What follows belongs to an exercise in optimizing a design on an open flow for small area and a short achievable clock period; a production flow would make more cautious choices. The RTL was checked by simulation tests, not by an equivalence proof against the original design. The series may have gaps, and a smaller design here may also do less where the tests do not look. The flow treats the clock pin as an ideal source, which a real chip does not have. Power and IR drop assume default switching activity.

`design/flow/constraint.sdc`:
```
create_clock -name core_clock -period 20.0 [get_ports {clk}]
set_input_delay 4.0000 -clock core_clock [delete_from_list [all_inputs] [get_ports {clk}]]
set_output_delay 4.0000 -clock core_clock [all_outputs]
set_load 0.01 [all_outputs]
```
`design/flow/run.sh`:
```
#!/bin/bash
# synth_recipe.tcl (not shown) runs the flow's synth.tcl, then flattens the netlist and writes it again
# the make line also repeats each setting of config.mk as NAME=value (left out here)
make -C /OpenROAD-flow-scripts/flow DESIGN_CONFIG=/design/flow/config.mk WORK_HOME=/design/flow/orfs CLKGATE_MAP_FILE= SYNTH_SCRIPT=/design/flow/synth_recipe.tcl finish
```
`design/flow/design.v`:
```
module Adder #(
    parameter ADDR_WIDTH = 32
) (
    input   [ADDR_WIDTH - 1 : 0]    in1,
    input   [ADDR_WIDTH - 1 : 0]    in2,
    output  [ADDR_WIDTH - 1 : 0]    adder_o
);
assign adder_o = in1 + in2;
endmodule
module AdderPC#(
    parameter ADDR_WIDTH = 32
) (
    input [ADDR_WIDTH - 1 : 0] PC_o,
    output [ADDR_WIDTH - 1 : 0] adder_o
);
assign adder_o = PC_o + 4;
endmodule
module ALU_Control #(
) (
    input   [1:0]   ALUOp,
    input           func7,
    input   [2:0]   func3,
    output  [3:0]   control_o
);
logic [3:0] control_o_reg;
always_comb begin
    case (ALUOp)
        2'b00: begin
            case (func3)
                3'b000: control_o_reg = 4'b0010;  
                3'b110: control_o_reg = 4'b0001;  
                3'b100: control_o_reg = 4'b0100;  
                3'b111: control_o_reg = 4'b0000;
                default: control_o_reg = 4'b1111;
            endcase
        end
        2'b01: control_o_reg = 4'b0110;  
        2'b10: begin
            case ({func7, func3})
                4'b0_000: control_o_reg = 4'b0010;  
                4'b1_000: control_o_reg = 4'b0110;  
                4'b0_111: control_o_reg = 4'b0000;  
                4'b0_110: control_o_reg = 4'b0001;  
                4'b0_100: control_o_reg = 4'b0100;  
                default:  control_o_reg = 4'b1111;
            endcase
        end
        default: control_o_reg = 4'b1111;
    endcase
end
assign control_o = control_o_reg;
endmodule
module ALU #(
) (
    input           [31:0]  in1,
    input           [31:0]  in2,
    input           [3:0]   control_i,
    output signed   [31:0]  ALU_o,
    output                  zero
);
logic   [31:0]  ALU_o_reg;
logic           zero_reg;
always @(control_i or in1 or in2) begin
    case (control_i)
        4'b0000: begin
            ALU_o_reg = in1 & in2;
            zero_reg = 0;
        end
        4'b0001: begin
            ALU_o_reg = in1 | in2;
            zero_reg = 0;
        end
        4'b0010: begin
            ALU_o_reg = in1 + in2;
            zero_reg = 0;
        end
        4'b0110: begin
            ALU_o_reg = in1 - in2;
            zero_reg = (in1 == in2) ? 1 : 0;
        end
        4'b0100: begin
            ALU_o_reg = in1 ^ in2;
            zero_reg = 0;
        end
        default: begin
            zero_reg = 0;
            ALU_o_reg = 0;
        end
    endcase
end
assign ALU_o = ALU_o_reg;
assign zero = zero_reg;
endmodule
module AND (
    input [2:0] func3,  
    input       jump,   
    input       branch,
    input       zero,
    output      and_o
);
assign and_o =  (func3 == 3'b000 & !jump) ? (branch & zero) :    
                (func3 == 3'b001 & !jump) ? (branch & !zero) :   
                (jump) ? 1'b1 : 1'b0;                            
endmodule
module Control_Unit#(
) (
    input  [6:0] instruction,
    output       Branch,
    output       MemRead,
    output       MemtoReg,
    output [1:0] ALUOp,
    output       MemWrite,
    output       ALUSrc,
    output       RegWrite,
    output       Jump            
);
logic        Branch_reg;
logic        MemRead_reg;
logic        MemtoReg_reg;
logic [1:0]  ALUOp_reg;
logic        MemWrite_reg;
logic        ALUSrc_reg;
logic        RegWrite_reg;
logic        Jump_reg;  
always_comb begin
    case (instruction)
        7'b0110011: begin
            {ALUSrc_reg, MemtoReg_reg, RegWrite_reg, MemRead_reg, MemWrite_reg, Branch_reg, ALUOp_reg[1], ALUOp_reg[0], Jump_reg} = 9'b001000100;
        end
        7'b0010011: begin
            {ALUSrc_reg, MemtoReg_reg, RegWrite_reg, MemRead_reg, MemWrite_reg, Branch_reg, ALUOp_reg[1], ALUOp_reg[0], Jump_reg} = 9'b101000000;
        end
        7'b0000011: begin
            {ALUSrc_reg, MemtoReg_reg, RegWrite_reg, MemRead_reg, MemWrite_reg, Branch_reg, ALUOp_reg[1], ALUOp_reg[0], Jump_reg} = 9'b111100000;
        end
        7'b0100011: begin
            {ALUSrc_reg, MemtoReg_reg, RegWrite_reg, MemRead_reg, MemWrite_reg, Branch_reg, ALUOp_reg[1], ALUOp_reg[0], Jump_reg} = 9'b100010000;
        end
        7'b1100011: begin
            {ALUSrc_reg, MemtoReg_reg, RegWrite_reg, MemRead_reg, MemWrite_reg, Branch_reg, ALUOp_reg[1], ALUOp_reg[0], Jump_reg} = 9'b000001010;
        end
        7'b1101111: begin
            {ALUSrc_reg, MemtoReg_reg, RegWrite_reg, MemRead_reg, MemWrite_reg, Branch_reg, ALUOp_reg[1], ALUOp_reg[0], Jump_reg} = 9'b001000001;
        end
        default: begin
            {ALUSrc_reg, MemtoReg_reg, RegWrite_reg, MemRead_reg, MemWrite_reg, Branch_reg, ALUOp_reg[1], ALUOp_reg[0], Jump_reg} = 9'b0;
        end
    endcase
end
assign Branch   = Branch_reg;
assign MemRead  = MemRead_reg;
assign MemtoReg = MemtoReg_reg;
assign ALUOp    = ALUOp_reg;
assign MemWrite = MemWrite_reg;
assign ALUSrc   = ALUSrc_reg;
assign RegWrite = RegWrite_reg;
assign Jump     = Jump_reg;
endmodule
module Data_Memory #(
    parameter ADDR_WIDTH = 32,
    parameter DAT_WIDTH = 32
) (
    input                           clk,
    input                           rst_n,
    input   [ADDR_WIDTH - 1 : 0]    addr,
    input   [DAT_WIDTH - 1 : 0]     wdata,
    input                           MemWrite,
    input                           MemRead,
    output  [DAT_WIDTH - 1 : 0]     rdata
);
reg [DAT_WIDTH - 1 : 0] cpu_mem [0 : 63];
always @(posedge clk or negedge rst_n) begin
    if (!rst_n) begin
        for (int i = 0; i < 64; i++) begin
            cpu_mem[i] <= i%64;
        end
    end else if (MemWrite) begin
        cpu_mem[addr%64] <= wdata;
    end
end
assign rdata = (MemRead) ? cpu_mem[addr%64] : 0;
endmodule
module Immediate_Generator#(
    parameter ADDR_WIDTH = 32
) (
    input   [ADDR_WIDTH - 1 : 0]    instruction,
    input   [6:0]                   opcode,
    output  [31:0]                  ImmExt
);
logic   [31:0]  ImmExt_reg;
always @(*) begin
    case (opcode)
        7'b0010011: begin
            ImmExt_reg = {{20{instruction[31]}}, instruction[31:20]};
        end 
        7'b0000011: begin
            ImmExt_reg = {{20{instruction[31]}}, instruction[31:20]};                     
        end
        7'b0100011: begin
            ImmExt_reg = {{20{instruction[31]}}, instruction[31:25], instruction[11:7]};  
        end
        7'b1100011: begin
            ImmExt_reg = {{19{instruction[31]}}, instruction[31], instruction[7], instruction[30:25], instruction[11:8], 1'b0};  
        end
        7'b1101111: begin
            ImmExt_reg = {{12{instruction[31]}}, instruction[19:12], instruction[20], instruction[30:21], 1'b0};
        end
        default: begin
            ImmExt_reg = 32'b0;
        end
    endcase
end
assign ImmExt = ImmExt_reg;
endmodule
module Mux #(
    parameter DAT_WIDTH = 32   
) (
    input                           sel,
    input       [DAT_WIDTH - 1 : 0] a,
    input       [DAT_WIDTH - 1 : 0] b,
    output      [DAT_WIDTH - 1 : 0] mux_o
);
assign mux_o = (!sel) ? a : b;
endmodule
module Mem_Mux #(
    parameter DAT_WIDTH = 32   
) (
    input       [1:0]               sel,
    input       [DAT_WIDTH - 1 : 0] a,
    input       [DAT_WIDTH - 1 : 0] b,
    input       [DAT_WIDTH - 1 : 0] c,
    output      [DAT_WIDTH - 1 : 0] mux_o
);
assign mux_o = (sel == 2'b00) ? a : (sel == 2'b01) ? b : c;
endmodule
module Program_Counter#(
    parameter ADDR_WIDTH = 32  
) (
    input                           clk,
    input                           rst_n,
    input   [ADDR_WIDTH - 1 : 0]    PC_i,
    output  [ADDR_WIDTH - 1 : 0]    PC_o
);
logic   [ADDR_WIDTH - 1 : 0]    PC_o_reg;
always @(posedge clk or negedge rst_n) begin
    if (!rst_n) begin
        PC_o_reg <= -4;
    end else begin
        PC_o_reg <= PC_i;
    end
end 
assign PC_o = PC_o_reg;
endmodule
module Register_File #(
    parameter ADDR_WIDTH = 32,
    parameter DAT_WIDTH = 32
) (
    input                       clk,
    input                       rst_n,
    input   [4:0]               rs1,
    input   [4:0]               rs2,
    input   [4:0]               rd,
    input                       RegWrite,
    input   [DAT_WIDTH - 1 : 0] wdata,
    output  [DAT_WIDTH - 1 : 0] rdata1, 
    output  [DAT_WIDTH - 1 : 0] rdata2 
);
logic [DAT_WIDTH - 1 : 0] reg_mem [0:31];
always @(posedge clk or negedge rst_n) begin
    if (!rst_n) begin
        for (int i = 0; i < 32; i++) begin
            reg_mem[i] <= i;
        end
    end else if (RegWrite) begin
        reg_mem[rd] <= wdata;
    end
end
assign rdata1 = reg_mem[rs1];
assign rdata2 = reg_mem[rs2];
endmodule
module CPU_Top #(
    parameter ADDR_WIDTH = 32,
    parameter DAT_WIDTH = 32
) (
    input   clk,
    input   rst_n,
    output  [ADDR_WIDTH - 1 : 0]    im_PC_o,
    output  [ADDR_WIDTH - 1 : 0]    im_next_PC_o,
    input   [ADDR_WIDTH - 1 : 0]    im_wdata_i,
    output  [4 : 0]                 rs1_o,
    output  [4 : 0]                 rs2_o,
    output  [4 : 0]                 rd_o,
    output  [ADDR_WIDTH - 1 : 0]    ALU_o,
    output  [ADDR_WIDTH - 1 : 0]    memory_data_o,
    output  [ADDR_WIDTH - 1 : 0]    store_data_o
);
logic   [ADDR_WIDTH - 1 : 0]    PC_top;
logic   [ADDR_WIDTH - 1 : 0]    im_top;
logic   [ADDR_WIDTH - 1 : 0]    ImmExt_top;
logic   [ADDR_WIDTH - 1 : 0]    adder1_o_top;
logic   [ADDR_WIDTH - 1 : 0]    adder2_o_top;
logic   [ADDR_WIDTH - 1 : 0]    ALU_o_top;
logic   [DAT_WIDTH - 1 : 0]     rdata1_top;
logic   [DAT_WIDTH - 1 : 0]     rdata2_top;
logic   [DAT_WIDTH - 1 : 0]     mux_o_ALU_top;
logic   [DAT_WIDTH - 1 : 0]     mux_o_PC_top;
logic   [DAT_WIDTH - 1 : 0]     rdata_mem_top;
logic   [DAT_WIDTH - 1 : 0]     mem_mux_data_o;
logic                           RegWrite_top;
logic                           ALUSrc_top;
logic                           zero_top;
logic                           and_o_top;
logic                           Branch_top;
logic                           MemRead_top;
logic                           MemWrite_top;
logic   [1:0]                   MemtoReg_top;
logic                           Jump_top;
logic   [1:0]                   ALUOp_top;
logic   [3:0]                   control_o_top;
Program_Counter PC (
    .clk(clk),
    .rst_n(rst_n),
    .PC_i(mux_o_PC_top),
    .PC_o(PC_top)
);
AdderPC Add1 (
    .PC_o(PC_top),
    .adder_o(adder1_o_top)
);
assign im_PC_o = PC_top;
assign im_next_PC_o = mux_o_PC_top;  
assign im_top = im_wdata_i;
Register_File Registers (
    .clk(clk),
    .rst_n(rst_n),
    .rs1(im_top[19:15]),
    .rs2(im_top[24:20]),
    .rd(im_top[11:7]),
    .RegWrite(RegWrite_top),
    .wdata(mem_mux_data_o),
    .rdata1(rdata1_top),
    .rdata2(rdata2_top)
);
assign store_data_o = rdata2_top;
assign rs1_o    = im_top[19:15];
assign rs2_o    = im_top[24:20];
assign rd_o     = im_top[11:7];
Immediate_Generator ImmGen (
    .instruction(im_top),
    .opcode(im_top[6:0]),
    .ImmExt(ImmExt_top)
);
Control_Unit Control(
    .instruction(im_top[6:0]),
    .Branch(Branch_top),
    .MemRead(MemRead_top),
    .MemtoReg(MemtoReg_top[0]),
    .ALUOp(ALUOp_top),
    .MemWrite(MemWrite_top),
    .ALUSrc(ALUSrc_top),
    .RegWrite(RegWrite_top),
    .Jump(MemtoReg_top[1])
);
ALU_Control ALU_Control(
    .ALUOp(ALUOp_top),
    .func7(im_top[30]),
    .func3(im_top[14:12]),
    .control_o(control_o_top)
);
ALU ALU(
    .in1(rdata1_top),
    .in2(mux_o_ALU_top),
    .control_i(control_o_top),
    .ALU_o(ALU_o_top),
    .zero(zero_top)
);
assign ALU_o = ALU_o_top;
assign memory_data_o = mem_mux_data_o;
Mux ALU_mux (
    .sel(ALUSrc_top),
    .a(rdata2_top),
    .b(ImmExt_top),
    .mux_o(mux_o_ALU_top)
);
Adder Add2 (
    .in1(PC_top),
    .in2(ImmExt_top),
    .adder_o(adder2_o_top)
);
AND AND (
    .func3(im_top[14:12]),
    .jump(MemtoReg_top[1]),
    .branch(Branch_top),
    .zero(zero_top),
    .and_o(and_o_top)
);
Mux Adder_mux (
    .sel(and_o_top),
    .a(adder1_o_top),
    .b(adder2_o_top),
    .mux_o(mux_o_PC_top)
);
Data_Memory Data_Memory (
    .clk(clk),
    .rst_n(rst_n),
    .addr(ALU_o_top),
    .wdata(rdata2_top),
    .MemWrite(MemWrite_top),
    .MemRead(MemRead_top),
    .rdata(rdata_mem_top)
);
Mem_Mux Memory_mux (
    .sel(MemtoReg_top),
    .a(ALU_o_top),
    .b(rdata_mem_top),
    .c(adder1_o_top),
    .mux_o(mem_mux_data_o)
);
endmodule
```
`design/flow/config.mk`:
```
export PLATFORM = sky130hd
export DESIGN_NAME = CPU_Top
export DESIGN_NICKNAME = CPU_Top
export VERILOG_FILES = /design/flow/design.v
export SDC_FILE = /design/flow/constraint.sdc
export NUM_CORES = 8
export LEC_CHECK = 0
export CAP_MARGIN = 20
export CORE_MARGIN = 2
export CORE_UTILIZATION = 40
export SLEW_MARGIN = 20
```
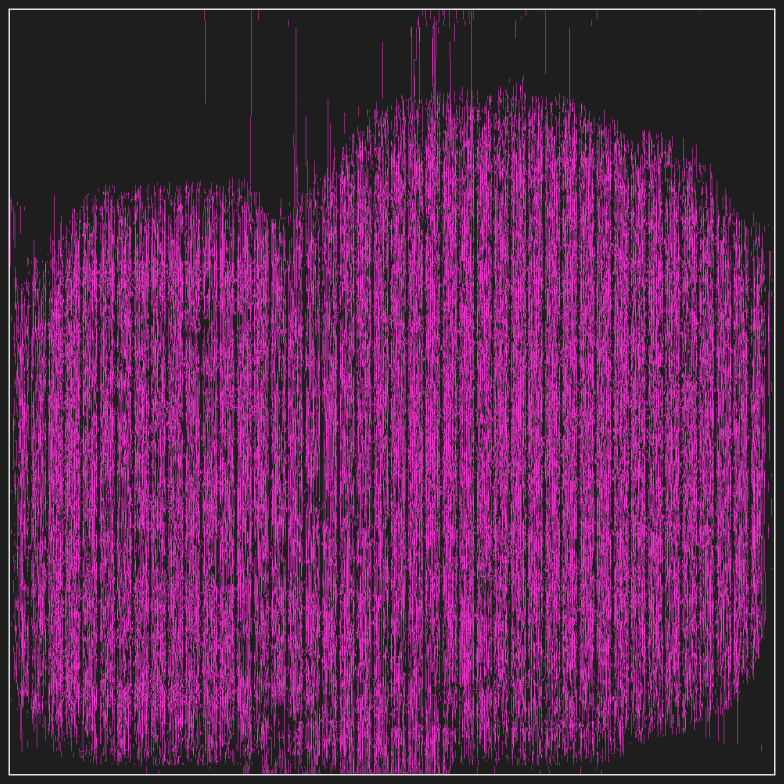
Run 1: M2 wires
longest straight run: 238 um
nets with wire on the layer: 11852

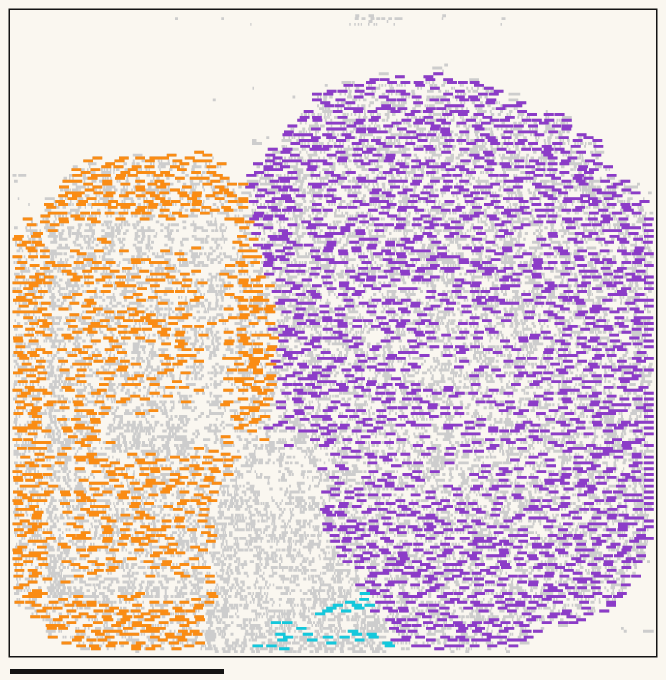
Run 1: register map, names as in the netlist
Bar = 200 um. Other cells in grey.
legend:
  Data_Memory.cpu_mem:
    colour: purple
    sequential_cells: 2048
  PC.PC_o_reg:
    colour: cyan
    sequential_cells: 32
    where: bottom centre
  Registers.reg_mem:
    colour: orange
    sequential_cells: 1024

==> results.ini, run 1 <==
[synthesis]
synthAdderAreaFrac_pct = 1.15
yosysSeqAreaShare_pct = 54.0
ys_top_cells_by_area = dfrtp_1 (49%), o21ai_0 (11%), nand2_1 (9.3%), dfstp_2 (5.5%), a22oi_1 (3.8%)
synthFlopType = dfrtp_1
async_flop_share_pct = 100
synth_cell_types = 106
yosysWarnings = 9

[die]
io_pins = 209
tapCellCount = 4773

[flow_run]
drv_cap = 0

[sta]
fin_tns_setup_ns = 0
fmax_ghz = 0.0511
rsz0062_at_grt = false

[routing]
num_vias = 141491
viasPerCell = 6.91
routed.top_layer = met5
drc = 0

[outcome]
outcome = complete, no violations

[power_and_ir_drop]
power_frac_clock_pct = 46.7
powerComb_mw = 1.20
pg_clk_mw = 6.66

[place]
place_area_um2 = 154000
port_buffers = 208

[finish]
final_common_cell = nand2_1
fill_cells = 34747
inverters = 189
buf_share_pct = 4.31
syn_to_final_growth_pct = 14.8
numSequentialCells = 3104
fin_area_um2 = 166000

[global_routing]
grt_pass1_vias = 129708
met1_usage_pct = 51.4

[clocking]
clk_path_buf_depth = 4
cts_made_buffers = 336

[setup_path]
worstSetupPathType = in2out
crit_start = im_wdata_i[22]

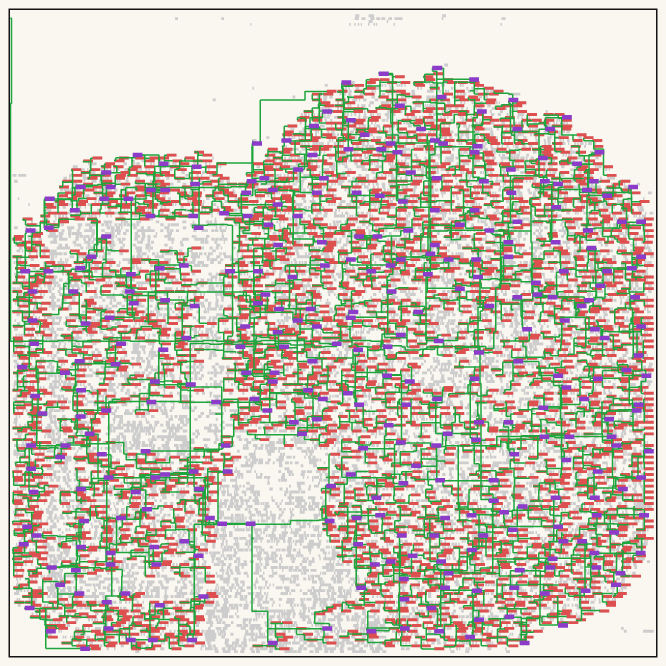
Run 1: routed clock nets over the placement
legend:
  clock wires:
    colour: green
    length: 41.5 mm
  flip-flops:
    colour: red
    count: 3104
  clock-net drivers:
    colour: purple
    count: 336
flops lie: spread over the die

Run 1, the routed nets:
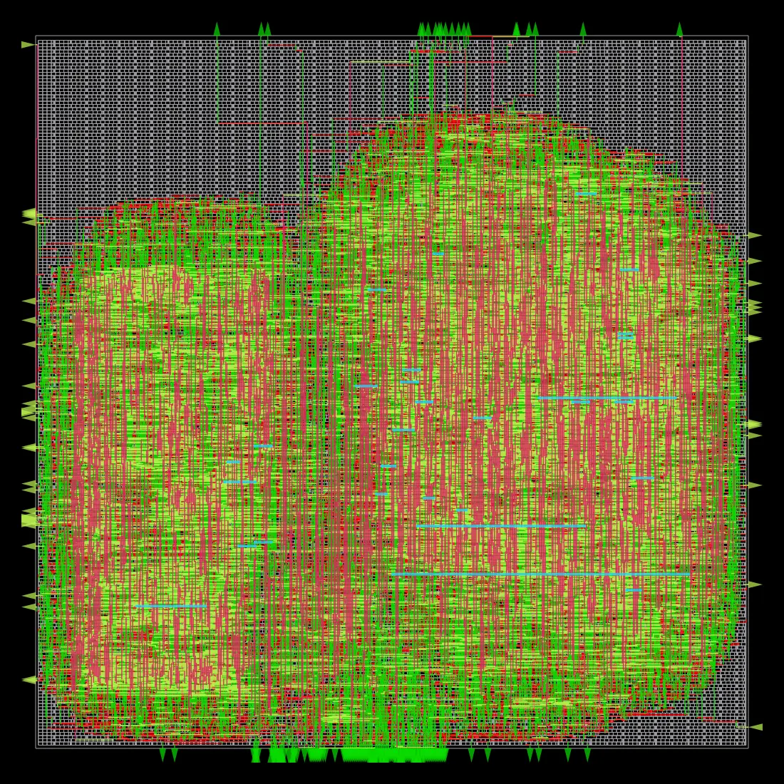

## Run 2: files that changed since run 1, shown whole
removed: design/flow/run.sh
==> design/flow/design.v <==
module cpu_ks32 (
    input  [31:0] g,
    input  [31:0] p,
    input         cin,
    output [31:0] s
);
wire [31:0] G [0:5];
wire [31:0] P [0:5];
assign G[0] = g;
assign P[0] = p;
genvar l, i;
generate
    for (l = 0; l < 5; l++) begin : g_l
        localparam int D = 1 << l;
        for (i = 0; i < 32; i++) begin : g_i
            if (i >= D) begin : g_node
                if (l % 2 == 0) begin : g_inv
                    cpu_aoi21 ug (.a1(P[l][i]), .a2(G[l][i-D]), .b(G[l][i]), .y(G[l+1][i]));
                    if (i >= 2*D) begin : g_p
                        cpu_nand2 up (.a(P[l][i]), .b(P[l][i-D]), .y(P[l+1][i]));
                    end else begin : g_np
                        assign P[l+1][i] = 1'b1;
                    end
                end else begin : g_true
                    cpu_oai21 ug (.a1(P[l][i]), .a2(G[l][i-D]), .b(G[l][i]), .y(G[l+1][i]));
                    if (i >= 2*D) begin : g_p
                        cpu_nor2 up (.a(P[l][i]), .b(P[l][i-D]), .y(P[l+1][i]));
                    end else begin : g_np
                        assign P[l+1][i] = 1'b0;
                    end
                end
            end else begin : g_pass
                cpu_inv ug (.a(G[l][i]), .y(G[l+1][i]));
                assign P[l+1][i] = (l % 2 == 0) ? 1'b1 : 1'b0;
            end
        end
    end
endgenerate
cpu_xor2 us0 (.a(p[0]), .b(cin), .y(s[0]));
generate
    for (i = 1; i < 32; i++) begin : g_s
        cpu_xnor2 us (.a(p[i]), .b(G[5][i-1]), .y(s[i]));
    end
endgenerate
endmodule
module cpu_aoi222 (input a0, b0, a1, b1, a2, b2, output y);
assign y = ~((a0 & b0) | (a1 & b1) | (a2 & b2));
endmodule
module cpu_aoi22 (input a0, b0, a1, b1, output y);
assign y = ~((a0 & b0) | (a1 & b1));
endmodule
module cpu_aoi21 (input a1, a2, b, output y);
assign y = ~((a1 & a2) | b);
endmodule
module cpu_oai21 (input a1, a2, b, output y);
assign y = ~((a1 | a2) & b);
endmodule
module cpu_ao21 (input a1, a2, b, output y);
assign y = (a1 & a2) | b;
endmodule
module cpu_nand2 (input a, b, output y);
assign y = ~(a & b);
endmodule
module cpu_nand3 (input a, b, c, output y);
assign y = ~(a & b & c);
endmodule
module cpu_nand3_dup (input a, b, c, output y);
assign y = ~(a & b & c);
endmodule
module cpu_nand2_dup (input a, b, output y);
assign y = ~(a & b);
endmodule
module cpu_nand4 (input a, b, c, d, output y);
assign y = ~(a & b & c & d);
endmodule
module cpu_nand4_dup (input a, b, c, d, output y);
assign y = ~(a & b & c & d);
endmodule
module cpu_nor2 (input a, b, output y);
assign y = ~(a | b);
endmodule
module cpu_nor3 (input a, b, c, output y);
assign y = ~(a | b | c);
endmodule
module cpu_nor4 (input a, b, c, d, output y);
assign y = ~(a | b | c | d);
endmodule
module cpu_and2 (input a, b, output y);
assign y = a & b;
endmodule
module cpu_inv (input a, output y);
assign y = ~a;
endmodule
module cpu_xor2 (input a, b, output y);
assign y = a ^ b;
endmodule
module cpu_xnor2 (input a, b, output y);
assign y = ~(a ^ b);
endmodule
module cpu_mux2 (input d0, d1, s, output y);
assign y = s ? d1 : d0;
endmodule
module cpu_mux4 (input d0, d1, d2, d3, s0, s1, output y);
assign y = s1 ? (s0 ? d3 : d2) : (s0 ? d1 : d0);
endmodule
module cpu_hold (input we, nwe, d, q, output y);
assign y = (we & d) | (nwe & q);
endmodule
module cpu_rd32 #(
    parameter NRV = 16
) (
    input  [31:0] sel,
    input  [31:0] d,
    input  [15:0] rv,
    output        y,
    output        y2
);
wire [15:0] n;
wire [3:0]  o;
wire [1:0]  m;
wire        nx;
genvar k;
generate
    for (k = 0; k < 16; k++) begin : g_a
        cpu_aoi22 u (.a0(sel[2*k]), .b0(d[2*k]), .a1(sel[2*k+1]), .b1(d[2*k+1]), .y(n[k]));
    end
    for (k = 0; k < 4; k++) begin : g_o
        cpu_nand4 u (.a(n[4*k]), .b(n[4*k+1]), .c(n[4*k+2]), .d(n[4*k+3]), .y(o[k]));
    end
    for (k = 0; k < 2; k++) begin : g_m
        cpu_nor2 u (.a(o[2*k]), .b(o[2*k+1]), .y(m[k]));
    end
    if (NRV == 16) begin : g_rv
        wire [3:0] r1;
        wire [1:0] r2;
        for (k = 0; k < 4; k++) begin : g_r1
            cpu_nor4 u (.a(rv[4*k]), .b(rv[4*k+1]), .c(rv[4*k+2]), .d(rv[4*k+3]), .y(r1[k]));
        end
        for (k = 0; k < 2; k++) begin : g_r2
            cpu_nand2 u (.a(r1[2*k]), .b(r1[2*k+1]), .y(r2[k]));
        end
        cpu_nor2 u_nx (.a(r2[0]), .b(r2[1]), .y(nx));
        cpu_nand3     u_y  (.a(m[0]), .b(m[1]), .c(nx), .y(y));
        cpu_nand3_dup u_y2 (.a(m[0]), .b(m[1]), .c(nx), .y(y2));
    end else begin : g_norv
        cpu_nand2     u_y  (.a(m[0]), .b(m[1]), .y(y));
        cpu_nand2_dup u_y2 (.a(m[0]), .b(m[1]), .y(y2));
    end
endgenerate
endmodule
module cpu_rd64 #(
    parameter NRV = 32
) (
    input  [63:0] sel,
    input  [63:0] d,
    input  [31:0] rv,
    input         nx,
    output        y,
    output        y2
);
wire [21:0] n;
wire [5:0]  o;
wire [1:0]  m;
genvar k;
generate
    for (k = 0; k < 21; k++) begin : g_a
        cpu_aoi222 u (.a0(sel[3*k]), .b0(d[3*k]), .a1(sel[3*k+1]), .b1(d[3*k+1]),
                      .a2(sel[3*k+2]), .b2(d[3*k+2]), .y(n[k]));
    end
    for (k = 0; k < 5; k++) begin : g_o
        cpu_nand4 u (.a(n[4*k]), .b(n[4*k+1]), .c(n[4*k+2]), .d(n[4*k+3]), .y(o[k]));
    end
    for (k = 0; k < 2; k++) begin : g_m
        cpu_nor3 u (.a(o[3*k]), .b(o[3*k+1]), .c(o[3*k+2]), .y(m[k]));
    end
    if (NRV == 32) begin : g_rv
        wire [7:0] r1;
        wire [1:0] r2;
        wire       t;
        for (k = 0; k < 8; k++) begin : g_r1
            cpu_nor4 u (.a(rv[4*k]), .b(rv[4*k+1]), .c(rv[4*k+2]), .d(rv[4*k+3]), .y(r1[k]));
        end
        for (k = 0; k < 2; k++) begin : g_r2
            cpu_nand4 u (.a(r1[4*k]), .b(r1[4*k+1]), .c(r1[4*k+2]), .d(r1[4*k+3]), .y(r2[k]));
        end
        cpu_nor2 u_t (.a(r2[0]), .b(r2[1]), .y(t));
        cpu_nand4     u_y  (.a(m[0]), .b(m[1]), .c(t), .d(nx), .y(y));
        cpu_nand4_dup u_y2 (.a(m[0]), .b(m[1]), .c(t), .d(nx), .y(y2));
    end else begin : g_norv
        cpu_nand3     u_y  (.a(m[0]), .b(m[1]), .c(nx), .y(y));
        cpu_nand3_dup u_y2 (.a(m[0]), .b(m[1]), .c(nx), .y(y2));
    end
endgenerate
cpu_nand2 u_l  (.a(sel[63]), .b(d[63]), .y(n[21]));
cpu_nand2 u_o5 (.a(n[20]), .b(n[21]), .y(o[5]));
endmodule
module CPU_Top #(
    parameter ADDR_WIDTH = 32,
    parameter DAT_WIDTH = 32
) (
    input   clk,
    input   rst_n,
    output  [ADDR_WIDTH - 1 : 0]    im_PC_o,
    output  [ADDR_WIDTH - 1 : 0]    im_next_PC_o,
    input   [ADDR_WIDTH - 1 : 0]    im_wdata_i,
    output  [4 : 0]                 rs1_o,
    output  [4 : 0]                 rs2_o,
    output  [4 : 0]                 rd_o,
    output  [ADDR_WIDTH - 1 : 0]    ALU_o,
    output  [ADDR_WIDTH - 1 : 0]    memory_data_o,
    output  [ADDR_WIDTH - 1 : 0]    store_data_o
);
genvar gi, gb;
wire [31:0] instr  = im_wdata_i;
wire [6:0]  opcode = instr[6:0];
wire [2:0]  f3     = instr[14:12];
wire [4:0]  rs1    = instr[19:15];
wire [4:0]  rs2    = instr[24:20];
wire [4:0]  rd     = instr[11:7];
assign rs1_o = rs1;
assign rs2_o = rs2;
assign rd_o  = rd;
wire op_r  = opcode == 7'b0110011;
wire op_i  = opcode == 7'b0010011;
wire op_ld = opcode == 7'b0000011;
wire op_st = opcode == 7'b0100011;
wire op_br = opcode == 7'b1100011;
wire op_j  = opcode == 7'b1101111;
wire alu_src   = op_i | op_ld | op_st;
wire reg_write = op_r | op_i | op_ld | op_j;
wire [31:0] imm_i = {{20{instr[31]}}, instr[31:20]};
logic [31:0] imm;
always_comb begin
    case (1'b1)
        op_i, op_ld: imm = imm_i;
        op_st:       imm = {{20{instr[31]}}, instr[31:25], instr[11:7]};
        op_br:       imm = {{19{instr[31]}}, instr[31], instr[7], instr[30:25], instr[11:8], 1'b0};
        op_j:        imm = {{12{instr[31]}}, instr[19:12], instr[20], instr[30:21], 1'b0};
        default:     imm = 32'b0;
    endcase
end
logic alu_add, alu_sub, alu_and, alu_or, alu_xor;
always_comb begin
    {alu_add, alu_sub, alu_and, alu_or, alu_xor} = 5'b0;
    if (op_br) begin
        alu_sub = 1'b1;
    end else if (op_r) begin
        case ({instr[30], f3})
            4'b0000: alu_add = 1'b1;
            4'b1000: alu_sub = 1'b1;
            4'b0111: alu_and = 1'b1;
            4'b0110: alu_or  = 1'b1;
            4'b0100: alu_xor = 1'b1;
            default: ;
        endcase
    end else begin
        case (f3)
            3'b000: alu_add = 1'b1;
            3'b111: alu_and = 1'b1;
            3'b110: alu_or  = 1'b1;
            3'b100: alu_xor = 1'b1;
            default: ;
        endcase
    end
end
wire alu_arith = alu_add | alu_sub;
logic [31:0] pc;
wire  [31:0] pc_plus4 = pc + 32'd4;
wire  [31:0] pc_imm   = pc + imm;
logic [31:0] rf   [0:31];
logic [31:0] rf_v;
wire  [31:0] rf_wdata;
wire [31:0] rf_sel1 = 32'b1 << rs1;
wire [31:0] rf_sel2 = 32'b1 << rs2;
wire [31:0] rf_we   = reg_write ? (32'b1 << rd) : 32'b0;
generate
    for (gi = 0; gi < 32; gi++) begin : g_rf
        wire        nwe = ~rf_we[gi];
        wire [31:0] nxt;
        for (gb = 0; gb < 32; gb++) begin : g_h
            cpu_hold u (.we(rf_we[gi]), .nwe(nwe), .d(rf_wdata[gb]), .q(rf[gi][gb]), .y(nxt[gb]));
        end
        always_ff @(posedge clk) rf[gi] <= nxt;
        always_ff @(posedge clk or negedge rst_n) begin
            if (!rst_n)         rf_v[gi] <= 1'b0;
            else if (rf_we[gi]) rf_v[gi] <= 1'b1;
        end
    end
endgenerate
wire [31:0] rf_dsel1 = rf_sel1 & rf_v;
wire [31:0] rf_dsel2 = rf_sel2 & rf_v;
wire [31:0] rf_rsel1 = rf_sel1 & ~rf_v;
wire [31:0] rf_rsel2 = rf_sel2 & ~rf_v;
wire [31:0] rdata1, rdata2, rdata2_w, rdata1_unused;
generate
    for (gb = 0; gb < 32; gb++) begin : g_rd
        wire [31:0] col;
        for (gi = 0; gi < 32; gi++) begin : g_c
            assign col[gi] = rf[gi][gb];
        end
        if (gb < 5) begin : g_lo
            wire [15:0] rv1, rv2;
            for (gi = 0; gi < 16; gi++) begin : g_r
                localparam int W = ((gi >> gb) << (gb + 1)) | (1 << gb) | (gi & ((1 << gb) - 1));
                assign rv1[gi] = rf_rsel1[W];
                assign rv2[gi] = rf_rsel2[W];
            end
            cpu_rd32 #(.NRV(16)) u1 (.sel(rf_dsel1), .d(col), .rv(rv1), .y(rdata1[gb]), .y2(rdata1_unused[gb]));
            cpu_rd32 #(.NRV(16)) u2 (.sel(rf_dsel2), .d(col), .rv(rv2), .y(rdata2[gb]), .y2(rdata2_w[gb]));
        end else begin : g_hi
            cpu_rd32 #(.NRV(0)) u1 (.sel(rf_dsel1), .d(col), .rv(16'b0), .y(rdata1[gb]), .y2(rdata1_unused[gb]));
            cpu_rd32 #(.NRV(0)) u2 (.sel(rf_dsel2), .d(col), .rv(16'b0), .y(rdata2[gb]), .y2(rdata2_w[gb]));
        end
    end
endgenerate
assign store_data_o = rdata2;
wire [31:0] in2 = alu_src ? imm : rdata2;
wire [31:0] alu_b, alu_g, alu_p, alu_sum;
generate
    for (gb = 0; gb < 32; gb++) begin : g_gp
        wire e1 = alu_src ? imm[gb] ^ alu_sub : ~alu_sub;
        wire e0 = alu_src ? imm[gb] ^ alu_sub : alu_sub;
        cpu_mux2 ub (.d0(e0), .d1(e1), .s(rdata2[gb]), .y(alu_b[gb]));
        cpu_xor2 up (.a(rdata1[gb]), .b(alu_b[gb]), .y(alu_p[gb]));
        if (gb == 0) begin : g_0
            assign alu_g[0] = (rdata1[0] & alu_b[0]) | (alu_p[0] & alu_sub);
        end else begin : g_n
            cpu_and2 ug (.a(rdata1[gb]), .b(alu_b[gb]), .y(alu_g[gb]));
        end
    end
endgenerate
cpu_ks32 u_add (.g(alu_g), .p(alu_p), .cin(alu_sub), .s(alu_sum));
wire [31:0] alu_lg = alu_and ? (rdata1 & in2) :
                     alu_or  ? (rdata1 | in2) :
                     alu_xor ? (rdata1 ^ in2) : 32'b0;
wire [31:0] alu_res;
generate
    for (gb = 0; gb < 32; gb++) begin : g_res
        cpu_ao21 u (.a1(alu_arith), .a2(alu_sum[gb]), .b(alu_lg[gb]), .y(alu_res[gb]));
    end
endgenerate
assign ALU_o = alu_res;
logic [31:0] dm   [0:63];
logic [63:0] dm_v;
wire  [63:0] dm_we = op_st ? (64'b1 << alu_res[5:0]) : 64'b0;
generate
    for (gi = 0; gi < 64; gi++) begin : g_dm
        wire        nwe = ~dm_we[gi];
        wire [31:0] nxt;
        for (gb = 0; gb < 32; gb++) begin : g_h
            cpu_hold u (.we(dm_we[gi]), .nwe(nwe), .d(rdata2_w[gb]), .q(dm[gi][gb]), .y(nxt[gb]));
        end
        always_ff @(posedge clk) dm[gi] <= nxt;
        always_ff @(posedge clk or negedge rst_n) begin
            if (!rst_n)         dm_v[gi] <= 1'b0;
            else if (dm_we[gi]) dm_v[gi] <= 1'b1;
        end
    end
endgenerate
wire [5:0] la = rdata1[5:0];
wire [5:0] lb = imm_i[5:0];
wire ld_add = f3 == 3'b000;
wire ld_or  = f3 == 3'b110;
wire ld_xor = f3 == 3'b100;
wire ld_and = f3 == 3'b111;
wire [5:0] s1 = ld_add ? ~lb : ld_or ? 6'h3f : ld_xor ? ~lb : ld_and ? lb : 6'h00;
wire [5:0] s0 = (ld_add | ld_or | ld_xor) ? lb : 6'h00;
wire [5:0] g1 = {6{ld_add}} & lb;
wire [5:0] p1 = {6{ld_add}};
wire [5:0] p0 = {6{ld_add}} & lb;
logic [3:0] lt_d [0:5][0:3];    
always_comb begin
    for (int i = 0; i < 6; i++)
        for (int k = 0; k < 4; k++)
            for (int x = 0; x < 2; x++)
                for (int y = 0; y < 2; y++) begin
                    logic sx, sy, gy, py, c;
                    sx = x ? s1[i] : s0[i];
                    if (i == 0) begin
                        c = 1'b0;
                    end else begin
                        sy = y ? s1[i-1] : s0[i-1];
                        gy = y ? g1[i-1] : 1'b0;
                        py = y ? p1[i-1] : p0[i-1];
                        c  = gy | (py & (sy ^ k[0]));
                    end
                    lt_d[i][k][{x[0], y[0]}] = ~(sx ^ k[1] ^ c);
                end
end
wire [3:0] lt [0:5];
generate
    for (gi = 0; gi < 6; gi++) begin : g_lt
        for (gb = 0; gb < 4; gb++) begin : g_k
            if (gi == 0) begin : g_0
                if (gb < 2) begin : g_u
                    cpu_mux2 u (.d0(lt_d[0][2*gb][0]), .d1(lt_d[0][2*gb][2]), .s(la[0]), .y(lt[0][2*gb]));
                end
            end else begin : g_n
                cpu_mux4 u (.d0(lt_d[gi][gb][0]), .d1(lt_d[gi][gb][1]), .d2(lt_d[gi][gb][2]),
                            .d3(lt_d[gi][gb][3]), .s0(la[gi-1]), .s1(la[gi]), .y(lt[gi][gb]));
            end
        end
    end
endgenerate
wire [63:0] vld  = dm_v & {64{op_ld}};
wire [63:0] nvld = ~dm_v & {64{op_ld}};
wire [63:0] dm_dsel, dm_rsel;
generate
    for (gi = 0; gi < 64; gi++) begin : g_sel
        wire a, bd, br;
        cpu_nand4 ua (.a(lt[0][{gi[0], 1'b0}]), .b(lt[1][{gi[1], gi[0]}]),
                      .c(lt[2][{gi[2], gi[1]}]), .d(lt[3][{gi[3], gi[2]}]), .y(a));
        cpu_nand3 ud (.a(lt[4][{gi[4], gi[3]}]), .b(lt[5][{gi[5], gi[4]}]), .c(vld[gi]), .y(bd));
        cpu_nand3 ur (.a(lt[4][{gi[4], gi[3]}]), .b(lt[5][{gi[5], gi[4]}]), .c(nvld[gi]), .y(br));
        cpu_nor2  usd (.a(a), .b(bd), .y(dm_dsel[gi]));
        cpu_nor2  usr (.a(a), .b(br), .y(dm_rsel[gi]));
    end
endgenerate
wire        wb_a = ~op_ld & ~op_j & alu_arith;
wire [31:0] wb_b = op_ld ? 32'b0 : op_j ? pc_plus4 : alu_lg;
wire [31:0] wb_data;
generate
    for (gb = 0; gb < 32; gb++) begin : g_dmrd
        wire [63:0] col;
        for (gi = 0; gi < 64; gi++) begin : g_c
            assign col[gi] = dm[gi][gb];
        end
        wire nx;
        cpu_aoi21 ux (.a1(wb_a), .a2(alu_sum[gb]), .b(wb_b[gb]), .y(nx));
        if (gb < 6) begin : g_lo
            wire [31:0] rv;
            for (gi = 0; gi < 32; gi++) begin : g_r
                localparam int W = ((gi >> gb) << (gb + 1)) | (1 << gb) | (gi & ((1 << gb) - 1));
                assign rv[gi] = dm_rsel[W];
            end
            cpu_rd64 #(.NRV(32)) u (.sel(dm_dsel), .d(col), .rv(rv), .nx(nx), .y(wb_data[gb]), .y2(rf_wdata[gb]));
        end else begin : g_hi
            cpu_rd64 #(.NRV(0)) u (.sel(dm_dsel), .d(col), .rv(32'b0), .nx(nx), .y(wb_data[gb]), .y2(rf_wdata[gb]));
        end
    end
endgenerate
assign memory_data_o = wb_data;
wire [31:0] ne0;
wire [15:0] eq1;
wire [7:0]  ne2;
wire [3:0]  eq3;
wire [1:0]  ne4;
wire        eq;
generate
    for (gb = 0; gb < 32; gb++) begin : g_ne0
        cpu_xor2 u (.a(rdata1[gb]), .b(rdata2[gb]), .y(ne0[gb]));
    end
    for (gb = 0; gb < 16; gb++) begin : g_eq1
        cpu_nor2 u (.a(ne0[2*gb]), .b(ne0[2*gb+1]), .y(eq1[gb]));
    end
    for (gb = 0; gb < 8; gb++) begin : g_ne2
        cpu_nand2 u (.a(eq1[2*gb]), .b(eq1[2*gb+1]), .y(ne2[gb]));
    end
    for (gb = 0; gb < 4; gb++) begin : g_eq3
        cpu_nor2 u (.a(ne2[2*gb]), .b(ne2[2*gb+1]), .y(eq3[gb]));
    end
    for (gb = 0; gb < 2; gb++) begin : g_ne4
        cpu_nand2 u (.a(eq3[2*gb]), .b(eq3[2*gb+1]), .y(ne4[gb]));
    end
endgenerate
cpu_nor2 u_eq (.a(ne4[0]), .b(ne4[1]), .y(eq));
wire        tk1 = op_j | (op_br & f3 == 3'b000);
wire        tk0 = op_j | (op_br & f3 == 3'b001);
wire [31:0] npc1 = tk1 ? pc_imm : pc_plus4;
wire [31:0] npc0 = tk0 ? pc_imm : pc_plus4;
wire [31:0] next_pc;
generate
    for (gb = 0; gb < 32; gb++) begin : g_npc
        cpu_mux2 u (.d0(npc0[gb]), .d1(npc1[gb]), .s(eq), .y(next_pc[gb]));
    end
endgenerate
always_ff @(posedge clk or negedge rst_n) begin
    if (!rst_n) pc <= 32'hFFFF_FFFC;
    else        pc <= next_pc;
end
assign im_PC_o      = pc;
assign im_next_PC_o = next_pc;
endmodule
==> design/flow/flow/run.sh <==
#!/bin/bash
# Layout flow: the standard synthesis unchanged, then the ORFS stages
# with stronger setup repair, a lighter clock tree (no dummy loads, larger
# sink clusters), footprint-free resizing, and combinational cells set to
# their smallest size before floorplanning (flow/downsize.tcl). Each stage's output goes to its
# own log file here; ORFS's own logs stay under orfs/logs.
set -euo pipefail
bash standard.sh synth > log_1_synth.txt 2>&1
EXTRA=(
  SETUP_SLACK_MARGIN=6
  MATCH_CELL_FOOTPRINT=0
  "PRE_FLOORPLAN_TCL=$PWD/flow/downsize.tcl"
  "BUFFER_PORTS_ARGS=-buffer_cell sky130_fd_sc_hd__buf_4"
  "CTS_ARGS=-sink_clustering_enable -repair_clock_nets -dont_use_dummy_load -sink_clustering_size 25 -sink_clustering_max_diameter 100"
)
STAGES=${FLOW_STAGES:-floorplan place cts route finish}
n=2
for s in $STAGES; do
  bash standard.sh "${EXTRA[@]}" $s > log_${n}_$s.txt 2>&1
  n=$((n+1))
done
==> design/flow/flow/downsize.tcl <==
# Hook run before floorplanning (PRE_FLOORPLAN_TCL): set every combinational
# cell to the smallest-area variant of its function (the strongest one among
# equal areas). Synthesis sizes cells without knowing their real loads;
# repair_design and repair_timing upsize the ones that need it later.
set n_changed 0
set area_before 0.0
set area_after 0.0
set variants [dict create]
foreach lc [get_lib_cells sky130_fd_sc_hd__*] {
  set name [get_name $lc]
  if {![regexp {^sky130_fd_sc_hd__([a-z0-9]+)_([0-9]+)$} $name -> base size]} { continue }
  if {[regexp {^(df|edf|sdf|sed|dl|clk|conb|tap|fill|decap|probe|lpflow|diode|einv|ebuf|bufbuf|bufinv|dly|lp)} $base]} { continue }
  if {[get_property $lc dont_use]} { continue }
  dict lappend variants $base [list $size [get_property $lc area] $name]
}
foreach inst [get_cells *] {
  set m [get_property $inst ref_name]
  if {![regexp {^sky130_fd_sc_hd__([a-z0-9]+)_([0-9]+)$} $m -> base size]} { continue }
  if {![dict exists $variants $base]} { continue }
  set best ""
  set best_area 1e9
  set best_size -1
  foreach v [dict get $variants $base] {
    lassign $v vs va vn
    if {$va < $best_area - 1e-6 || ($va < $best_area + 1e-6 && $vs > $best_size)} {
      set best $vn; set best_area $va; set best_size $vs
    }
  }
  set cur_area [get_property [get_lib_cells $m] area]
  set area_before [expr {$area_before + $cur_area}]
  if {$best ne "" && $best ne $m && $best_area <= $cur_area + 1e-6} {
    replace_cell $inst $best
    incr n_changed
    set area_after [expr {$area_after + $best_area}]
  } else {
    set area_after [expr {$area_after + $cur_area}]
  }
}
puts "downsize: replaced $n_changed cells, combinational area $area_before -> $area_after"
==> design/flow/standard.sh <==
#!/bin/bash
# synth_recipe.tcl (not shown) runs the flow's synth.tcl, then flattens the netlist and writes it again
# the make line also repeats each setting of config.mk as NAME=value (left out here)
make -C /OpenROAD-flow-scripts/flow DESIGN_CONFIG=/design/flow/config.mk WORK_HOME=/design/flow/orfs CLKGATE_MAP_FILE= SYNTH_SCRIPT=/design/flow/synth_recipe.tcl "${@:-finish}"
==> design/flow/config.mk <==
export PLATFORM = sky130hd
export DESIGN_NAME = CPU_Top
export DESIGN_NICKNAME = CPU_Top
export VERILOG_FILES = /design/flow/design.v
export SDC_FILE = /design/flow/constraint.sdc
export NUM_CORES = 8
export LEC_CHECK = 0
export ABC_CLOCK_PERIOD_IN_PS = 3000
export CAP_MARGIN = 20
export CORE_MARGIN = 2
export CORE_UTILIZATION = 55
export PLACE_DENSITY = 0.65
export SLEW_MARGIN = 20
export SYNTH_HIERARCHICAL = 1
export SYNTH_MINIMUM_KEEP_SIZE = 0
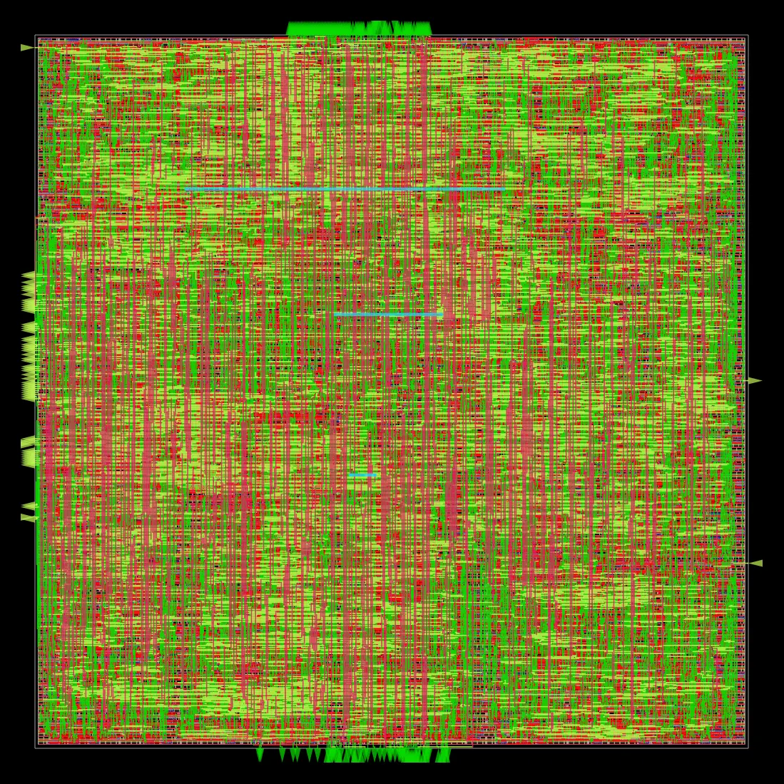
Run 2: the routed nets
vias: 121k
WL met2: 238000 um
drt wl/cell: 38.9 um

==> run 2 against run 1 <==
  * Largest power group is now sequential cells
  * Register-to-register slack gained 2.7 ns
  * Critical path depth decreased by 6
  * Utilization grew 15 points
  * Largest cell class unchanged
  * Sequential share of layout area shrank 0.83 points
  * Combinational power decreased by 18%
  * Flip-flop and latch count grew 96
  * Still clean on timing, DRC and antenna
  * Hold slack improved by 0.0036 ns
  * Global-route usage up 4.2 points
  * Clock power decreased by 49%
  * Non-clock buffer count decreased by 237
  * Sequential power up 2%
==> results.ini, run 2 <==
[power_and_ir_drop]
pg_clk_mw = 3.40  ; was 6.66 mW
power_frac_clock_pct = 31.2  ; was 46.7%
pwr-share-seq_pct = 59.9  ; was 44.9%
pwr-share-comb_pct = 9.0  ; was 8.4%
peakVddDrop_mv = 0.113  ; was 0.0696 mV
powerComb_mw = 0.981  ; was 1.20 mW

[finish]
final_common_cell = a22o_1  ; was nand2_1
fin_area_um2 = 140000  ; was 166000 um2
syn_to_final_growth_pct = 10.7  ; was 14.8%
inverters = 261  ; was 189
buf_share_pct = 3.47  ; was 4.31%
fill_cells = 18860  ; was 34.7k

[routing]
routed.top_layer = met5  ; unchanged
viasPerCell = 7.92  ; was 6.91

[die]
tapCellCount = 3026  ; was 4773
io_pins = 209  ; unchanged

[sta]
fmax_ghz = 0.0706  ; was 0.0511 GHz
fin_tns_setup_ns = 0  ; unchanged
rsz0062_at_grt = true  ; was false

[outcome]
outcome = complete, no violations  ; unchanged

[clocking]
clk_path_buf_depth = 3  ; was 4
cts_made_buffers = 150  ; was 336

[setup_path]
worstSetupPathType = in2out  ; unchanged
crit_start = im_wdata_i[17]  ; was im_wdata_i[22]

[synthesis]
yosysWarnings = 14  ; was 9

[global_routing]
grt_pass1_vias = 113384  ; was 130k

[flow_run]
drv_cap = 0  ; unchanged

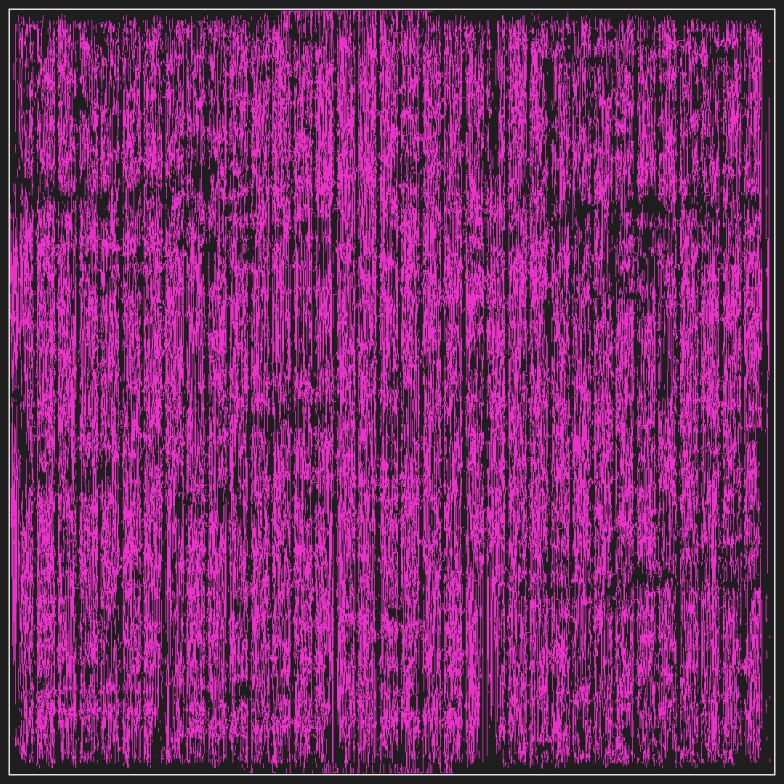
Run 2: M2 wires
nets with wire on the layer: 10882
wire length on this layer: 238 mm

Run 2, register map, names as in the netlist:
Bar = 100 um. Other sequential cells in the stronger grey, the rest of the logic in the fainter grey.
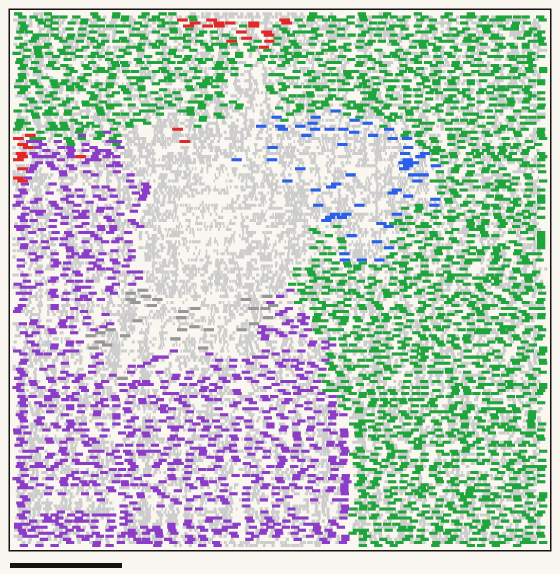

==> run 3: changes to the inputs <==
--- a/design/flow/design.v
+++ b/design/flow/design.v
@@ -57,2 +57,5 @@
 endmodule
+module cpu_ao21_dup (input a1, a2, b, output y);
+assign y = (a1 & a2) | b;
+endmodule
 module cpu_ao21 (input a1, a2, b, output y);
@@ -156,3 +159,4 @@
     input  [31:0] rv,
-    input         nx,
+    input         wx,
+    input         nwx,
     output        y,
@@ -160,17 +164,14 @@
 );
-wire [21:0] n;
-wire [5:0]  o;
-wire [1:0]  m;
+wire [31:0] n;
+wire [7:0]  o;
+wire [2:0]  m;
+wire        tn;
 genvar k;
 generate
-    for (k = 0; k < 21; k++) begin : g_a
-        cpu_aoi222 u (.a0(sel[3*k]), .b0(d[3*k]), .a1(sel[3*k+1]), .b1(d[3*k+1]),
-                      .a2(sel[3*k+2]), .b2(d[3*k+2]), .y(n[k]));
+    for (k = 0; k < 32; k++) begin : g_a
+        cpu_aoi22 u (.a0(sel[2*k]), .b0(d[2*k]), .a1(sel[2*k+1]), .b1(d[2*k+1]), .y(n[k]));
     end
-    for (k = 0; k < 5; k++) begin : g_o
+    for (k = 0; k < 8; k++) begin : g_o
         cpu_nand4 u (.a(n[4*k]), .b(n[4*k+1]), .c(n[4*k+2]), .d(n[4*k+3]), .y(o[k]));
     end
-    for (k = 0; k < 2; k++) begin : g_m
-        cpu_nor3 u (.a(o[3*k]), .b(o[3*k+1]), .c(o[3*k+2]), .y(m[k]));
-    end
     if (NRV == 32) begin : g_rv
@@ -178,3 +179,2 @@
         wire [1:0] r2;
-        wire       t;
         for (k = 0; k < 8; k++) begin : g_r1
@@ -185,12 +185,12 @@
         end
-        cpu_nor2 u_t (.a(r2[0]), .b(r2[1]), .y(t));
-        cpu_nand4     u_y  (.a(m[0]), .b(m[1]), .c(t), .d(nx), .y(y));
-        cpu_nand4_dup u_y2 (.a(m[0]), .b(m[1]), .c(t), .d(nx), .y(y2));
+        cpu_nor3 u_t (.a(r2[0]), .b(r2[1]), .c(wx), .y(tn));
     end else begin : g_norv
-        cpu_nand3     u_y  (.a(m[0]), .b(m[1]), .c(nx), .y(y));
-        cpu_nand3_dup u_y2 (.a(m[0]), .b(m[1]), .c(nx), .y(y2));
+        assign tn = nwx;
     end
 endgenerate
-cpu_nand2 u_l  (.a(sel[63]), .b(d[63]), .y(n[21]));
-cpu_nand2 u_o5 (.a(n[20]), .b(n[21]), .y(o[5]));
+cpu_nor3 u_m0 (.a(o[0]), .b(o[1]), .c(o[2]), .y(m[0]));
+cpu_nor3 u_m1 (.a(o[3]), .b(o[4]), .c(o[5]), .y(m[1]));
+cpu_nor2 u_m2 (.a(o[6]), .b(o[7]), .y(m[2]));
+cpu_nand4     u_y  (.a(m[0]), .b(m[1]), .c(m[2]), .d(tn), .y(y));
+cpu_nand4_dup u_y2 (.a(m[0]), .b(m[1]), .c(m[2]), .d(tn), .y(y2));
 endmodule
@@ -409,9 +409,8 @@
     for (gi = 0; gi < 64; gi++) begin : g_sel
-        wire a, bd, br;
+        wire a, b;
         cpu_nand4 ua (.a(lt[0][{gi[0], 1'b0}]), .b(lt[1][{gi[1], gi[0]}]),
                       .c(lt[2][{gi[2], gi[1]}]), .d(lt[3][{gi[3], gi[2]}]), .y(a));
-        cpu_nand3 ud (.a(lt[4][{gi[4], gi[3]}]), .b(lt[5][{gi[5], gi[4]}]), .c(vld[gi]), .y(bd));
-        cpu_nand3 ur (.a(lt[4][{gi[4], gi[3]}]), .b(lt[5][{gi[5], gi[4]}]), .c(nvld[gi]), .y(br));
-        cpu_nor2  usd (.a(a), .b(bd), .y(dm_dsel[gi]));
-        cpu_nor2  usr (.a(a), .b(br), .y(dm_rsel[gi]));
+        cpu_nand2 ub (.a(lt[4][{gi[4], gi[3]}]), .b(lt[5][{gi[5], gi[4]}]), .y(b));
+        cpu_nor3  usd (.a(a), .b(b), .c(~vld[gi]), .y(dm_dsel[gi]));
+        cpu_nor3  usr (.a(a), .b(b), .c(~nvld[gi]), .y(dm_rsel[gi]));
     end
@@ -427,4 +426,10 @@
         end
-        wire nx;
-        cpu_aoi21 ux (.a1(wb_a), .a2(alu_sum[gb]), .b(wb_b[gb]), .y(nx));
+        wire wx, nwx;
+        if (gb < 6) begin : g_wx
+            cpu_ao21_dup ux (.a1(wb_a), .a2(alu_sum[gb]), .b(wb_b[gb]), .y(wx));
+            assign nwx = 1'b1;
+        end else begin : g_nwx
+            cpu_aoi21 ux (.a1(wb_a), .a2(alu_sum[gb]), .b(wb_b[gb]), .y(nwx));
+            assign wx = 1'b0;
+        end
         if (gb < 6) begin : g_lo
@@ -435,5 +440,5 @@
             end
-            cpu_rd64 #(.NRV(32)) u (.sel(dm_dsel), .d(col), .rv(rv), .nx(nx), .y(wb_data[gb]), .y2(rf_wdata[gb]));
+            cpu_rd64 #(.NRV(32)) u (.sel(dm_dsel), .d(col), .rv(rv), .wx(wx), .nwx(nwx), .y(wb_data[gb]), .y2(rf_wdata[gb]));
         end else begin : g_hi
-            cpu_rd64 #(.NRV(0)) u (.sel(dm_dsel), .d(col), .rv(32'b0), .nx(nx), .y(wb_data[gb]), .y2(rf_wdata[gb]));
+            cpu_rd64 #(.NRV(0)) u (.sel(dm_dsel), .d(col), .rv(32'b0), .wx(wx), .nwx(nwx), .y(wb_data[gb]), .y2(rf_wdata[gb]));
         end
==> design/flow/flow/run.sh (replaced) <==
#!/bin/bash
# Layout flow: the standard synthesis unchanged, then the ORFS stages
# with these changes:
# - combinational cells set to their smallest size before floorplanning
#   (flow/downsize.tcl); repair_design and the sizing below grow them back
#   where timing needs it;
# - a lighter clock tree (no dummy loads, larger sink clusters);
# - ORFS's setup repair left at its default margin, and instead a greedy
#   sizing of the worst paths (flow/gsize.tcl) after CTS and after global
#   routing (flow/post_cts.tcl, flow/post_grt.tcl).
# Each stage's output goes to its own log file here; ORFS's own logs stay
# under orfs/logs.
set -euo pipefail
export FLOW_FLOW_DIR=$PWD/flow

bash standard.sh synth > log_1_synth.txt 2>&1
EXTRA=(
  MATCH_CELL_FOOTPRINT=0
  "PRE_FLOORPLAN_TCL=$PWD/flow/downsize.tcl"
  "POST_CTS_TCL=$PWD/flow/post_cts.tcl"
  "POST_GLOBAL_ROUTE_TCL=$PWD/flow/post_grt.tcl"
  "BUFFER_PORTS_ARGS=-buffer_cell sky130_fd_sc_hd__buf_4"
  "CTS_ARGS=-sink_clustering_enable -repair_clock_nets -dont_use_dummy_load -sink_clustering_size 25 -sink_clustering_max_diameter 100"
)
STAGES=${FLOW_STAGES:-floorplan place cts route finish}
n=2
for s in $STAGES; do
  bash standard.sh "${EXTRA[@]}" $s > log_${n}_$s.txt 2>&1
  n=$((n+1))
done
==> design/flow/flow/gsize.tcl (new file) <==
# Greedy path sizing. Rounds over the endpoints whose slack is within a
# window of the worst one, worst first: for each, resize the one cell on its
# worst path that most improves that endpoint's slack without lowering the
# design's worst slack. Only changes a cell's size within its function.
# replace_cell drops the estimated parasitics of the nets on the cell's pins,
# so they are estimated again after every change.

if {![info exists ::gs_est_mode]} { set ::gs_est_mode -placement }

proc gs_variants {} {
  set vars [dict create]
  foreach lc [get_lib_cells sky130_fd_sc_hd__*] {
    set name [get_name $lc]
    if {![regexp {^sky130_fd_sc_hd__([a-z0-9]+)_([0-9]+)$} $name -> base size]} { continue }
    if {[regexp {^(df|edf|sdf|sed|dl|clk|conb|tap|fill|decap|probe|lpflow|diode|dly)} $base]} { continue }
    if {[get_property $lc dont_use]} { continue }
    dict lappend vars $base [list $size [get_property $lc area] $name]
  }
  return $vars
}

proc gs_est {n} {
  if {[catch {est::estimate_parasitic_net $n} err]} {
    estimate_parasitics $::gs_est_mode
  }
}

proc gs_replace {inst cell} {
  replace_cell $inst $cell
  foreach p [get_pins -of_objects $inst] {
    set n [get_nets -quiet -of_objects $p]
    if {$n ne {}} { gs_est $n }
  }
}

proc gs_area {} {
  set a 0
  foreach i [[ord::get_db_block] getInsts] {
    set m [$i getMaster]
    if {[$m getType] == "CORE"} { set a [expr {$a + [$m getWidth] * [$m getHeight] / 1e6}] }
  }
  return $a
}

proc gs_ep_slack {ep} {
  return [get_property [lindex [find_timing_paths -to $ep -path_delay max] 0] slack]
}

# Try to improve the worst path to endpoint ep by one resize; returns the gain.
proc gs_improve {vars ep} {
  set wns [sta::worst_slack -max]
  set path [lindex [find_timing_paths -to $ep -path_delay max] 0]
  set ep_slack [get_property $path slack]
  set insts {}
  foreach pt [get_property $path points] {
    set pin [get_property $pt pin]
    if {[get_property $pin direction] ne "output"} { continue }
    set inst [get_cells -quiet -of_objects $pin]
    if {$inst ne ""} { lappend insts [get_full_name $inst] }
  }
  set best_inst ""; set best_cell ""; set best_gain 0.0
  foreach iname $insts {
    set inst [get_cells $iname]
    set m [get_property $inst ref_name]
    if {![regexp {^sky130_fd_sc_hd__([a-z0-9]+)_([0-9]+)$} $m -> base size]} { continue }
    if {![dict exists $vars $base]} { continue }
    set cur_area [get_property [get_lib_cells $m] area]
    foreach v [dict get $vars $base] {
      lassign $v vs va vn
      if {$vn eq $m} { continue }
      if {$va <= $cur_area + 1e-6 && $vs <= $size} { continue }
      gs_replace $inst $vn
      set gain [expr {[gs_ep_slack $ep] - $ep_slack}]
      set w [sta::worst_slack -max]
      if {$w >= $wns - 1e-4 && $gain > $best_gain + 1e-3} {
        set best_gain $gain; set best_inst $iname; set best_cell $vn
      }
      gs_replace $inst $m
    }
  }
  if {$best_inst ne ""} { gs_replace [get_cells $best_inst] $best_cell }
  return $best_gain
}

proc gs_run {max_rounds max_area_frac window budget {npaths 400}} {
  set t0 [clock seconds]
  set vars [gs_variants]
  set a0 [gs_area]
  set moves 0
  for {set r 0} {$r < $max_rounds} {incr r} {
    set wns [sta::worst_slack -max]
    set eps {}
    foreach p [find_timing_paths -path_delay max -group_path_count $npaths -endpoint_path_count 1 -sort_by_slack] {
      set s [get_property $p slack]
      if {$s <= $wns + $window + 1e-6} { lappend eps [list $s [get_property $p endpoint]] }
    }
    set eps [lsort -real -index 0 $eps]
    set moved 0
    foreach e $eps {
      set ep [lindex $e 1]
      # several moves on the same endpoint while they keep helping
      for {set k 0} {$k < 8} {incr k} {
        set g [gs_improve $vars $ep]
        if {$g <= 0.0} { break }
        incr moved; incr moves
      }
      if {[clock seconds] - $t0 > $budget} { break }
      if {[gs_area] > $a0 * (1.0 + $max_area_frac)} { break }
    }
    puts "gsize: round $r: [llength $eps] endpoints, $moved moves, wns [format %.3f [sta::worst_slack -max]] area [format %.0f [gs_area]] time [expr {[clock seconds] - $t0}]"
    if {$moved == 0} { break }
    if {[clock seconds] - $t0 > $budget} { puts "gsize: time budget used"; break }
    if {[gs_area] > $a0 * (1.0 + $max_area_frac)} { puts "gsize: area limit"; break }
  }
  puts "gsize: done, $moves moves, wns [sta::worst_slack -max] area [gs_area]"
}
==> design/flow/flow/post_cts.tcl (new file) <==
# Hook after CTS (POST_CTS_TCL): greedy sizing of the worst setup paths
# (flow/gsize.tcl) on placement parasitics, then re-legalize.
source $::env(FLOW_FLOW_DIR)/gsize.tcl
set ::gs_est_mode -placement
set_propagated_clock [all_clocks]
estimate_parasitics -placement
puts "post_cts: worst slack before sizing [sta::worst_slack -max]"
gs_run 300 0.10 0.0 1200
detailed_placement
check_placement -verbose
estimate_parasitics -placement
puts "post_cts: worst slack after sizing [sta::worst_slack -max]"
==> design/flow/flow/post_grt.tcl (new file) <==
# Hook after global routing (POST_GLOBAL_ROUTE_TCL): greedy sizing of the
# paths near the worst one (flow/gsize.tcl) on global-route parasitics, then
# re-legalize and re-route the changed nets; twice, so the second pass sees
# the effect of the first one's legalization.
source $::env(FLOW_FLOW_DIR)/gsize.tcl
set ::gs_est_mode -global_routing
set_propagated_clock [all_clocks]
for {set pass 0} {$pass < 2} {incr pass} {
  global_route -start_incremental
  estimate_parasitics -global_routing
  puts "post_grt: pass $pass worst slack before sizing [sta::worst_slack -max]"
  gs_run 100 0.05 0.15 600
  detailed_placement
  global_route -end_incremental -congestion_report_file $::env(REPORTS_DIR)/congestion_post_gsize.rpt
  check_placement -verbose
  estimate_parasitics -global_routing
  puts "post_grt: pass $pass worst slack after sizing [sta::worst_slack -max]"
}
write_guides $::env(RESULTS_DIR)/route.guide
--- a/design/flow/config.mk
+++ b/design/flow/config.mk
@@ -10,4 +10,4 @@
 export CORE_MARGIN = 2
-export CORE_UTILIZATION = 55
-export PLACE_DENSITY = 0.65
+export CORE_UTILIZATION = 65
+export PLACE_DENSITY = 0.72
 export SLEW_MARGIN = 20
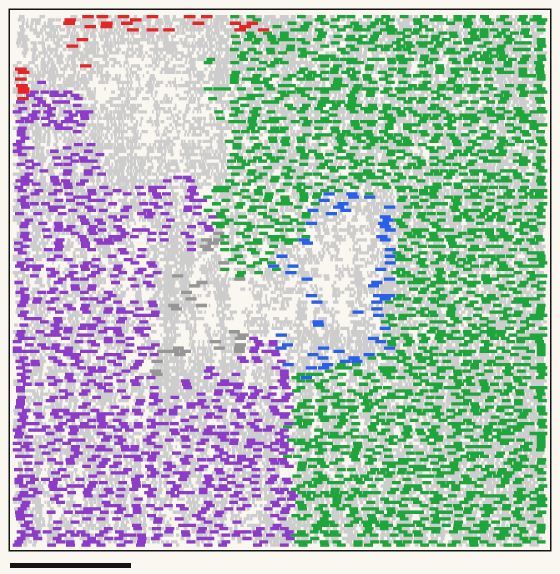
Run 3: register map, names as in the netlist
Bar = 100 um. Other sequential cells in the stronger grey, the rest of the logic in the fainter grey.
legend:
  rf:
    colour: purple
    sequential_cells: 1024
  pc:
    colour: red
    sequential_cells: 32
    where: upper left
  dm:
    colour: green
    sequential_cells: 2048
  dm_v:
    colour: blue
    sequential_cells: 64
not coloured: 32

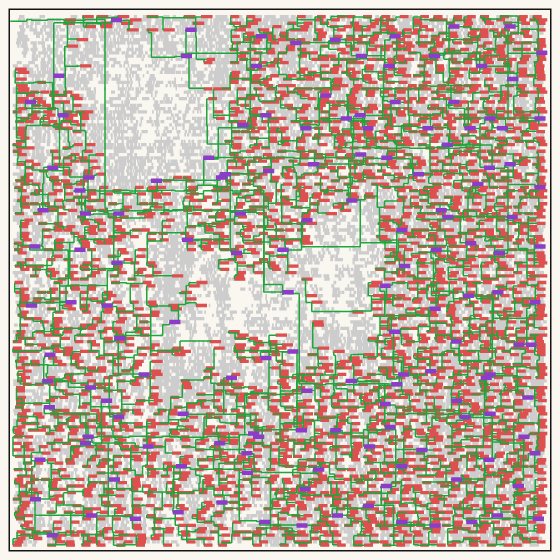
Run 3: routed clock nets over the placement
final setup skew: 0.0924 ns
clock latency (worst-skew pair): 0.89 ns
P_clk: 3.36 mW
clock share of power: 31.1%

==> run 3 against run 2 <==
  * The layout now fails its checks (capacitance limit, slew limit)
  * Setup slack better by 0.83 ns
  * Clock power shrank 1%
  * Final cell count down 0.50%
  * Hold slack got worse by 0.0024 ns
  * Synthesized cell count grew 3.3%
  * Sequential share of layout area shrank 2.3 points
  * Die area fell by 14%
  * Flip-flop and latch count stayed put
  * Register-to-register slack gained 0.13 ns
  * Via count up 4.2%
  * Utilization rose by 14 points
  * Critical path type unchanged
  * Critical endpoint is now memory_data_o[22]
  * Largest cell class is now multi-input gates
==> results.ini, run 3 <==
[outcome]
outcome = finished with violations  ; was complete, no violations
failed_checks = capacitance limit, slew limit

[routing]
viasPerCell = 8.30  ; was 7.92
dr.pass1.iters = 12  ; was 13
wl_per_cell_um = 38.3  ; was 38.9 um
drc = 0  ; unchanged
routed.top_layer = met5  ; unchanged
drt_iter0_markers = 24371  ; was 22.9k
num_vias = 126376  ; was 121k

[sta]
slew_violations = 1  ; was 0
fmax_ghz = 0.0750  ; was 0.0706 GHz
min_period_ns = 13.34  ; was 14.16 ns

[setup_path]
worstSetupPathType = in2out  ; unchanged
crit_start = im_wdata_i[17]  ; unchanged
cp_cell_sequence = buf_12 > nor2b_4 > buf_12 > and3_1 > buf_12 > a22oi_1 > nand4_1 > nor2_1 > nand2_1 > xor2_1 > nand2_1 > nor2_1 > nand2_1 > nor2_1 > a21oi_2 > xnor2_2 > a21oi_4 > nand4_4 > buf_8  ; was buf_4 > nor2b_1 > buf_4 > and3_1 > buf_6 > a22oi_1 > nand4_1 > nor2_1 > nand3_1 > buf_6 > mux4_2 > buf_12 > nand3_1 > nor2_2 > buf_4 > a222oi_1 > nand4_1 > nor3_4 > buf_4 > nand4_1 > buf_4
cp_max_fo = 32  ; unchanged

[power_and_ir_drop]
pwr-share-comb_pct = 8.6  ; was 9.0%
peakVddDrop_mv = 0.104  ; was 0.113 mV
pwr-share-seq_pct = 60.3  ; was 59.9%
powerComb_mw = 0.927  ; was 0.981 mW
powerDensity_nw_per_um2 = 73.2  ; was 78.0 nW/um2

[global_routing]
grt_pass1_vias = 118747  ; was 113k

[synthesis]
yosysWarnings = 14  ; unchanged

[flow_run]
drv_cap = 1  ; was 0

[finish]
syn_to_final_growth_pct = 15.2  ; was 10.7%
buf_share_pct = 4.50  ; was 3.47%
multi_input_gates = 8458  ; was 8053
sh_seq_area_pct = 43.9  ; was 46.2%
fill_cells = 13199  ; was 18.9k
numSequentialCells = 3200  ; unchanged
fin_area_um2 = 147000  ; was 140000 um2
inverters = 226  ; was 261

[die]
io_pins = 209  ; unchanged
tapCellCount = 2624  ; was 3026
num_rows = 162  ; was 176

[place]
port_buffers = 208  ; unchanged
place_area_um2 = 136000  ; was 135000 um2

==> run 4: changes to the inputs <==
--- a/design/flow/flow/run.sh
+++ b/design/flow/flow/run.sh
@@ -14,3 +14,3 @@
 export FLOW_FLOW_DIR=$PWD/flow
-
+export FLOW_GS_ITER=${FLOW_GS_ITER:-800}
 bash standard.sh synth > log_1_synth.txt 2>&1
--- a/design/flow/flow/post_cts.tcl
+++ b/design/flow/flow/post_cts.tcl
@@ -1,3 +1,4 @@
 # Hook after CTS (POST_CTS_TCL): greedy sizing of the worst setup paths
-# (flow/gsize.tcl) on placement parasitics, then re-legalize.
+# (flow/gsize.tcl) on placement parasitics, repair of the slew and
+# capacitance limits the larger cells may have broken, then re-legalize.
 source $::env(FLOW_FLOW_DIR)/gsize.tcl
@@ -8,2 +9,3 @@
 gs_run 300 0.10 0.0 1200
+repair_design_helper
 detailed_placement
==> design/flow/flow/post_grt.tcl (replaced) <==
# Hook after global routing (POST_GLOBAL_ROUTE_TCL): greedy sizing of the
# worst setup paths (flow/gsize.tcl) on global-route parasitics, repair of
# the slew and capacitance limits, then re-legalize and re-route the
# changed nets.
source $::env(FLOW_FLOW_DIR)/gsize.tcl
set ::gs_est_mode -global_routing
set_propagated_clock [all_clocks]
global_route -start_incremental
estimate_parasitics -global_routing
puts "post_grt: worst slack before sizing [sta::worst_slack -max]"
gs_run 100 0.05 0.0 400
repair_design_helper
detailed_placement
global_route -end_incremental -congestion_report_file $::env(REPORTS_DIR)/congestion_post_gsize.rpt
check_placement -verbose
estimate_parasitics -global_routing
puts "post_grt: worst slack after sizing [sta::worst_slack -max]"
report_check_types -max_slew -max_capacitance -violators
write_guides $::env(RESULTS_DIR)/route.guide
==> run 4 against run 3 <==
  * The run now fails in 4_1_cts
  * Synthesized cell count unchanged
  * Area after synthesis did not move
==> results.ini, run 4 <==
[outcome]
outcome = did not finish  ; was finished with violations
tool.error = [ERROR EST-0104] inconsistent parasitics state
failed_stage = 4_1_cts

[die]
io_pins = 209  ; unchanged
num_rows = 162  ; unchanged
die_h_um = 448  ; unchanged
start_util_pct = 65.5  ; unchanged
die_w_um = 448  ; unchanged

[place]
gp_congestion = 1.08  ; unchanged
hpwlAfterDp_um = 350000  ; unchanged
place_area_um2 = 136000  ; unchanged
place_ws_ns = 5.34  ; unchanged
port_buffers = 208  ; unchanged
dp.cells = 15063  ; unchanged

[synthesis]
syn-cell-area_um2 = 128000  ; unchanged
synth_nets = 12153  ; unchanged
avgSynthCellArea_um2 = 10.6  ; unchanged
syn_inst = 12019  ; unchanged
yosysWarnings = 14  ; unchanged

==> run 5: changes to the inputs <==
--- a/design/flow/flow/post_cts.tcl
+++ b/design/flow/flow/post_cts.tcl
@@ -9,2 +9,3 @@
 gs_run 300 0.10 0.0 1200
+estimate_parasitics $::gs_est_mode
 repair_design_helper
--- a/design/flow/flow/post_grt.tcl
+++ b/design/flow/flow/post_grt.tcl
@@ -11,2 +11,3 @@
 gs_run 100 0.05 0.0 400
+estimate_parasitics $::gs_est_mode
 repair_design_helper
==> run 5 against run 4 <==
  * The flow stops in 5_1_grt
  * Synthesized cell count is the same
  * Area after synthesis did not move
==> results.ini, run 5 <==
[place]
port_buffers = 208  ; unchanged
place_area_um2 = 136000  ; unchanged
gp_congestion = 1.08  ; unchanged
dp.cells = 15063  ; unchanged
hpwlAfterDp_um = 350000  ; unchanged
place_ws_ns = 5.34  ; unchanged

[die]
io_pins = 209  ; unchanged
die_h_um = 448  ; unchanged
num_rows = 162  ; unchanged
start_util_pct = 65.5  ; unchanged
die_w_um = 448  ; unchanged

[synthesis]
yosysWarnings = 14  ; unchanged
syn_inst = 12019  ; unchanged
avgSynthCellArea_um2 = 10.6  ; unchanged
syn-cell-area_um2 = 128000  ; unchanged
synth_nets = 12153  ; unchanged

[global_routing]
grt_max_degree = 77
antenna_found_initial = 33

[outcome]
failed_stage = 5_1_grt  ; was 4_1_cts
outcome = did not finish  ; unchanged
tool.error = [ERROR EST-0104] inconsistent parasitics state  ; unchanged

==> run 6: changes to the inputs <==
==> design/flow/flow/post_grt.tcl (replaced) <==
# Hook after global routing (POST_GLOBAL_ROUTE_TCL): greedy sizing of the
# worst setup paths (flow/gsize.tcl) on global-route parasitics, then
# re-legalize and re-route the changed nets, repair the slew and capacitance
# limits the larger cells may have broken, and re-legalize and re-route
# once more.
source $::env(FLOW_FLOW_DIR)/gsize.tcl
set ::gs_est_mode -global_routing
set_propagated_clock [all_clocks]
global_route -start_incremental
estimate_parasitics -global_routing
puts "post_grt: worst slack before sizing [sta::worst_slack -max]"
gs_run 100 0.05 0.0 400
detailed_placement
global_route -end_incremental -congestion_report_file $::env(REPORTS_DIR)/congestion_post_gsize.rpt
estimate_parasitics -global_routing
puts "post_grt: worst slack after sizing [sta::worst_slack -max]"
global_route -start_incremental
repair_design_helper
detailed_placement
global_route -end_incremental -congestion_report_file $::env(REPORTS_DIR)/congestion_post_gsize_rd.rpt
check_placement -verbose
estimate_parasitics -global_routing
puts "post_grt: worst slack after repair_design [sta::worst_slack -max]"
report_check_types -max_slew -max_capacitance -violators
write_guides $::env(RESULTS_DIR)/route.guide
==> run 6 against run 5 <==
  * The flow again stops in 5_1_grt
  * Area after synthesis stayed put
  * Synthesized cell count stayed put
==> results.ini, run 6 <==
[outcome]
outcome = did not finish  ; unchanged
failed_stage = 5_1_grt  ; unchanged
tool.error = [ERROR EST-0104] inconsistent parasitics state  ; unchanged

[place]
port_buffers = 208  ; unchanged
hpwlAfterDp_um = 350000  ; unchanged
gp_congestion = 1.08  ; unchanged
place_area_um2 = 136000  ; unchanged
dp.cells = 15063  ; unchanged
place_ws_ns = 5.34  ; unchanged

[die]
start_util_pct = 65.5  ; unchanged
num_rows = 162  ; unchanged
die_w_um = 448  ; unchanged
io_pins = 209  ; unchanged
die_h_um = 448  ; unchanged

[synthesis]
syn-cell-area_um2 = 128000  ; unchanged
syn_inst = 12019  ; unchanged
synth_nets = 12153  ; unchanged
avgSynthCellArea_um2 = 10.6  ; unchanged
yosysWarnings = 14  ; unchanged

[global_routing]
antenna_found_initial = 33
grt_max_degree = 77

==> run 7: changes to the inputs <==
--- a/design/flow/design.v
+++ b/design/flow/design.v
@@ -90,2 +90,8 @@
 endmodule
+module cpu_nor3_dup (input a, b, c, output y);
+assign y = ~(a | b | c);
+endmodule
+module cpu_nor2_dup (input a, b, output y);
+assign y = ~(a | b);
+endmodule
 module cpu_and2 (input a, b, output y);
@@ -193,4 +199,8 @@
 cpu_nor2 u_m2 (.a(o[6]), .b(o[7]), .y(m[2]));
-cpu_nand4     u_y  (.a(m[0]), .b(m[1]), .c(m[2]), .d(tn), .y(y));
-cpu_nand4_dup u_y2 (.a(m[0]), .b(m[1]), .c(m[2]), .d(tn), .y(y2));
+cpu_nand4 u_y (.a(m[0]), .b(m[1]), .c(m[2]), .d(tn), .y(y));
+wire [2:0] m2;
+cpu_nor3_dup  u_n0 (.a(o[0]), .b(o[1]), .c(o[2]), .y(m2[0]));
+cpu_nor3_dup  u_n1 (.a(o[3]), .b(o[4]), .c(o[5]), .y(m2[1]));
+cpu_nor2_dup  u_n2 (.a(o[6]), .b(o[7]), .y(m2[2]));
+cpu_nand4_dup u_y2 (.a(m2[0]), .b(m2[1]), .c(m2[2]), .d(tn), .y(y2));
 endmodule
==> run 7 against run 6 <==
  * The flow again stops in 5_1_grt
  * Synthesized cell count grew 0.80%
  * Area after synthesis grew 0.34%
==> results.ini, run 7 <==
[die]
die_w_um = 448  ; about the same
die_h_um = 448  ; about the same
start_util_pct = 65.2  ; was 65.5%
num_rows = 163  ; was 162
io_pins = 209  ; unchanged

[global_routing]
grt_max_degree = 70
antenna_found_initial = 13

[place]
gp_congestion = 1.07  ; was 1.08
hpwlAfterDp_um = 358000  ; was 350000 um
dp.cells = 15179  ; was 15.1k
place_ws_ns = 5.21  ; was 5.34 ns
place_area_um2 = 136000  ; about the same
port_buffers = 208  ; unchanged

[synthesis]
synth_nets = 12249  ; about the same
avgSynthCellArea_um2 = 10.6  ; about the same
syn_inst = 12115  ; was 12.0k
syn-cell-area_um2 = 128000  ; about the same
yosysWarnings = 14  ; unchanged

[outcome]
outcome = did not finish  ; unchanged
failed_stage = 5_1_grt  ; unchanged
tool.error = [ERROR EST-0104] inconsistent parasitics state  ; unchanged

==> run 8: changes to the inputs <==
--- a/design/flow/flow/gsize.tcl
+++ b/design/flow/flow/gsize.tcl
@@ -80,3 +80,13 @@
   }
-  if {$best_inst ne ""} { gs_replace [get_cells $best_inst] $best_cell }
+  if {$best_inst ne ""} {
+    set inst [get_cells $best_inst]
+    set old [get_property $inst ref_name]
+    gs_replace $inst $best_cell
+    # a larger cell loads its drivers more: keep no move that breaks a
+    # max-slew or max-capacitance limit
+    if {[sta::max_slew_violation_count] > $::gs_slew_viol || [sta::max_capacitance_violation_count] > $::gs_cap_viol} {
+      gs_replace $inst $old
+      return 0.0
+    }
+  }
   return $best_gain
@@ -89,2 +99,4 @@
   set moves 0
+  set ::gs_slew_viol [sta::max_slew_violation_count]
+  set ::gs_cap_viol [sta::max_capacitance_violation_count]
   for {set r 0} {$r < $max_rounds} {incr r} {
==> design/flow/flow/post_grt.tcl (replaced) <==
# Hook after global routing (POST_GLOBAL_ROUTE_TCL): greedy sizing of the
# worst setup paths (flow/gsize.tcl) on global-route parasitics, keeping the
# slew and capacitance limits, then re-legalize and re-route the changed
# nets.
source $::env(FLOW_FLOW_DIR)/gsize.tcl
set ::gs_est_mode -global_routing
set_propagated_clock [all_clocks]
global_route -start_incremental
estimate_parasitics -global_routing
puts "post_grt: worst slack before sizing [sta::worst_slack -max]"
gs_run 100 0.05 0.0 400
detailed_placement
global_route -end_incremental -congestion_report_file $::env(REPORTS_DIR)/congestion_post_gsize.rpt
check_placement -verbose
estimate_parasitics -global_routing
puts "post_grt: worst slack after sizing [sta::worst_slack -max]"
report_check_types -max_slew -max_capacitance -violators
write_guides $::env(RESULTS_DIR)/route.guide
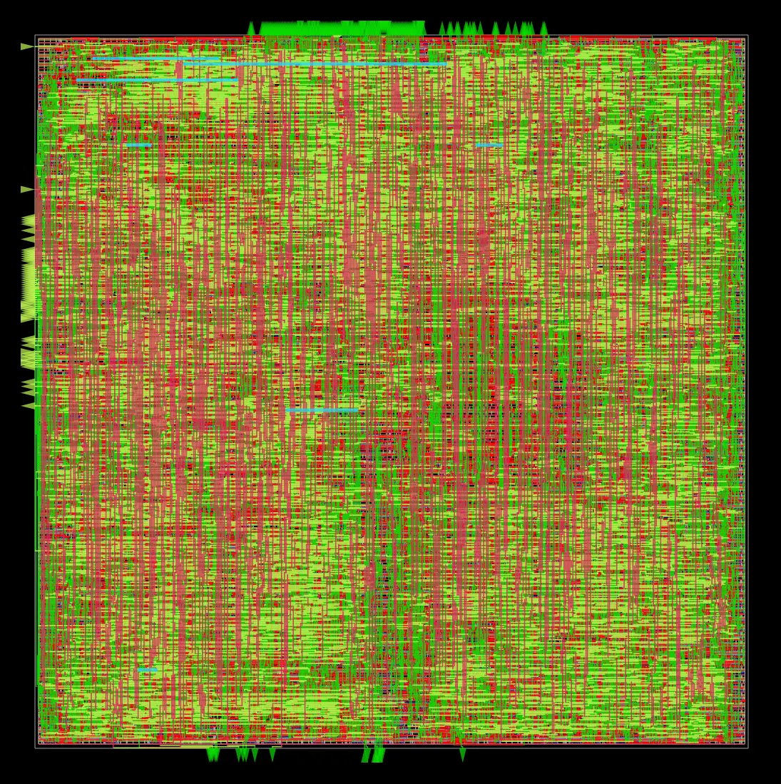
Run 8: the routed nets
vias: 127k
drt wl/cell: 38.3 um
WL met2: 227000 um
Top Layer Used: met5
M1 wire length: 190000 um

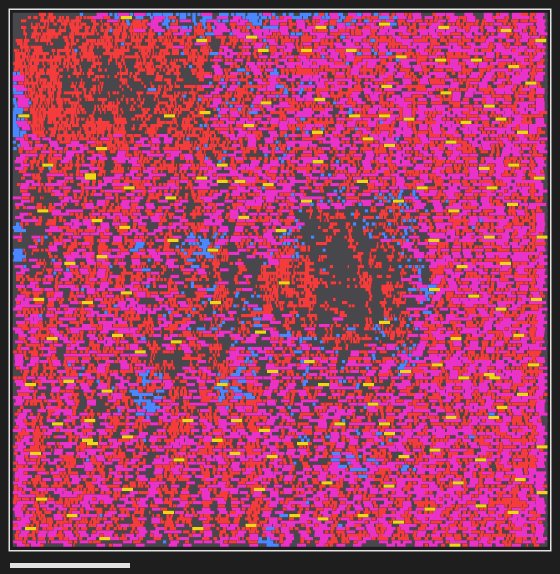
Run 8: cells coloured by class
Bar = 100 um. Fill, decap, tap and diode cells in grey.
legend:
  sequential cells:
    colour: magenta
    cells: 3200
    share_of_their_area: 46%
  clock-net drivers:
    colour: yellow
    cells: 150
    share_of_their_area: 2.7%
  remaining logic cells:
    colour: red
    cells: 8780
    share_of_their_area: 47%
  remaining buffers and delay cells:
    colour: blue
    cells: 561
    share_of_their_area: 3.8%

==> run 8 against run 7 <==
  * The run now finishes clean
  * Synthesized cell count unchanged
  * Area after synthesis unchanged
==> results.ini, run 8 <==
[power_and_ir_drop]
pg_clk_mw = 3.38
powerDensity_nw_per_um2 = 74.6
power_frac_clock_pct = 31.5
peakVddDrop_mv = 0.0966
pwr-share-comb_pct = 8.0
pwr-share-seq_pct = 60.5

[die]
io_pins = 209  ; unchanged
start_util_pct = 65.2  ; unchanged
die_w_um = 448  ; unchanged
die_h_um = 448  ; unchanged

[finish]
buf_share_pct = 3.76
numSequentialCells = 3200
multi_input_gates = 8554
fin_area_um2 = 144000
syn_to_final_growth_pct = 12.1
final_common_cell = a22o_1

[synthesis]
synth_nets = 12249  ; unchanged
syn-cell-area_um2 = 128000  ; unchanged
avgSynthCellArea_um2 = 10.6  ; unchanged
yosysWarnings = 14  ; unchanged

[sta]
fin_tns_setup_ns = 0
fmax_ghz = 0.0740
finClkSkew_ns = 0.107

[place]
port_buffers = 208  ; unchanged
dp.cells = 15179  ; unchanged
place_ws_ns = 5.21  ; unchanged
place_area_um2 = 136000  ; unchanged
gp_congestion = 1.07  ; unchanged

[outcome]
outcome = complete, no violations  ; was did not finish

[global_routing]
met1_usage_pct = 66.5
grt_max_degree = 70
grt_pass1_vias = 118472

[routing]
viasPerCell = 8.29
drc = 0

[clocking]
clk_latency_ns = 0.91

==> run 9: changes to the inputs <==
--- a/design/flow/design.v
+++ b/design/flow/design.v
@@ -4,3 +4,4 @@
     input         cin,
-    output [31:0] s
+    output [31:0] s,
+    output [31:0] nc
 );
@@ -38,2 +39,8 @@
 endgenerate
+assign nc[0] = ~cin;
+generate
+    for (i = 1; i < 32; i++) begin : g_nc
+        assign nc[i] = G[5][i-1];
+    end
+endgenerate
 cpu_xor2 us0 (.a(p[0]), .b(cin), .y(s[0]));
@@ -90,8 +97,2 @@
 endmodule
-module cpu_nor3_dup (input a, b, c, output y);
-assign y = ~(a | b | c);
-endmodule
-module cpu_nor2_dup (input a, b, output y);
-assign y = ~(a | b);
-endmodule
 module cpu_and2 (input a, b, output y);
@@ -199,8 +200,7 @@
 cpu_nor2 u_m2 (.a(o[6]), .b(o[7]), .y(m[2]));
-cpu_nand4 u_y (.a(m[0]), .b(m[1]), .c(m[2]), .d(tn), .y(y));
-wire [2:0] m2;
-cpu_nor3_dup  u_n0 (.a(o[0]), .b(o[1]), .c(o[2]), .y(m2[0]));
-cpu_nor3_dup  u_n1 (.a(o[3]), .b(o[4]), .c(o[5]), .y(m2[1]));
-cpu_nor2_dup  u_n2 (.a(o[6]), .b(o[7]), .y(m2[2]));
-cpu_nand4_dup u_y2 (.a(m2[0]), .b(m2[1]), .c(m2[2]), .d(tn), .y(y2));
+cpu_nand4     u_y  (.a(m[0]), .b(m[1]), .c(m[2]), .d(tn), .y(y));
+cpu_nand4_dup u_y2 (.a(m[0]), .b(m[1]), .c(m[2]), .d(tn), .y(y2));
+endmodule
+module cpu_mux2_dup (input d0, d1, s, output y);
+assign y = s ? d1 : d0;
 endmodule
@@ -327,3 +327,3 @@
 wire [31:0] in2 = alu_src ? imm : rdata2;
-wire [31:0] alu_b, alu_g, alu_p, alu_sum;
+wire [31:0] alu_b, alu_g, alu_p, alu_sum, alu_nc;
 generate
@@ -341,3 +341,3 @@
 endgenerate
-cpu_ks32 u_add (.g(alu_g), .p(alu_p), .cin(alu_sub), .s(alu_sum));
+cpu_ks32 u_add (.g(alu_g), .p(alu_p), .cin(alu_sub), .s(alu_sum), .nc(alu_nc));
 wire [31:0] alu_lg = alu_and ? (rdata1 & in2) :
@@ -348,3 +348,5 @@
     for (gb = 0; gb < 32; gb++) begin : g_res
-        cpu_ao21 u (.a1(alu_arith), .a2(alu_sum[gb]), .b(alu_lg[gb]), .y(alu_res[gb]));
+        wire r1 = (alu_arith & ~alu_p[gb]) | alu_lg[gb];
+        wire r0 = (alu_arith & alu_p[gb]) | alu_lg[gb];
+        cpu_mux2 u (.d0(r1), .d1(r0), .s(alu_nc[gb]), .y(alu_res[gb]));
     end
@@ -437,7 +439,9 @@
         wire wx, nwx;
+        wire x1 = (wb_a & ~alu_p[gb]) | wb_b[gb];
+        wire x0 = (wb_a & alu_p[gb]) | wb_b[gb];
         if (gb < 6) begin : g_wx
-            cpu_ao21_dup ux (.a1(wb_a), .a2(alu_sum[gb]), .b(wb_b[gb]), .y(wx));
+            cpu_mux2_dup ux (.d0(x1), .d1(x0), .s(alu_nc[gb]), .y(wx));
             assign nwx = 1'b1;
         end else begin : g_nwx
-            cpu_aoi21 ux (.a1(wb_a), .a2(alu_sum[gb]), .b(wb_b[gb]), .y(nwx));
+            cpu_mux2_dup ux (.d0(~x1), .d1(~x0), .s(alu_nc[gb]), .y(nwx));
             assign wx = 1'b0;
--- a/design/flow/flow/gsize.tcl
+++ b/design/flow/flow/gsize.tcl
@@ -80,13 +80,3 @@
   }
-  if {$best_inst ne ""} {
-    set inst [get_cells $best_inst]
-    set old [get_property $inst ref_name]
-    gs_replace $inst $best_cell
-    # a larger cell loads its drivers more: keep no move that breaks a
-    # max-slew or max-capacitance limit
-    if {[sta::max_slew_violation_count] > $::gs_slew_viol || [sta::max_capacitance_violation_count] > $::gs_cap_viol} {
-      gs_replace $inst $old
-      return 0.0
-    }
-  }
+  if {$best_inst ne ""} { gs_replace [get_cells $best_inst] $best_cell }
   return $best_gain
@@ -99,4 +89,2 @@
   set moves 0
-  set ::gs_slew_viol [sta::max_slew_violation_count]
-  set ::gs_cap_viol [sta::max_capacitance_violation_count]
   for {set r 0} {$r < $max_rounds} {incr r} {
--- a/design/flow/flow/post_cts.tcl
+++ b/design/flow/flow/post_cts.tcl
@@ -9,3 +9,2 @@
 gs_run 300 0.10 0.0 1200
-estimate_parasitics $::gs_est_mode
 repair_design_helper
--- a/design/flow/flow/post_grt.tcl
+++ b/design/flow/flow/post_grt.tcl
@@ -1,5 +1,5 @@
 # Hook after global routing (POST_GLOBAL_ROUTE_TCL): greedy sizing of the
-# worst setup paths (flow/gsize.tcl) on global-route parasitics, keeping the
-# slew and capacitance limits, then re-legalize and re-route the changed
-# nets.
+# worst setup paths (flow/gsize.tcl) on global-route parasitics, repair of
+# the slew and capacitance limits, then re-legalize and re-route the
+# changed nets.
 source $::env(FLOW_FLOW_DIR)/gsize.tcl
@@ -11,2 +11,3 @@
 gs_run 100 0.05 0.0 400
+repair_design_helper
 detailed_placement
==> run 9 against run 8 <==
  * The run now fails in 4_1_cts
  * Area after synthesis rose by 0.26%
  * Synthesized cell count about the same
==> results.ini, run 9 <==
[place]
port_buffers = 208  ; unchanged
place_ws_ns = 5.67  ; was 5.21 ns
gp_congestion = 1.09  ; was 1.07
dp.cells = 15141  ; was 15.2k
place_area_um2 = 136000  ; about the same
hpwlAfterDp_um = 360000  ; was 358000 um

[synthesis]
avgSynthCellArea_um2 = 10.6  ; about the same
syn-cell-area_um2 = 129000  ; was 128000 um2
yosysWarnings = 14  ; unchanged
syn_inst = 12106  ; about the same
synth_nets = 12240  ; about the same

[die]
die_w_um = 449  ; was 448 um
num_rows = 163  ; unchanged
io_pins = 209  ; unchanged
die_h_um = 449  ; was 448 um
start_util_pct = 65.3  ; was 65.2%

[outcome]
failed_stage = 4_1_cts
outcome = did not finish  ; was complete, no violations
tool.error = [ERROR EST-0104] inconsistent parasitics state

==> run 10: changes to the inputs <==
--- a/design/flow/flow/post_cts.tcl
+++ b/design/flow/flow/post_cts.tcl
@@ -9,2 +9,3 @@
 gs_run 300 0.10 0.0 1200
+estimate_parasitics $::gs_est_mode
 repair_design_helper
--- a/design/flow/flow/post_grt.tcl
+++ b/design/flow/flow/post_grt.tcl
@@ -11,2 +11,3 @@
 gs_run 100 0.05 0.0 400
+estimate_parasitics $::gs_est_mode
 repair_design_helper
==> run 10 against run 9 <==
  * Synthesized cell count stayed put
  * Area after synthesis stayed put
  * The flow stops in 5_1_grt
==> results.ini, run 10 <==
[outcome]
outcome = did not finish  ; unchanged
failed_stage = 5_1_grt  ; was 4_1_cts
tool.error = [ERROR EST-0104] inconsistent parasitics state  ; unchanged

[global_routing]
grt_max_degree = 90
antenna_found_initial = 38

[place]
place_ws_ns = 5.67  ; unchanged
gp_congestion = 1.09  ; unchanged
place_area_um2 = 136000  ; unchanged
dp.cells = 15141  ; unchanged
port_buffers = 208  ; unchanged
hpwlAfterDp_um = 360000  ; unchanged

[synthesis]
syn_inst = 12106  ; unchanged
synth_nets = 12240  ; unchanged
syn-cell-area_um2 = 129000  ; unchanged
avgSynthCellArea_um2 = 10.6  ; unchanged
yosysWarnings = 14  ; unchanged

[die]
die_h_um = 449  ; unchanged
die_w_um = 449  ; unchanged
io_pins = 209  ; unchanged
start_util_pct = 65.3  ; unchanged
num_rows = 163  ; unchanged

==> run 11: changes to the inputs <==
--- a/design/flow/design.v
+++ b/design/flow/design.v
@@ -4,4 +4,3 @@
     input         cin,
-    output [31:0] s,
-    output [31:0] nc
+    output [31:0] s
 );
@@ -39,8 +38,2 @@
 endgenerate
-assign nc[0] = ~cin;
-generate
-    for (i = 1; i < 32; i++) begin : g_nc
-        assign nc[i] = G[5][i-1];
-    end
-endgenerate
 cpu_xor2 us0 (.a(p[0]), .b(cin), .y(s[0]));
@@ -203,5 +196,2 @@
 endmodule
-module cpu_mux2_dup (input d0, d1, s, output y);
-assign y = s ? d1 : d0;
-endmodule
 module CPU_Top #(
@@ -327,3 +317,3 @@
 wire [31:0] in2 = alu_src ? imm : rdata2;
-wire [31:0] alu_b, alu_g, alu_p, alu_sum, alu_nc;
+wire [31:0] alu_b, alu_g, alu_p, alu_sum;
 generate
@@ -341,3 +331,3 @@
 endgenerate
-cpu_ks32 u_add (.g(alu_g), .p(alu_p), .cin(alu_sub), .s(alu_sum), .nc(alu_nc));
+cpu_ks32 u_add (.g(alu_g), .p(alu_p), .cin(alu_sub), .s(alu_sum));
 wire [31:0] alu_lg = alu_and ? (rdata1 & in2) :
@@ -348,5 +338,3 @@
     for (gb = 0; gb < 32; gb++) begin : g_res
-        wire r1 = (alu_arith & ~alu_p[gb]) | alu_lg[gb];
-        wire r0 = (alu_arith & alu_p[gb]) | alu_lg[gb];
-        cpu_mux2 u (.d0(r1), .d1(r0), .s(alu_nc[gb]), .y(alu_res[gb]));
+        cpu_ao21 u (.a1(alu_arith), .a2(alu_sum[gb]), .b(alu_lg[gb]), .y(alu_res[gb]));
     end
@@ -439,9 +427,7 @@
         wire wx, nwx;
-        wire x1 = (wb_a & ~alu_p[gb]) | wb_b[gb];
-        wire x0 = (wb_a & alu_p[gb]) | wb_b[gb];
         if (gb < 6) begin : g_wx
-            cpu_mux2_dup ux (.d0(x1), .d1(x0), .s(alu_nc[gb]), .y(wx));
+            cpu_ao21_dup ux (.a1(wb_a), .a2(alu_sum[gb]), .b(wb_b[gb]), .y(wx));
             assign nwx = 1'b1;
         end else begin : g_nwx
-            cpu_mux2_dup ux (.d0(~x1), .d1(~x0), .s(alu_nc[gb]), .y(nwx));
+            cpu_aoi21 ux (.a1(wb_a), .a2(alu_sum[gb]), .b(wb_b[gb]), .y(nwx));
             assign wx = 1'b0;
--- a/design/flow/flow/run.sh
+++ b/design/flow/flow/run.sh
@@ -8,4 +8,3 @@
 # - ORFS's setup repair left at its default margin, and instead a greedy
-#   sizing of the worst paths (flow/gsize.tcl) after CTS and after global
-#   routing (flow/post_cts.tcl, flow/post_grt.tcl).
+#   sizing of the worst paths (flow/gsize.tcl) after CTS (flow/post_cts.tcl).
 # Each stage's output goes to its own log file here; ORFS's own logs stay
@@ -20,3 +19,2 @@
   "POST_CTS_TCL=$PWD/flow/post_cts.tcl"
-  "POST_GLOBAL_ROUTE_TCL=$PWD/flow/post_grt.tcl"
   "BUFFER_PORTS_ARGS=-buffer_cell sky130_fd_sc_hd__buf_4"
--- a/design/flow/flow/gsize.tcl
+++ b/design/flow/flow/gsize.tcl
@@ -80,3 +80,13 @@
   }
-  if {$best_inst ne ""} { gs_replace [get_cells $best_inst] $best_cell }
+  if {$best_inst ne ""} {
+    set inst [get_cells $best_inst]
+    set old [get_property $inst ref_name]
+    gs_replace $inst $best_cell
+    # a larger cell loads its drivers more: keep no move that breaks a
+    # max-slew or max-capacitance limit
+    if {[sta::max_slew_violation_count] > $::gs_slew_viol || [sta::max_capacitance_violation_count] > $::gs_cap_viol} {
+      gs_replace $inst $old
+      return 0.0
+    }
+  }
   return $best_gain
@@ -89,2 +99,4 @@
   set moves 0
+  set ::gs_slew_viol [sta::max_slew_violation_count]
+  set ::gs_cap_viol [sta::max_capacitance_violation_count]
   for {set r 0} {$r < $max_rounds} {incr r} {
@@ -116 +128,51 @@
 }
+
+# Area recovery: set cells whose output has ample slack back to the smallest
+# variant of their function, keeping the worst slack, a slack margin on the
+# cell itself and the slew and capacitance limits.
+proc gs_recover {margin budget} {
+  set t0 [clock seconds]
+  set vars [gs_variants]
+  set wns [sta::worst_slack -max]
+  set sv [sta::max_slew_violation_count]
+  set cv [sta::max_capacitance_violation_count]
+  set a0 [gs_area]
+  set cands {}
+  foreach inst [get_cells *] {
+    set m [get_property $inst ref_name]
+    if {![regexp {^sky130_fd_sc_hd__([a-z0-9]+)_([0-9]+)$} $m -> base size]} { continue }
+    if {![dict exists $vars $base]} { continue }
+    set cur_area [get_property [get_lib_cells $m] area]
+    set best ""; set best_area $cur_area
+    foreach v [dict get $vars $base] {
+      lassign $v vs va vn
+      if {$va < $best_area - 1e-6} { set best $vn; set best_area $va }
+    }
+    if {$best eq ""} { continue }
+    set smin 1e9
+    foreach p [get_pins -of_objects $inst -filter "direction==output"] {
+      set s [get_property $p slack_max]
+      if {$s < $smin} { set smin $s }
+    }
+    if {$smin > $wns + 2.0 * $margin} { lappend cands [list $smin [get_full_name $inst] $best] }
+  }
+  set cands [lsort -real -decreasing -index 0 $cands]
+  set n 0
+  foreach c $cands {
+    if {[clock seconds] - $t0 > $budget} { break }
+    lassign $c s0 iname best
+    set inst [get_cells $iname]
+    set m [get_property $inst ref_name]
+    gs_replace $inst $best
+    set ok 1
+    if {[sta::worst_slack -max] < $wns - 1e-4} { set ok 0 }
+    if {$ok} {
+      foreach p [get_pins -of_objects $inst -filter "direction==output"] {
+        if {[get_property $p slack_max] < $wns + $margin} { set ok 0 }
+      }
+    }
+    if {$ok && ([sta::max_slew_violation_count] > $sv || [sta::max_capacitance_violation_count] > $cv)} { set ok 0 }
+    if {$ok} { incr n } else { gs_replace $inst $m }
+  }
+  puts "gs_recover: [llength $cands] candidates, $n downsized, area [format %.0f $a0] -> [format %.0f [gs_area]], wns [sta::worst_slack -max]"
+}
--- a/design/flow/flow/post_cts.tcl
+++ b/design/flow/flow/post_cts.tcl
@@ -2,3 +2,4 @@
 # (flow/gsize.tcl) on placement parasitics, repair of the slew and
-# capacitance limits the larger cells may have broken, then re-legalize.
+# capacitance limits the larger cells may have broken, a recovery of area
+# on cells with ample slack (gs_recover), then re-legalize.
 source $::env(FLOW_FLOW_DIR)/gsize.tcl
@@ -11,2 +12,3 @@
 repair_design_helper
+gs_recover 0.5 600
 detailed_placement
removed: design/flow/flow/post_grt.tcl
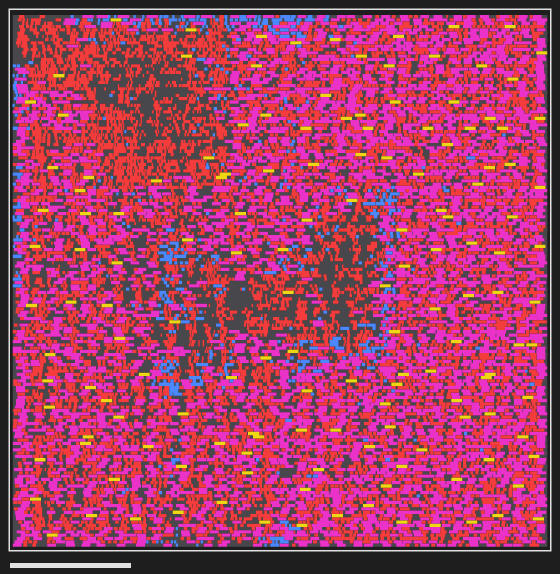
Run 11: cells coloured by class
Bar = 100 um. Fill, decap, tap and diode cells in grey.
fraction of area in registers: 45.6%
final core utilization: 72.7%
design area: 142000 um2
core area: 195000 um2
row cnt: 162

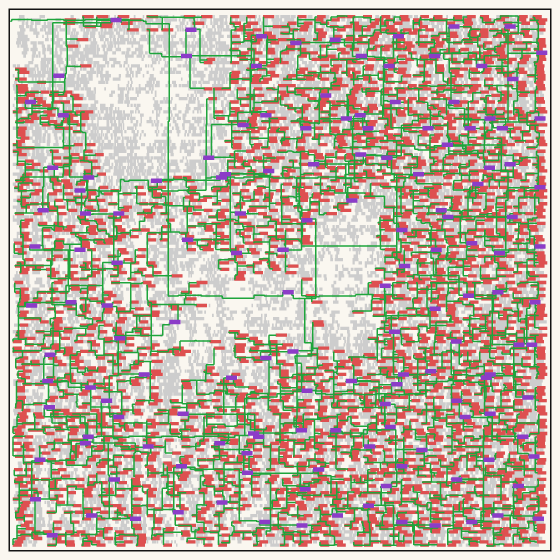
Run 11: routed clock nets over the placement
legend:
  clock wires:
    colour: green
    length: 29.8 mm
  flip-flops:
    colour: red
    count: 3200
  clock-net drivers:
    colour: purple
    count: 149
flops lie: spread over the die
routed clock nets: 150

==> run 11 against run 10 <==
  * The run now finishes clean
  * Area after synthesis is 0.60% lower
  * Synthesized cell count is 0.72% lower
==> results.ini, run 11 <==
[outcome]
outcome = complete, no violations  ; was did not finish

[global_routing]
met1_usage_pct = 63.9
grt_pass1_vias = 118593
antenna_found_initial = 27

[power_and_ir_drop]
pwr-share-comb_pct = 7.8
powerComb_mw = 0.831
power_frac_clock_pct = 31.4
pg_clk_mw = 3.36
pwr-share-seq_pct = 60.8
powerDensity_nw_per_um2 = 75.3

[synthesis]
syn_inst = 12019  ; was 12.1k
synth_nets = 12153  ; about the same

[clocking]
clk_latency_ns = 0.90

[routing]
drc = 0
num_vias = 125589
met1_length_um = 187000
viasPerCell = 8.25
dr.pass1.iters = 17
routed.top_layer = met5
wl_per_cell_um = 37.9

[sta]
fmax_ghz = 0.0737
min_period_ns = 13.56
fin_tns_setup_ns = 0
finClkSkew_ns = 0.105
slew_violations = 0

[die]
die_w_um = 448  ; was 449 um
die_h_um = 448  ; was 449 um
start_util_pct = 65.5  ; was 65.3%
io_pins = 209  ; unchanged
tapCellCount = 2624

[place]
dp.cells = 15063  ; about the same
hpwlAfterDp_um = 350000  ; was 360000 um
port_buffers = 208  ; unchanged
place_area_um2 = 136000  ; about the same
place_ws_ns = 5.34  ; was 5.67 ns

[finish]
fill_cells = 14106
syn_to_final_growth_pct = 10.9
buf_share_pct = 3.35
inverters = 226

[flow_run]
drv_cap = 0

[setup_path]
worstSetupPathType = in2out
crit_start = im_wdata_i[16]
cp_max_fo = 32
cp_cell_sequence = buf_12 > and2_4 > and3_1 > buf_4 > a22oi_1 > nand4_1 > nor2_2 > nand3_4 > mux4_2 > nand4_1 > nor3_2 > buf_4 > a22oi_1 > nand4_1 > nor3_2 > nand4_4 > buf_6

Run 11, register map, names as in the netlist:
Bar = 100 um. Other sequential cells in the stronger grey, the rest of the logic in the fainter grey.
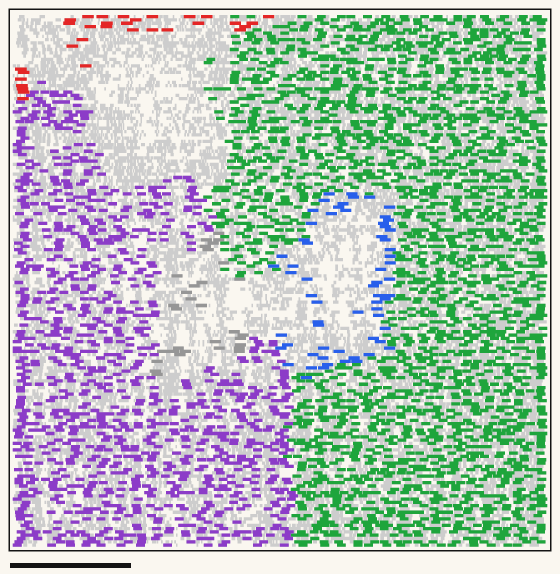

==> run 12: changes to the inputs <==
--- a/design/flow/flow/post_cts.tcl
+++ b/design/flow/flow/post_cts.tcl
@@ -1,3 +1,4 @@
 # Hook after CTS (POST_CTS_TCL): greedy sizing of the worst setup paths
-# (flow/gsize.tcl) on placement parasitics, repair of the slew and
+# (flow/gsize.tcl) on placement parasitics, then of the paths within 0.1 ns
+# of the worst, repair of the slew and
 # capacitance limits the larger cells may have broken, a recovery of area
@@ -10,2 +11,3 @@
 gs_run 300 0.10 0.0 1200
+gs_run 40 0.03 0.1 600
 estimate_parasitics $::gs_est_mode
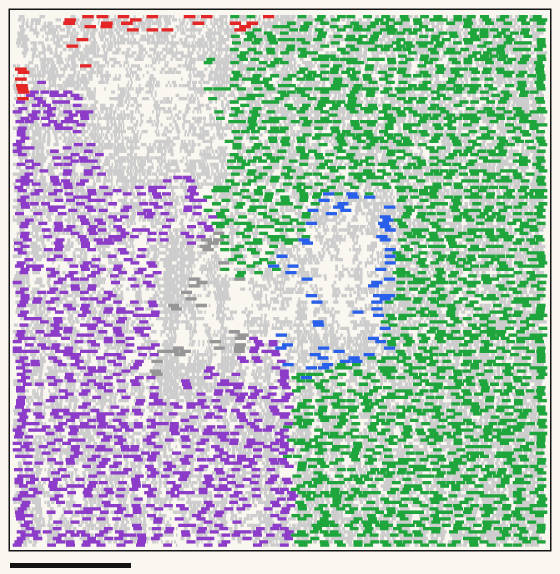
Run 12: register map, names as in the netlist
Bar = 100 um. Other sequential cells in the stronger grey, the rest of the logic in the fainter grey.
fraction of area in registers: 44.7%
final core utilization: 74.1%
Seq. pwr: 6.50 mW
register area: 64700 um2

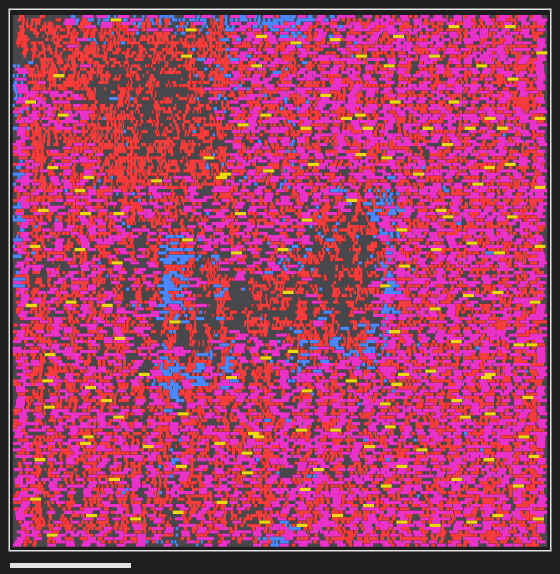
Run 12: cells coloured by class
Bar = 100 um. Fill, decap, tap and diode cells in grey.
design area: 145000 um2

==> run 12 against run 11 <==
  * Critical path depth is 2 higher
  * Clock power is essentially flat
  * Cell area up 2.0%
  * Combinational power increased by 2%
  * Area after synthesis did not move
  * Via count up 0.34%
  * Hold slack lost 0.0044 ns
  * Sequential share of layout area shrank 0.90 points
  * Setup slack gained 0.14 ns
  * Clock skew is 0.0062 ns lower
  * Fmax rose by 1.0%
  * Register-to-register slack better by 0.03 ns
==> results.ini, run 12 <==
[power_and_ir_drop]
powerComb_mw = 0.850  ; was 0.831 mW
pwr-share-comb_pct = 7.9  ; was 7.8%
peakVddDrop_mv = 0.101  ; was 0.102 mV
power_frac_clock_pct = 31.4  ; about the same
pwr-share-seq_pct = 60.7  ; was 60.8%
pg_clk_mw = 3.36  ; about the same

[die]
die_w_um = 448  ; unchanged
io_pins = 209  ; unchanged
tapCellCount = 2624  ; unchanged

[routing]
viasPerCell = 8.28  ; was 8.25
routed.top_layer = met5  ; unchanged
met1_length_um = 188000  ; was 187000 um
wl_per_cell_um = 38.2  ; was 37.9 um
dr.pass1.iters = 17  ; unchanged
num_vias = 126018  ; about the same

[global_routing]
grt_pass1_vias = 119733  ; was 119k
antenna_found_initial = 26  ; was 27
grt_max_degree = 77  ; unchanged

[finish]
buf_share_pct = 4.04  ; was 3.35%
multi_input_gates = 8458  ; unchanged
numSequentialCells = 3200  ; unchanged
fill_cells = 13727  ; was 14.1k

[synthesis]
yosysWarnings = 14  ; unchanged
synth_nets = 12153  ; unchanged
syn-cell-area_um2 = 128000  ; unchanged

[sta]
fmax_ghz = 0.0745  ; was 0.0737 GHz
min_period_ns = 13.43  ; was 13.56 ns

[setup_path]
worstSetupPathType = in2out  ; unchanged
cp_max_fo = 32  ; unchanged

[place]
dp.cells = 15063  ; unchanged
gp_congestion = 1.08  ; unchanged

[outcome]
outcome = complete, no violations  ; unchanged

Run 12, M2 wires:
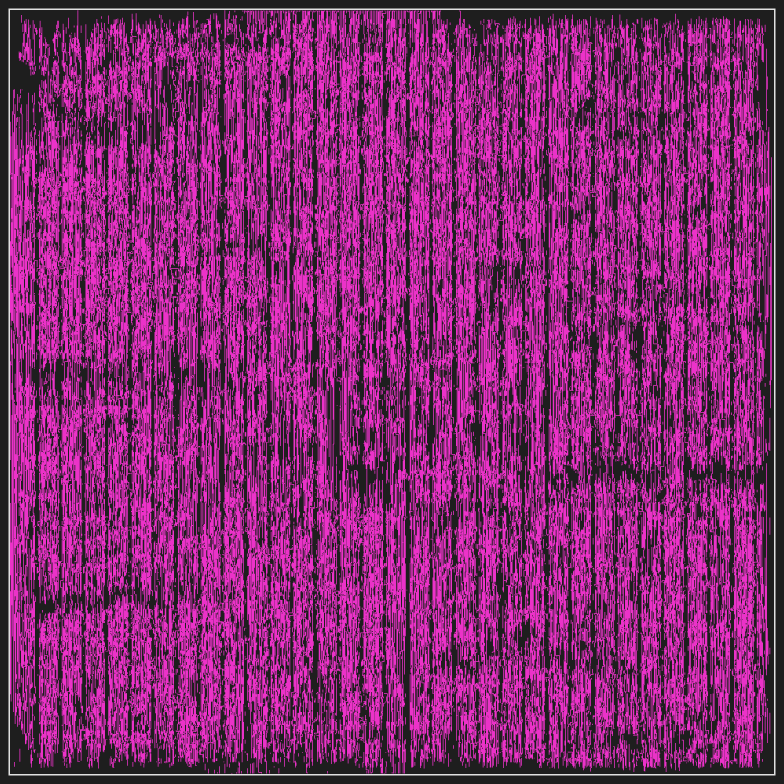

==> run 13: changes to the inputs <==
==> design/flow/flow/post_cts.tcl (replaced) <==
# Hook after CTS (POST_CTS_TCL): greedy sizing of the worst setup paths
# (flow/gsize.tcl), repair of the slew and capacitance limits the larger
# cells may have broken, a recovery of area on cells with ample slack
# (gs_recover), then re-legalize. The sizing sees signal wires 30% more
# resistive and capacitive than the placement estimate, which is about how
# much the routed wires come out worse.
source $::env(FLOW_FLOW_DIR)/gsize.tcl
set ::gs_est_mode -placement
set_propagated_clock [all_clocks]
set_wire_rc -signal -resistance [expr {8.929e-04 * 1.3}] -capacitance [expr {1.72375e-04 * 1.3}]
estimate_parasitics -placement
puts "post_cts: worst slack before sizing [sta::worst_slack -max]"
gs_run 300 0.10 0.0 1200
set_wire_rc -signal -layer met1
estimate_parasitics $::gs_est_mode
puts "post_cts: worst slack after sizing, usual wire model [sta::worst_slack -max]"
repair_design_helper
gs_recover 0.5 600
detailed_placement
check_placement -verbose
estimate_parasitics -placement
puts "post_cts: worst slack after sizing [sta::worst_slack -max]"
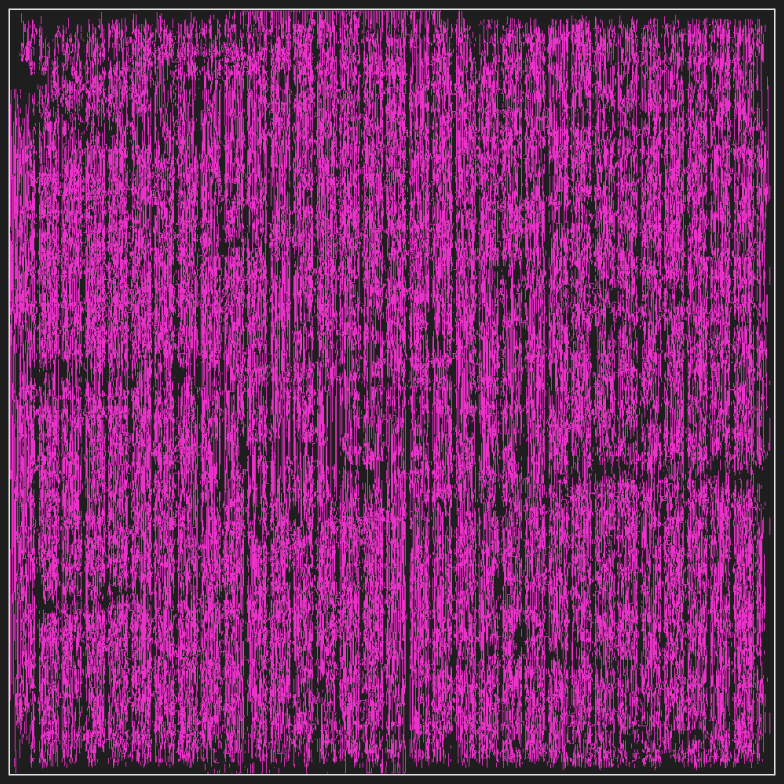
Run 13: M2 wires
share of all routed wire: 39%
main direction: vertical
wire length on this layer: 224 mm
nets with wire on the layer: 11316

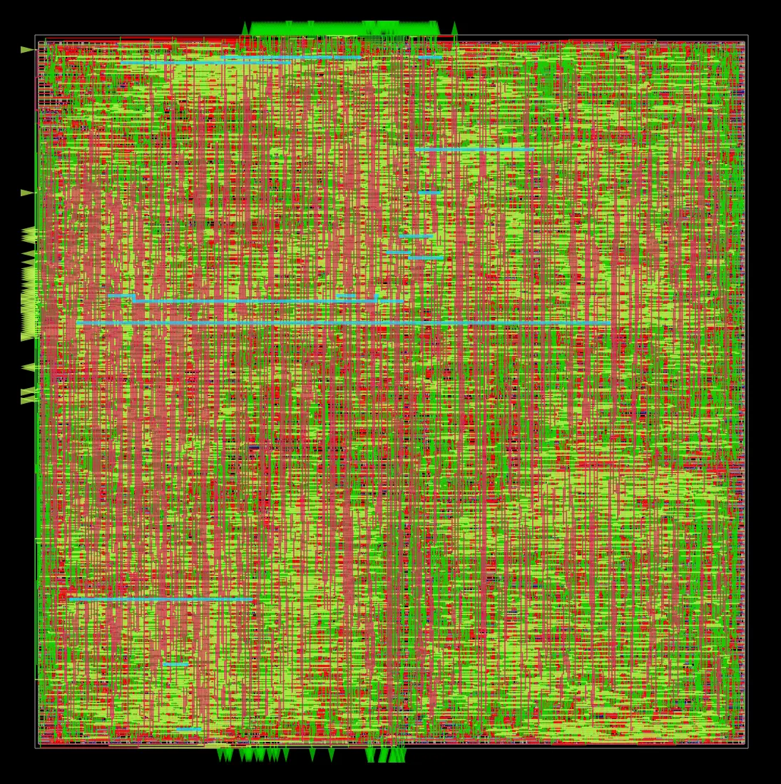
Run 13: the routed nets
Total GRT Usage: 54.8%
M1 wire length: 186000 um
WL met2: 224000 um
Post-Route WL: 573000 um
vias: 125k

==> run 13 against run 12 <==
  * Count of clock-buffer cells in the layout is the same
  * Hold slack gained 0.00063 ns
  * Utilization shrank 2.6 points
  * Clock power is essentially flat
  * Area after synthesis is the same
  * Die area is the same
  * Flip-flop and latch count is the same
  * Fmax shrank 10%
  * Critical path type unchanged
  * Global-route usage shrank 0.94 points
  * Largest power group unchanged
  * Combinational power shrank 5.9%
  * Setup slack lost 1.5 ns
==> results.ini, run 13 <==
[clocking]
cts_num_sinks = 3200  ; unchanged
clk_latency_ns = 0.90  ; about the same

[die]
die_h_um = 448  ; unchanged
num_rows = 162  ; unchanged
die_w_um = 448  ; unchanged
core_area_um2 = 195000  ; unchanged
start_util_pct = 65.5  ; unchanged

[finish]
multi_input_gates = 8458  ; unchanged
inverters = 226  ; unchanged
buf_share_pct = 2.93  ; was 4.04%
final_cell_mix = a22o_1 (3096), dfxtp_1 (3072), a22oi_1 (2082)  ; was a22o_1 (3096), dfxtp_1 (3072), a22oi_1 (1984)
sh_seq_area_pct = 46.4  ; was 44.7%
fill_cells = 14470  ; was 13.7k
syn_to_final_growth_pct = 9.14  ; was 13.2%
ff_latch_area_um2 = 64700  ; unchanged
multi_input_area_um2 = 62800  ; was 66200 um2
fin_area_um2 = 140000  ; was 145000 um2
final_util_pct = 71.5  ; was 74.1%
final_common_cell = a22o_1  ; unchanged

[power_and_ir_drop]
peakVddDrop_mv = 0.101  ; about the same
pwr-share-seq_pct = 61.0  ; was 60.7%
pg_clk_mw = 3.35  ; was 3.36 mW
powerComb_mw = 0.800  ; was 0.850 mW
p_seq_mw = 6.49  ; was 6.50 mW
powerDensity_nw_per_um2 = 76.3  ; was 74.0 nW/um2

[sta]
rsz0062_at_grt = false  ; unchanged
finClkSkew_ns = 0.102  ; was 0.0991 ns
fmax_ghz = 0.0670  ; was 0.0745 GHz
slew_violations = 0  ; unchanged
fin_tns_setup_ns = 0  ; unchanged
min_period_ns = 14.93  ; was 13.43 ns

[setup_path]
crit_start = im_wdata_i[15]  ; was im_wdata_i[17]
cp_max_fo = 32  ; unchanged
cp_cell_sequence = buf_12 > nor3b_1 > and3_1 > buf_4 > a22oi_1 > nand4_1 > nor2_1 > nand3_2 > mux4_2 > nand4_1 > nor3_2 > buf_4 > a22oi_1 > nand4_1 > nor3_1 > nand4_1 > buf_4  ; was buf_12 > nor2b_4 > buf_12 > and3_4 > buf_12 > a22oi_1 > nand4_1 > nor2_1 > nand2_1 > xor2_1 > a21oi_1 > o21ai_1 > a21oi_1 > o21ai_1 > a21oi_1 > xnor2_1 > a21oi_4 > nand4_4 > buf_6
worstSetupPathType = in2out  ; unchanged

[synthesis]
syn_inst = 12019  ; unchanged
synth_nets = 12153  ; unchanged
syn-cell-area_um2 = 128000  ; unchanged
yosysWarnings = 14  ; unchanged

[place]
gp_congestion = 1.08  ; unchanged
place_area_um2 = 136000  ; unchanged
hpwlAfterDp_um = 350000  ; unchanged
place_ws_ns = 5.34  ; unchanged
dp.cells = 15063  ; unchanged

[routing]
drc = 0  ; unchanged
dr.pass1.iters = 12  ; was 17
routed.top_layer = met5  ; unchanged
antenna_left = 0  ; unchanged

[flow_run]
drv_cap = 0  ; unchanged

[global_routing]
met1_usage_pct = 64.2  ; was 64.4%
grt_max_degree = 77  ; unchanged
antenna_found_initial = 27  ; was 26
grtUsageMet3_pct = 22.8  ; was 24.3%

[outcome]
outcome = complete, no violations  ; unchanged

Run 13, cells coloured by class:
Bar = 100 um. Fill, decap, tap and diode cells in grey.
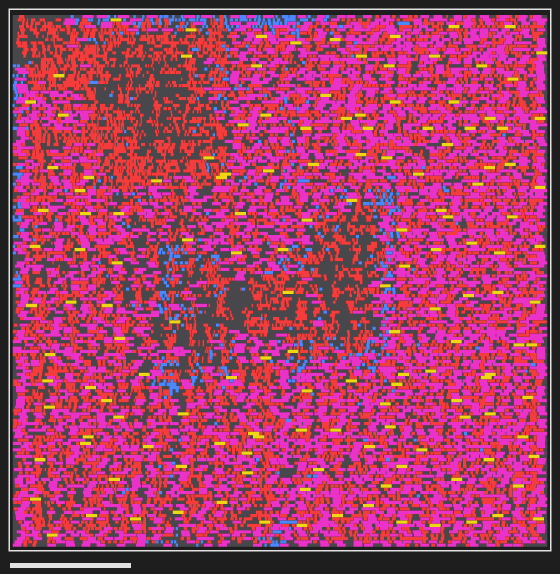

==> run 14: changes to the inputs <==
--- a/design/flow/flow/post_cts.tcl
+++ b/design/flow/flow/post_cts.tcl
@@ -3,5 +3,5 @@
 # cells may have broken, a recovery of area on cells with ample slack
-# (gs_recover), then re-legalize. The sizing sees signal wires 30% more
-# resistive and capacitive than the placement estimate, which is about how
-# much the routed wires come out worse.
+# (gs_recover), then re-legalize. The sizing sees signal wires 60% more
+# resistive and capacitive than the placement estimate, to allow for the
+# routed wires coming out worse.
 source $::env(FLOW_FLOW_DIR)/gsize.tcl
@@ -9,3 +9,3 @@
 set_propagated_clock [all_clocks]
-set_wire_rc -signal -resistance [expr {8.929e-04 * 1.3}] -capacitance [expr {1.72375e-04 * 1.3}]
+set_wire_rc -signal -resistance [expr {8.929e-04 * 1.6}] -capacitance [expr {1.72375e-04 * 1.6}]
 estimate_parasitics -placement
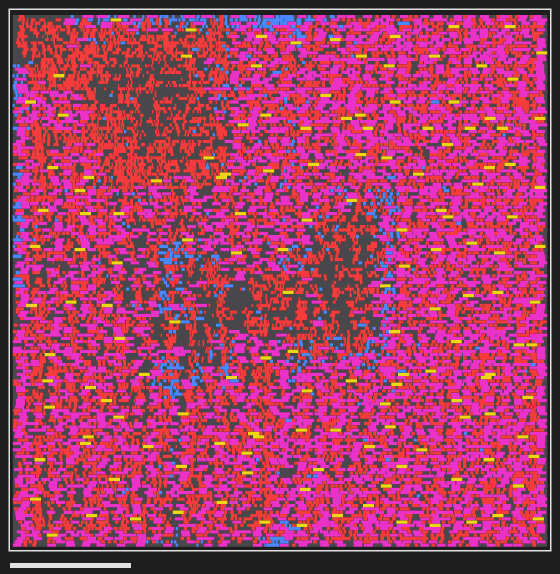
Run 14: cells coloured by class
Bar = 100 um. Fill, decap, tap and diode cells in grey.
legend:
  remaining logic cells:
    colour: red
    cells: 8684
    share_of_their_area: 47%
  remaining buffers and delay cells:
    colour: blue
    cells: 562
    share_of_their_area: 3.3%
  clock-net drivers:
    colour: yellow
    cells: 149
    share_of_their_area: 2.7%
  sequential cells:
    colour: magenta
    cells: 3200
    share_of_their_area: 47%

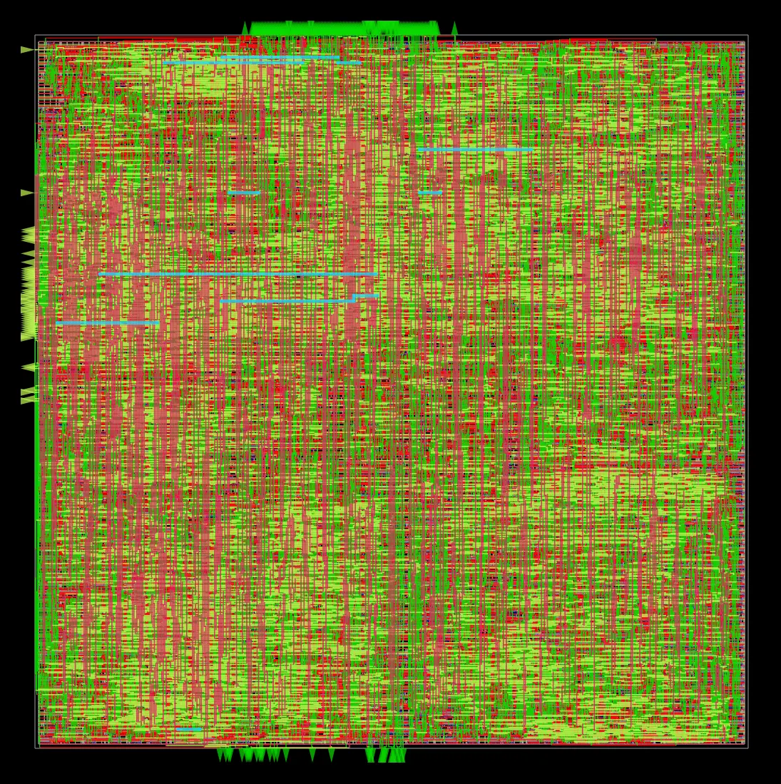
Run 14: the routed nets
drt wl/cell: 37.8 um
vias: 126k
Total GRT Usage: 55.1%

==> run 14 against run 13 <==
  * Fmax up 9.1%
  * Setup slack improved by 1.2 ns
  * Cell area up 1.5%
  * Power rose by 0.22%
  * Sequential power about the same
  * Largest cell class unchanged
  * Highest routed layer unchanged
==> results.ini, run 14 <==
[place]
place_ws_ns = 5.34  ; unchanged
dp.cells = 15063  ; unchanged
gp_congestion = 1.08  ; unchanged
hpwlAfterDp_um = 350000  ; unchanged

[flow_run]
drv_cap = 0  ; unchanged

[power_and_ir_drop]
power_frac_clock_pct = 31.4  ; was 31.5%
p_seq_mw = 6.49  ; about the same
pwr-share-seq_pct = 60.9  ; was 61.0%
peakVddDrop_mv = 0.0982  ; was 0.101 mV
pg_clk_mw = 3.35  ; about the same

[routing]
drt_iter0_markers = 24420  ; was 23.6k
wirelength_um = 575000  ; was 573000 um
drc = 0  ; unchanged
routed.top_layer = met5  ; unchanged
viasPerCell = 8.26  ; was 8.23

[die]
die_h_um = 448  ; unchanged
tapCellCount = 2624  ; unchanged
io_pins = 209  ; unchanged
die_w_um = 448  ; unchanged
core_area_um2 = 195000  ; unchanged

[sta]
fin_tns_setup_ns = 0  ; unchanged
min_period_ns = 13.68  ; was 14.93 ns
finClkSkew_ns = 0.104  ; was 0.102 ns

[finish]
syn_to_final_growth_pct = 10.7  ; was 9.14%
final_cell_mix = a22o_1 (3096), dfxtp_1 (3072), a22oi_1 (2070)  ; was a22o_1 (3096), dfxtp_1 (3072), a22oi_1 (2082)
multi_input_gates = 8458  ; unchanged
sh_seq_area_pct = 45.7  ; was 46.4%
fin_area_um2 = 142000  ; was 140000 um2
final_common_cell = a22o_1  ; unchanged
inverters = 226  ; unchanged
buf_share_pct = 3.24  ; was 2.93%

[clocking]
clk_latency_ns = 0.89  ; was 0.90 ns

[global_routing]
met1_usage_pct = 64.5  ; was 64.2%
grt_max_degree = 77  ; unchanged
grt_pass1_vias = 118316  ; about the same
antenna_found_initial = 23  ; was 27

[setup_path]
cp_cell_sequence = buf_12 > and2_4 > and3_1 > buf_4 > a22oi_1 > nand4_1 > nor2_1 > nand2_1 > mux2_2 > xor2_1 > a21oi_1 > o21ai_1 > a21oi_1 > o21ai_2 > a21oi_1 > xnor2_1 > a21oi_4 > nand4_4 > buf_6  ; was buf_12 > nor3b_1 > and3_1 > buf_4 > a22oi_1 > nand4_1 > nor2_1 > nand3_2 > mux4_2 > nand4_1 > nor3_2 > buf_4 > a22oi_1 > nand4_1 > nor3_1 > nand4_1 > buf_4
worstSetupPathType = in2out  ; unchanged

[outcome]
outcome = complete, no violations  ; unchanged

[synthesis]
syn-cell-area_um2 = 128000  ; unchanged
avgSynthCellArea_um2 = 10.6  ; unchanged
synth_nets = 12153  ; unchanged

-- separate check: timing with driven ports --
The results above use ideal ports. As a check the final layouts listed here were re-extracted and re-timed, cells and wires unchanged. Step 1 (the two cells are an assumption about what drives the block):
set clk [get_ports {clk}]
set_driving_cell -lib_cell sky130_fd_sc_hd__clkbuf_16 $clk
set_driving_cell -lib_cell sky130_fd_sc_hd__buf_2 [delete_from_list [all_inputs] $clk]
Step 2 times the ports against the registers' clock, not the clock port: input delays grow and output delays shrink by t, the midpoint of the rising clock arrivals with the driver on. a / b / c = ideal ports / drivers / drivers and shift; a / b = the first two.
| run | t (ns) | slack for setup (ns) | worst setup path at the end | cell pins on the clock port's net |
|---|---|---|---|---|
| run 1 | 1.111 | 0.420 / 0.351 / 0.351 | input to output | 1 |
| run 2 | 0.934 | 5.838 / 5.810 / 5.810 | input to output | 1 |
| run 3 | 0.960 | 6.664 / 6.613 / 6.613 | input to output | 1 |
| run 8 | 0.969 | 6.484 / 6.418 / 6.418 | input to output | 1 |
| run 11 | 0.961 | 6.437 / 6.380 / 6.380 | input to output | 1 |
| run 12 | 0.958 | 6.573 / 6.522 / 6.522 | input to output | 1 |
| run 13 | 0.961 | 5.068 / 5.007 / 5.007 | input to output | 1 |
| run 14 | 0.944 | 6.316 / 6.253 / 6.253 | input to output | 1 |
The setup slack of run 1, which loses most, moves by -0.069 ns with the drivers and by -0.069 ns with both steps.
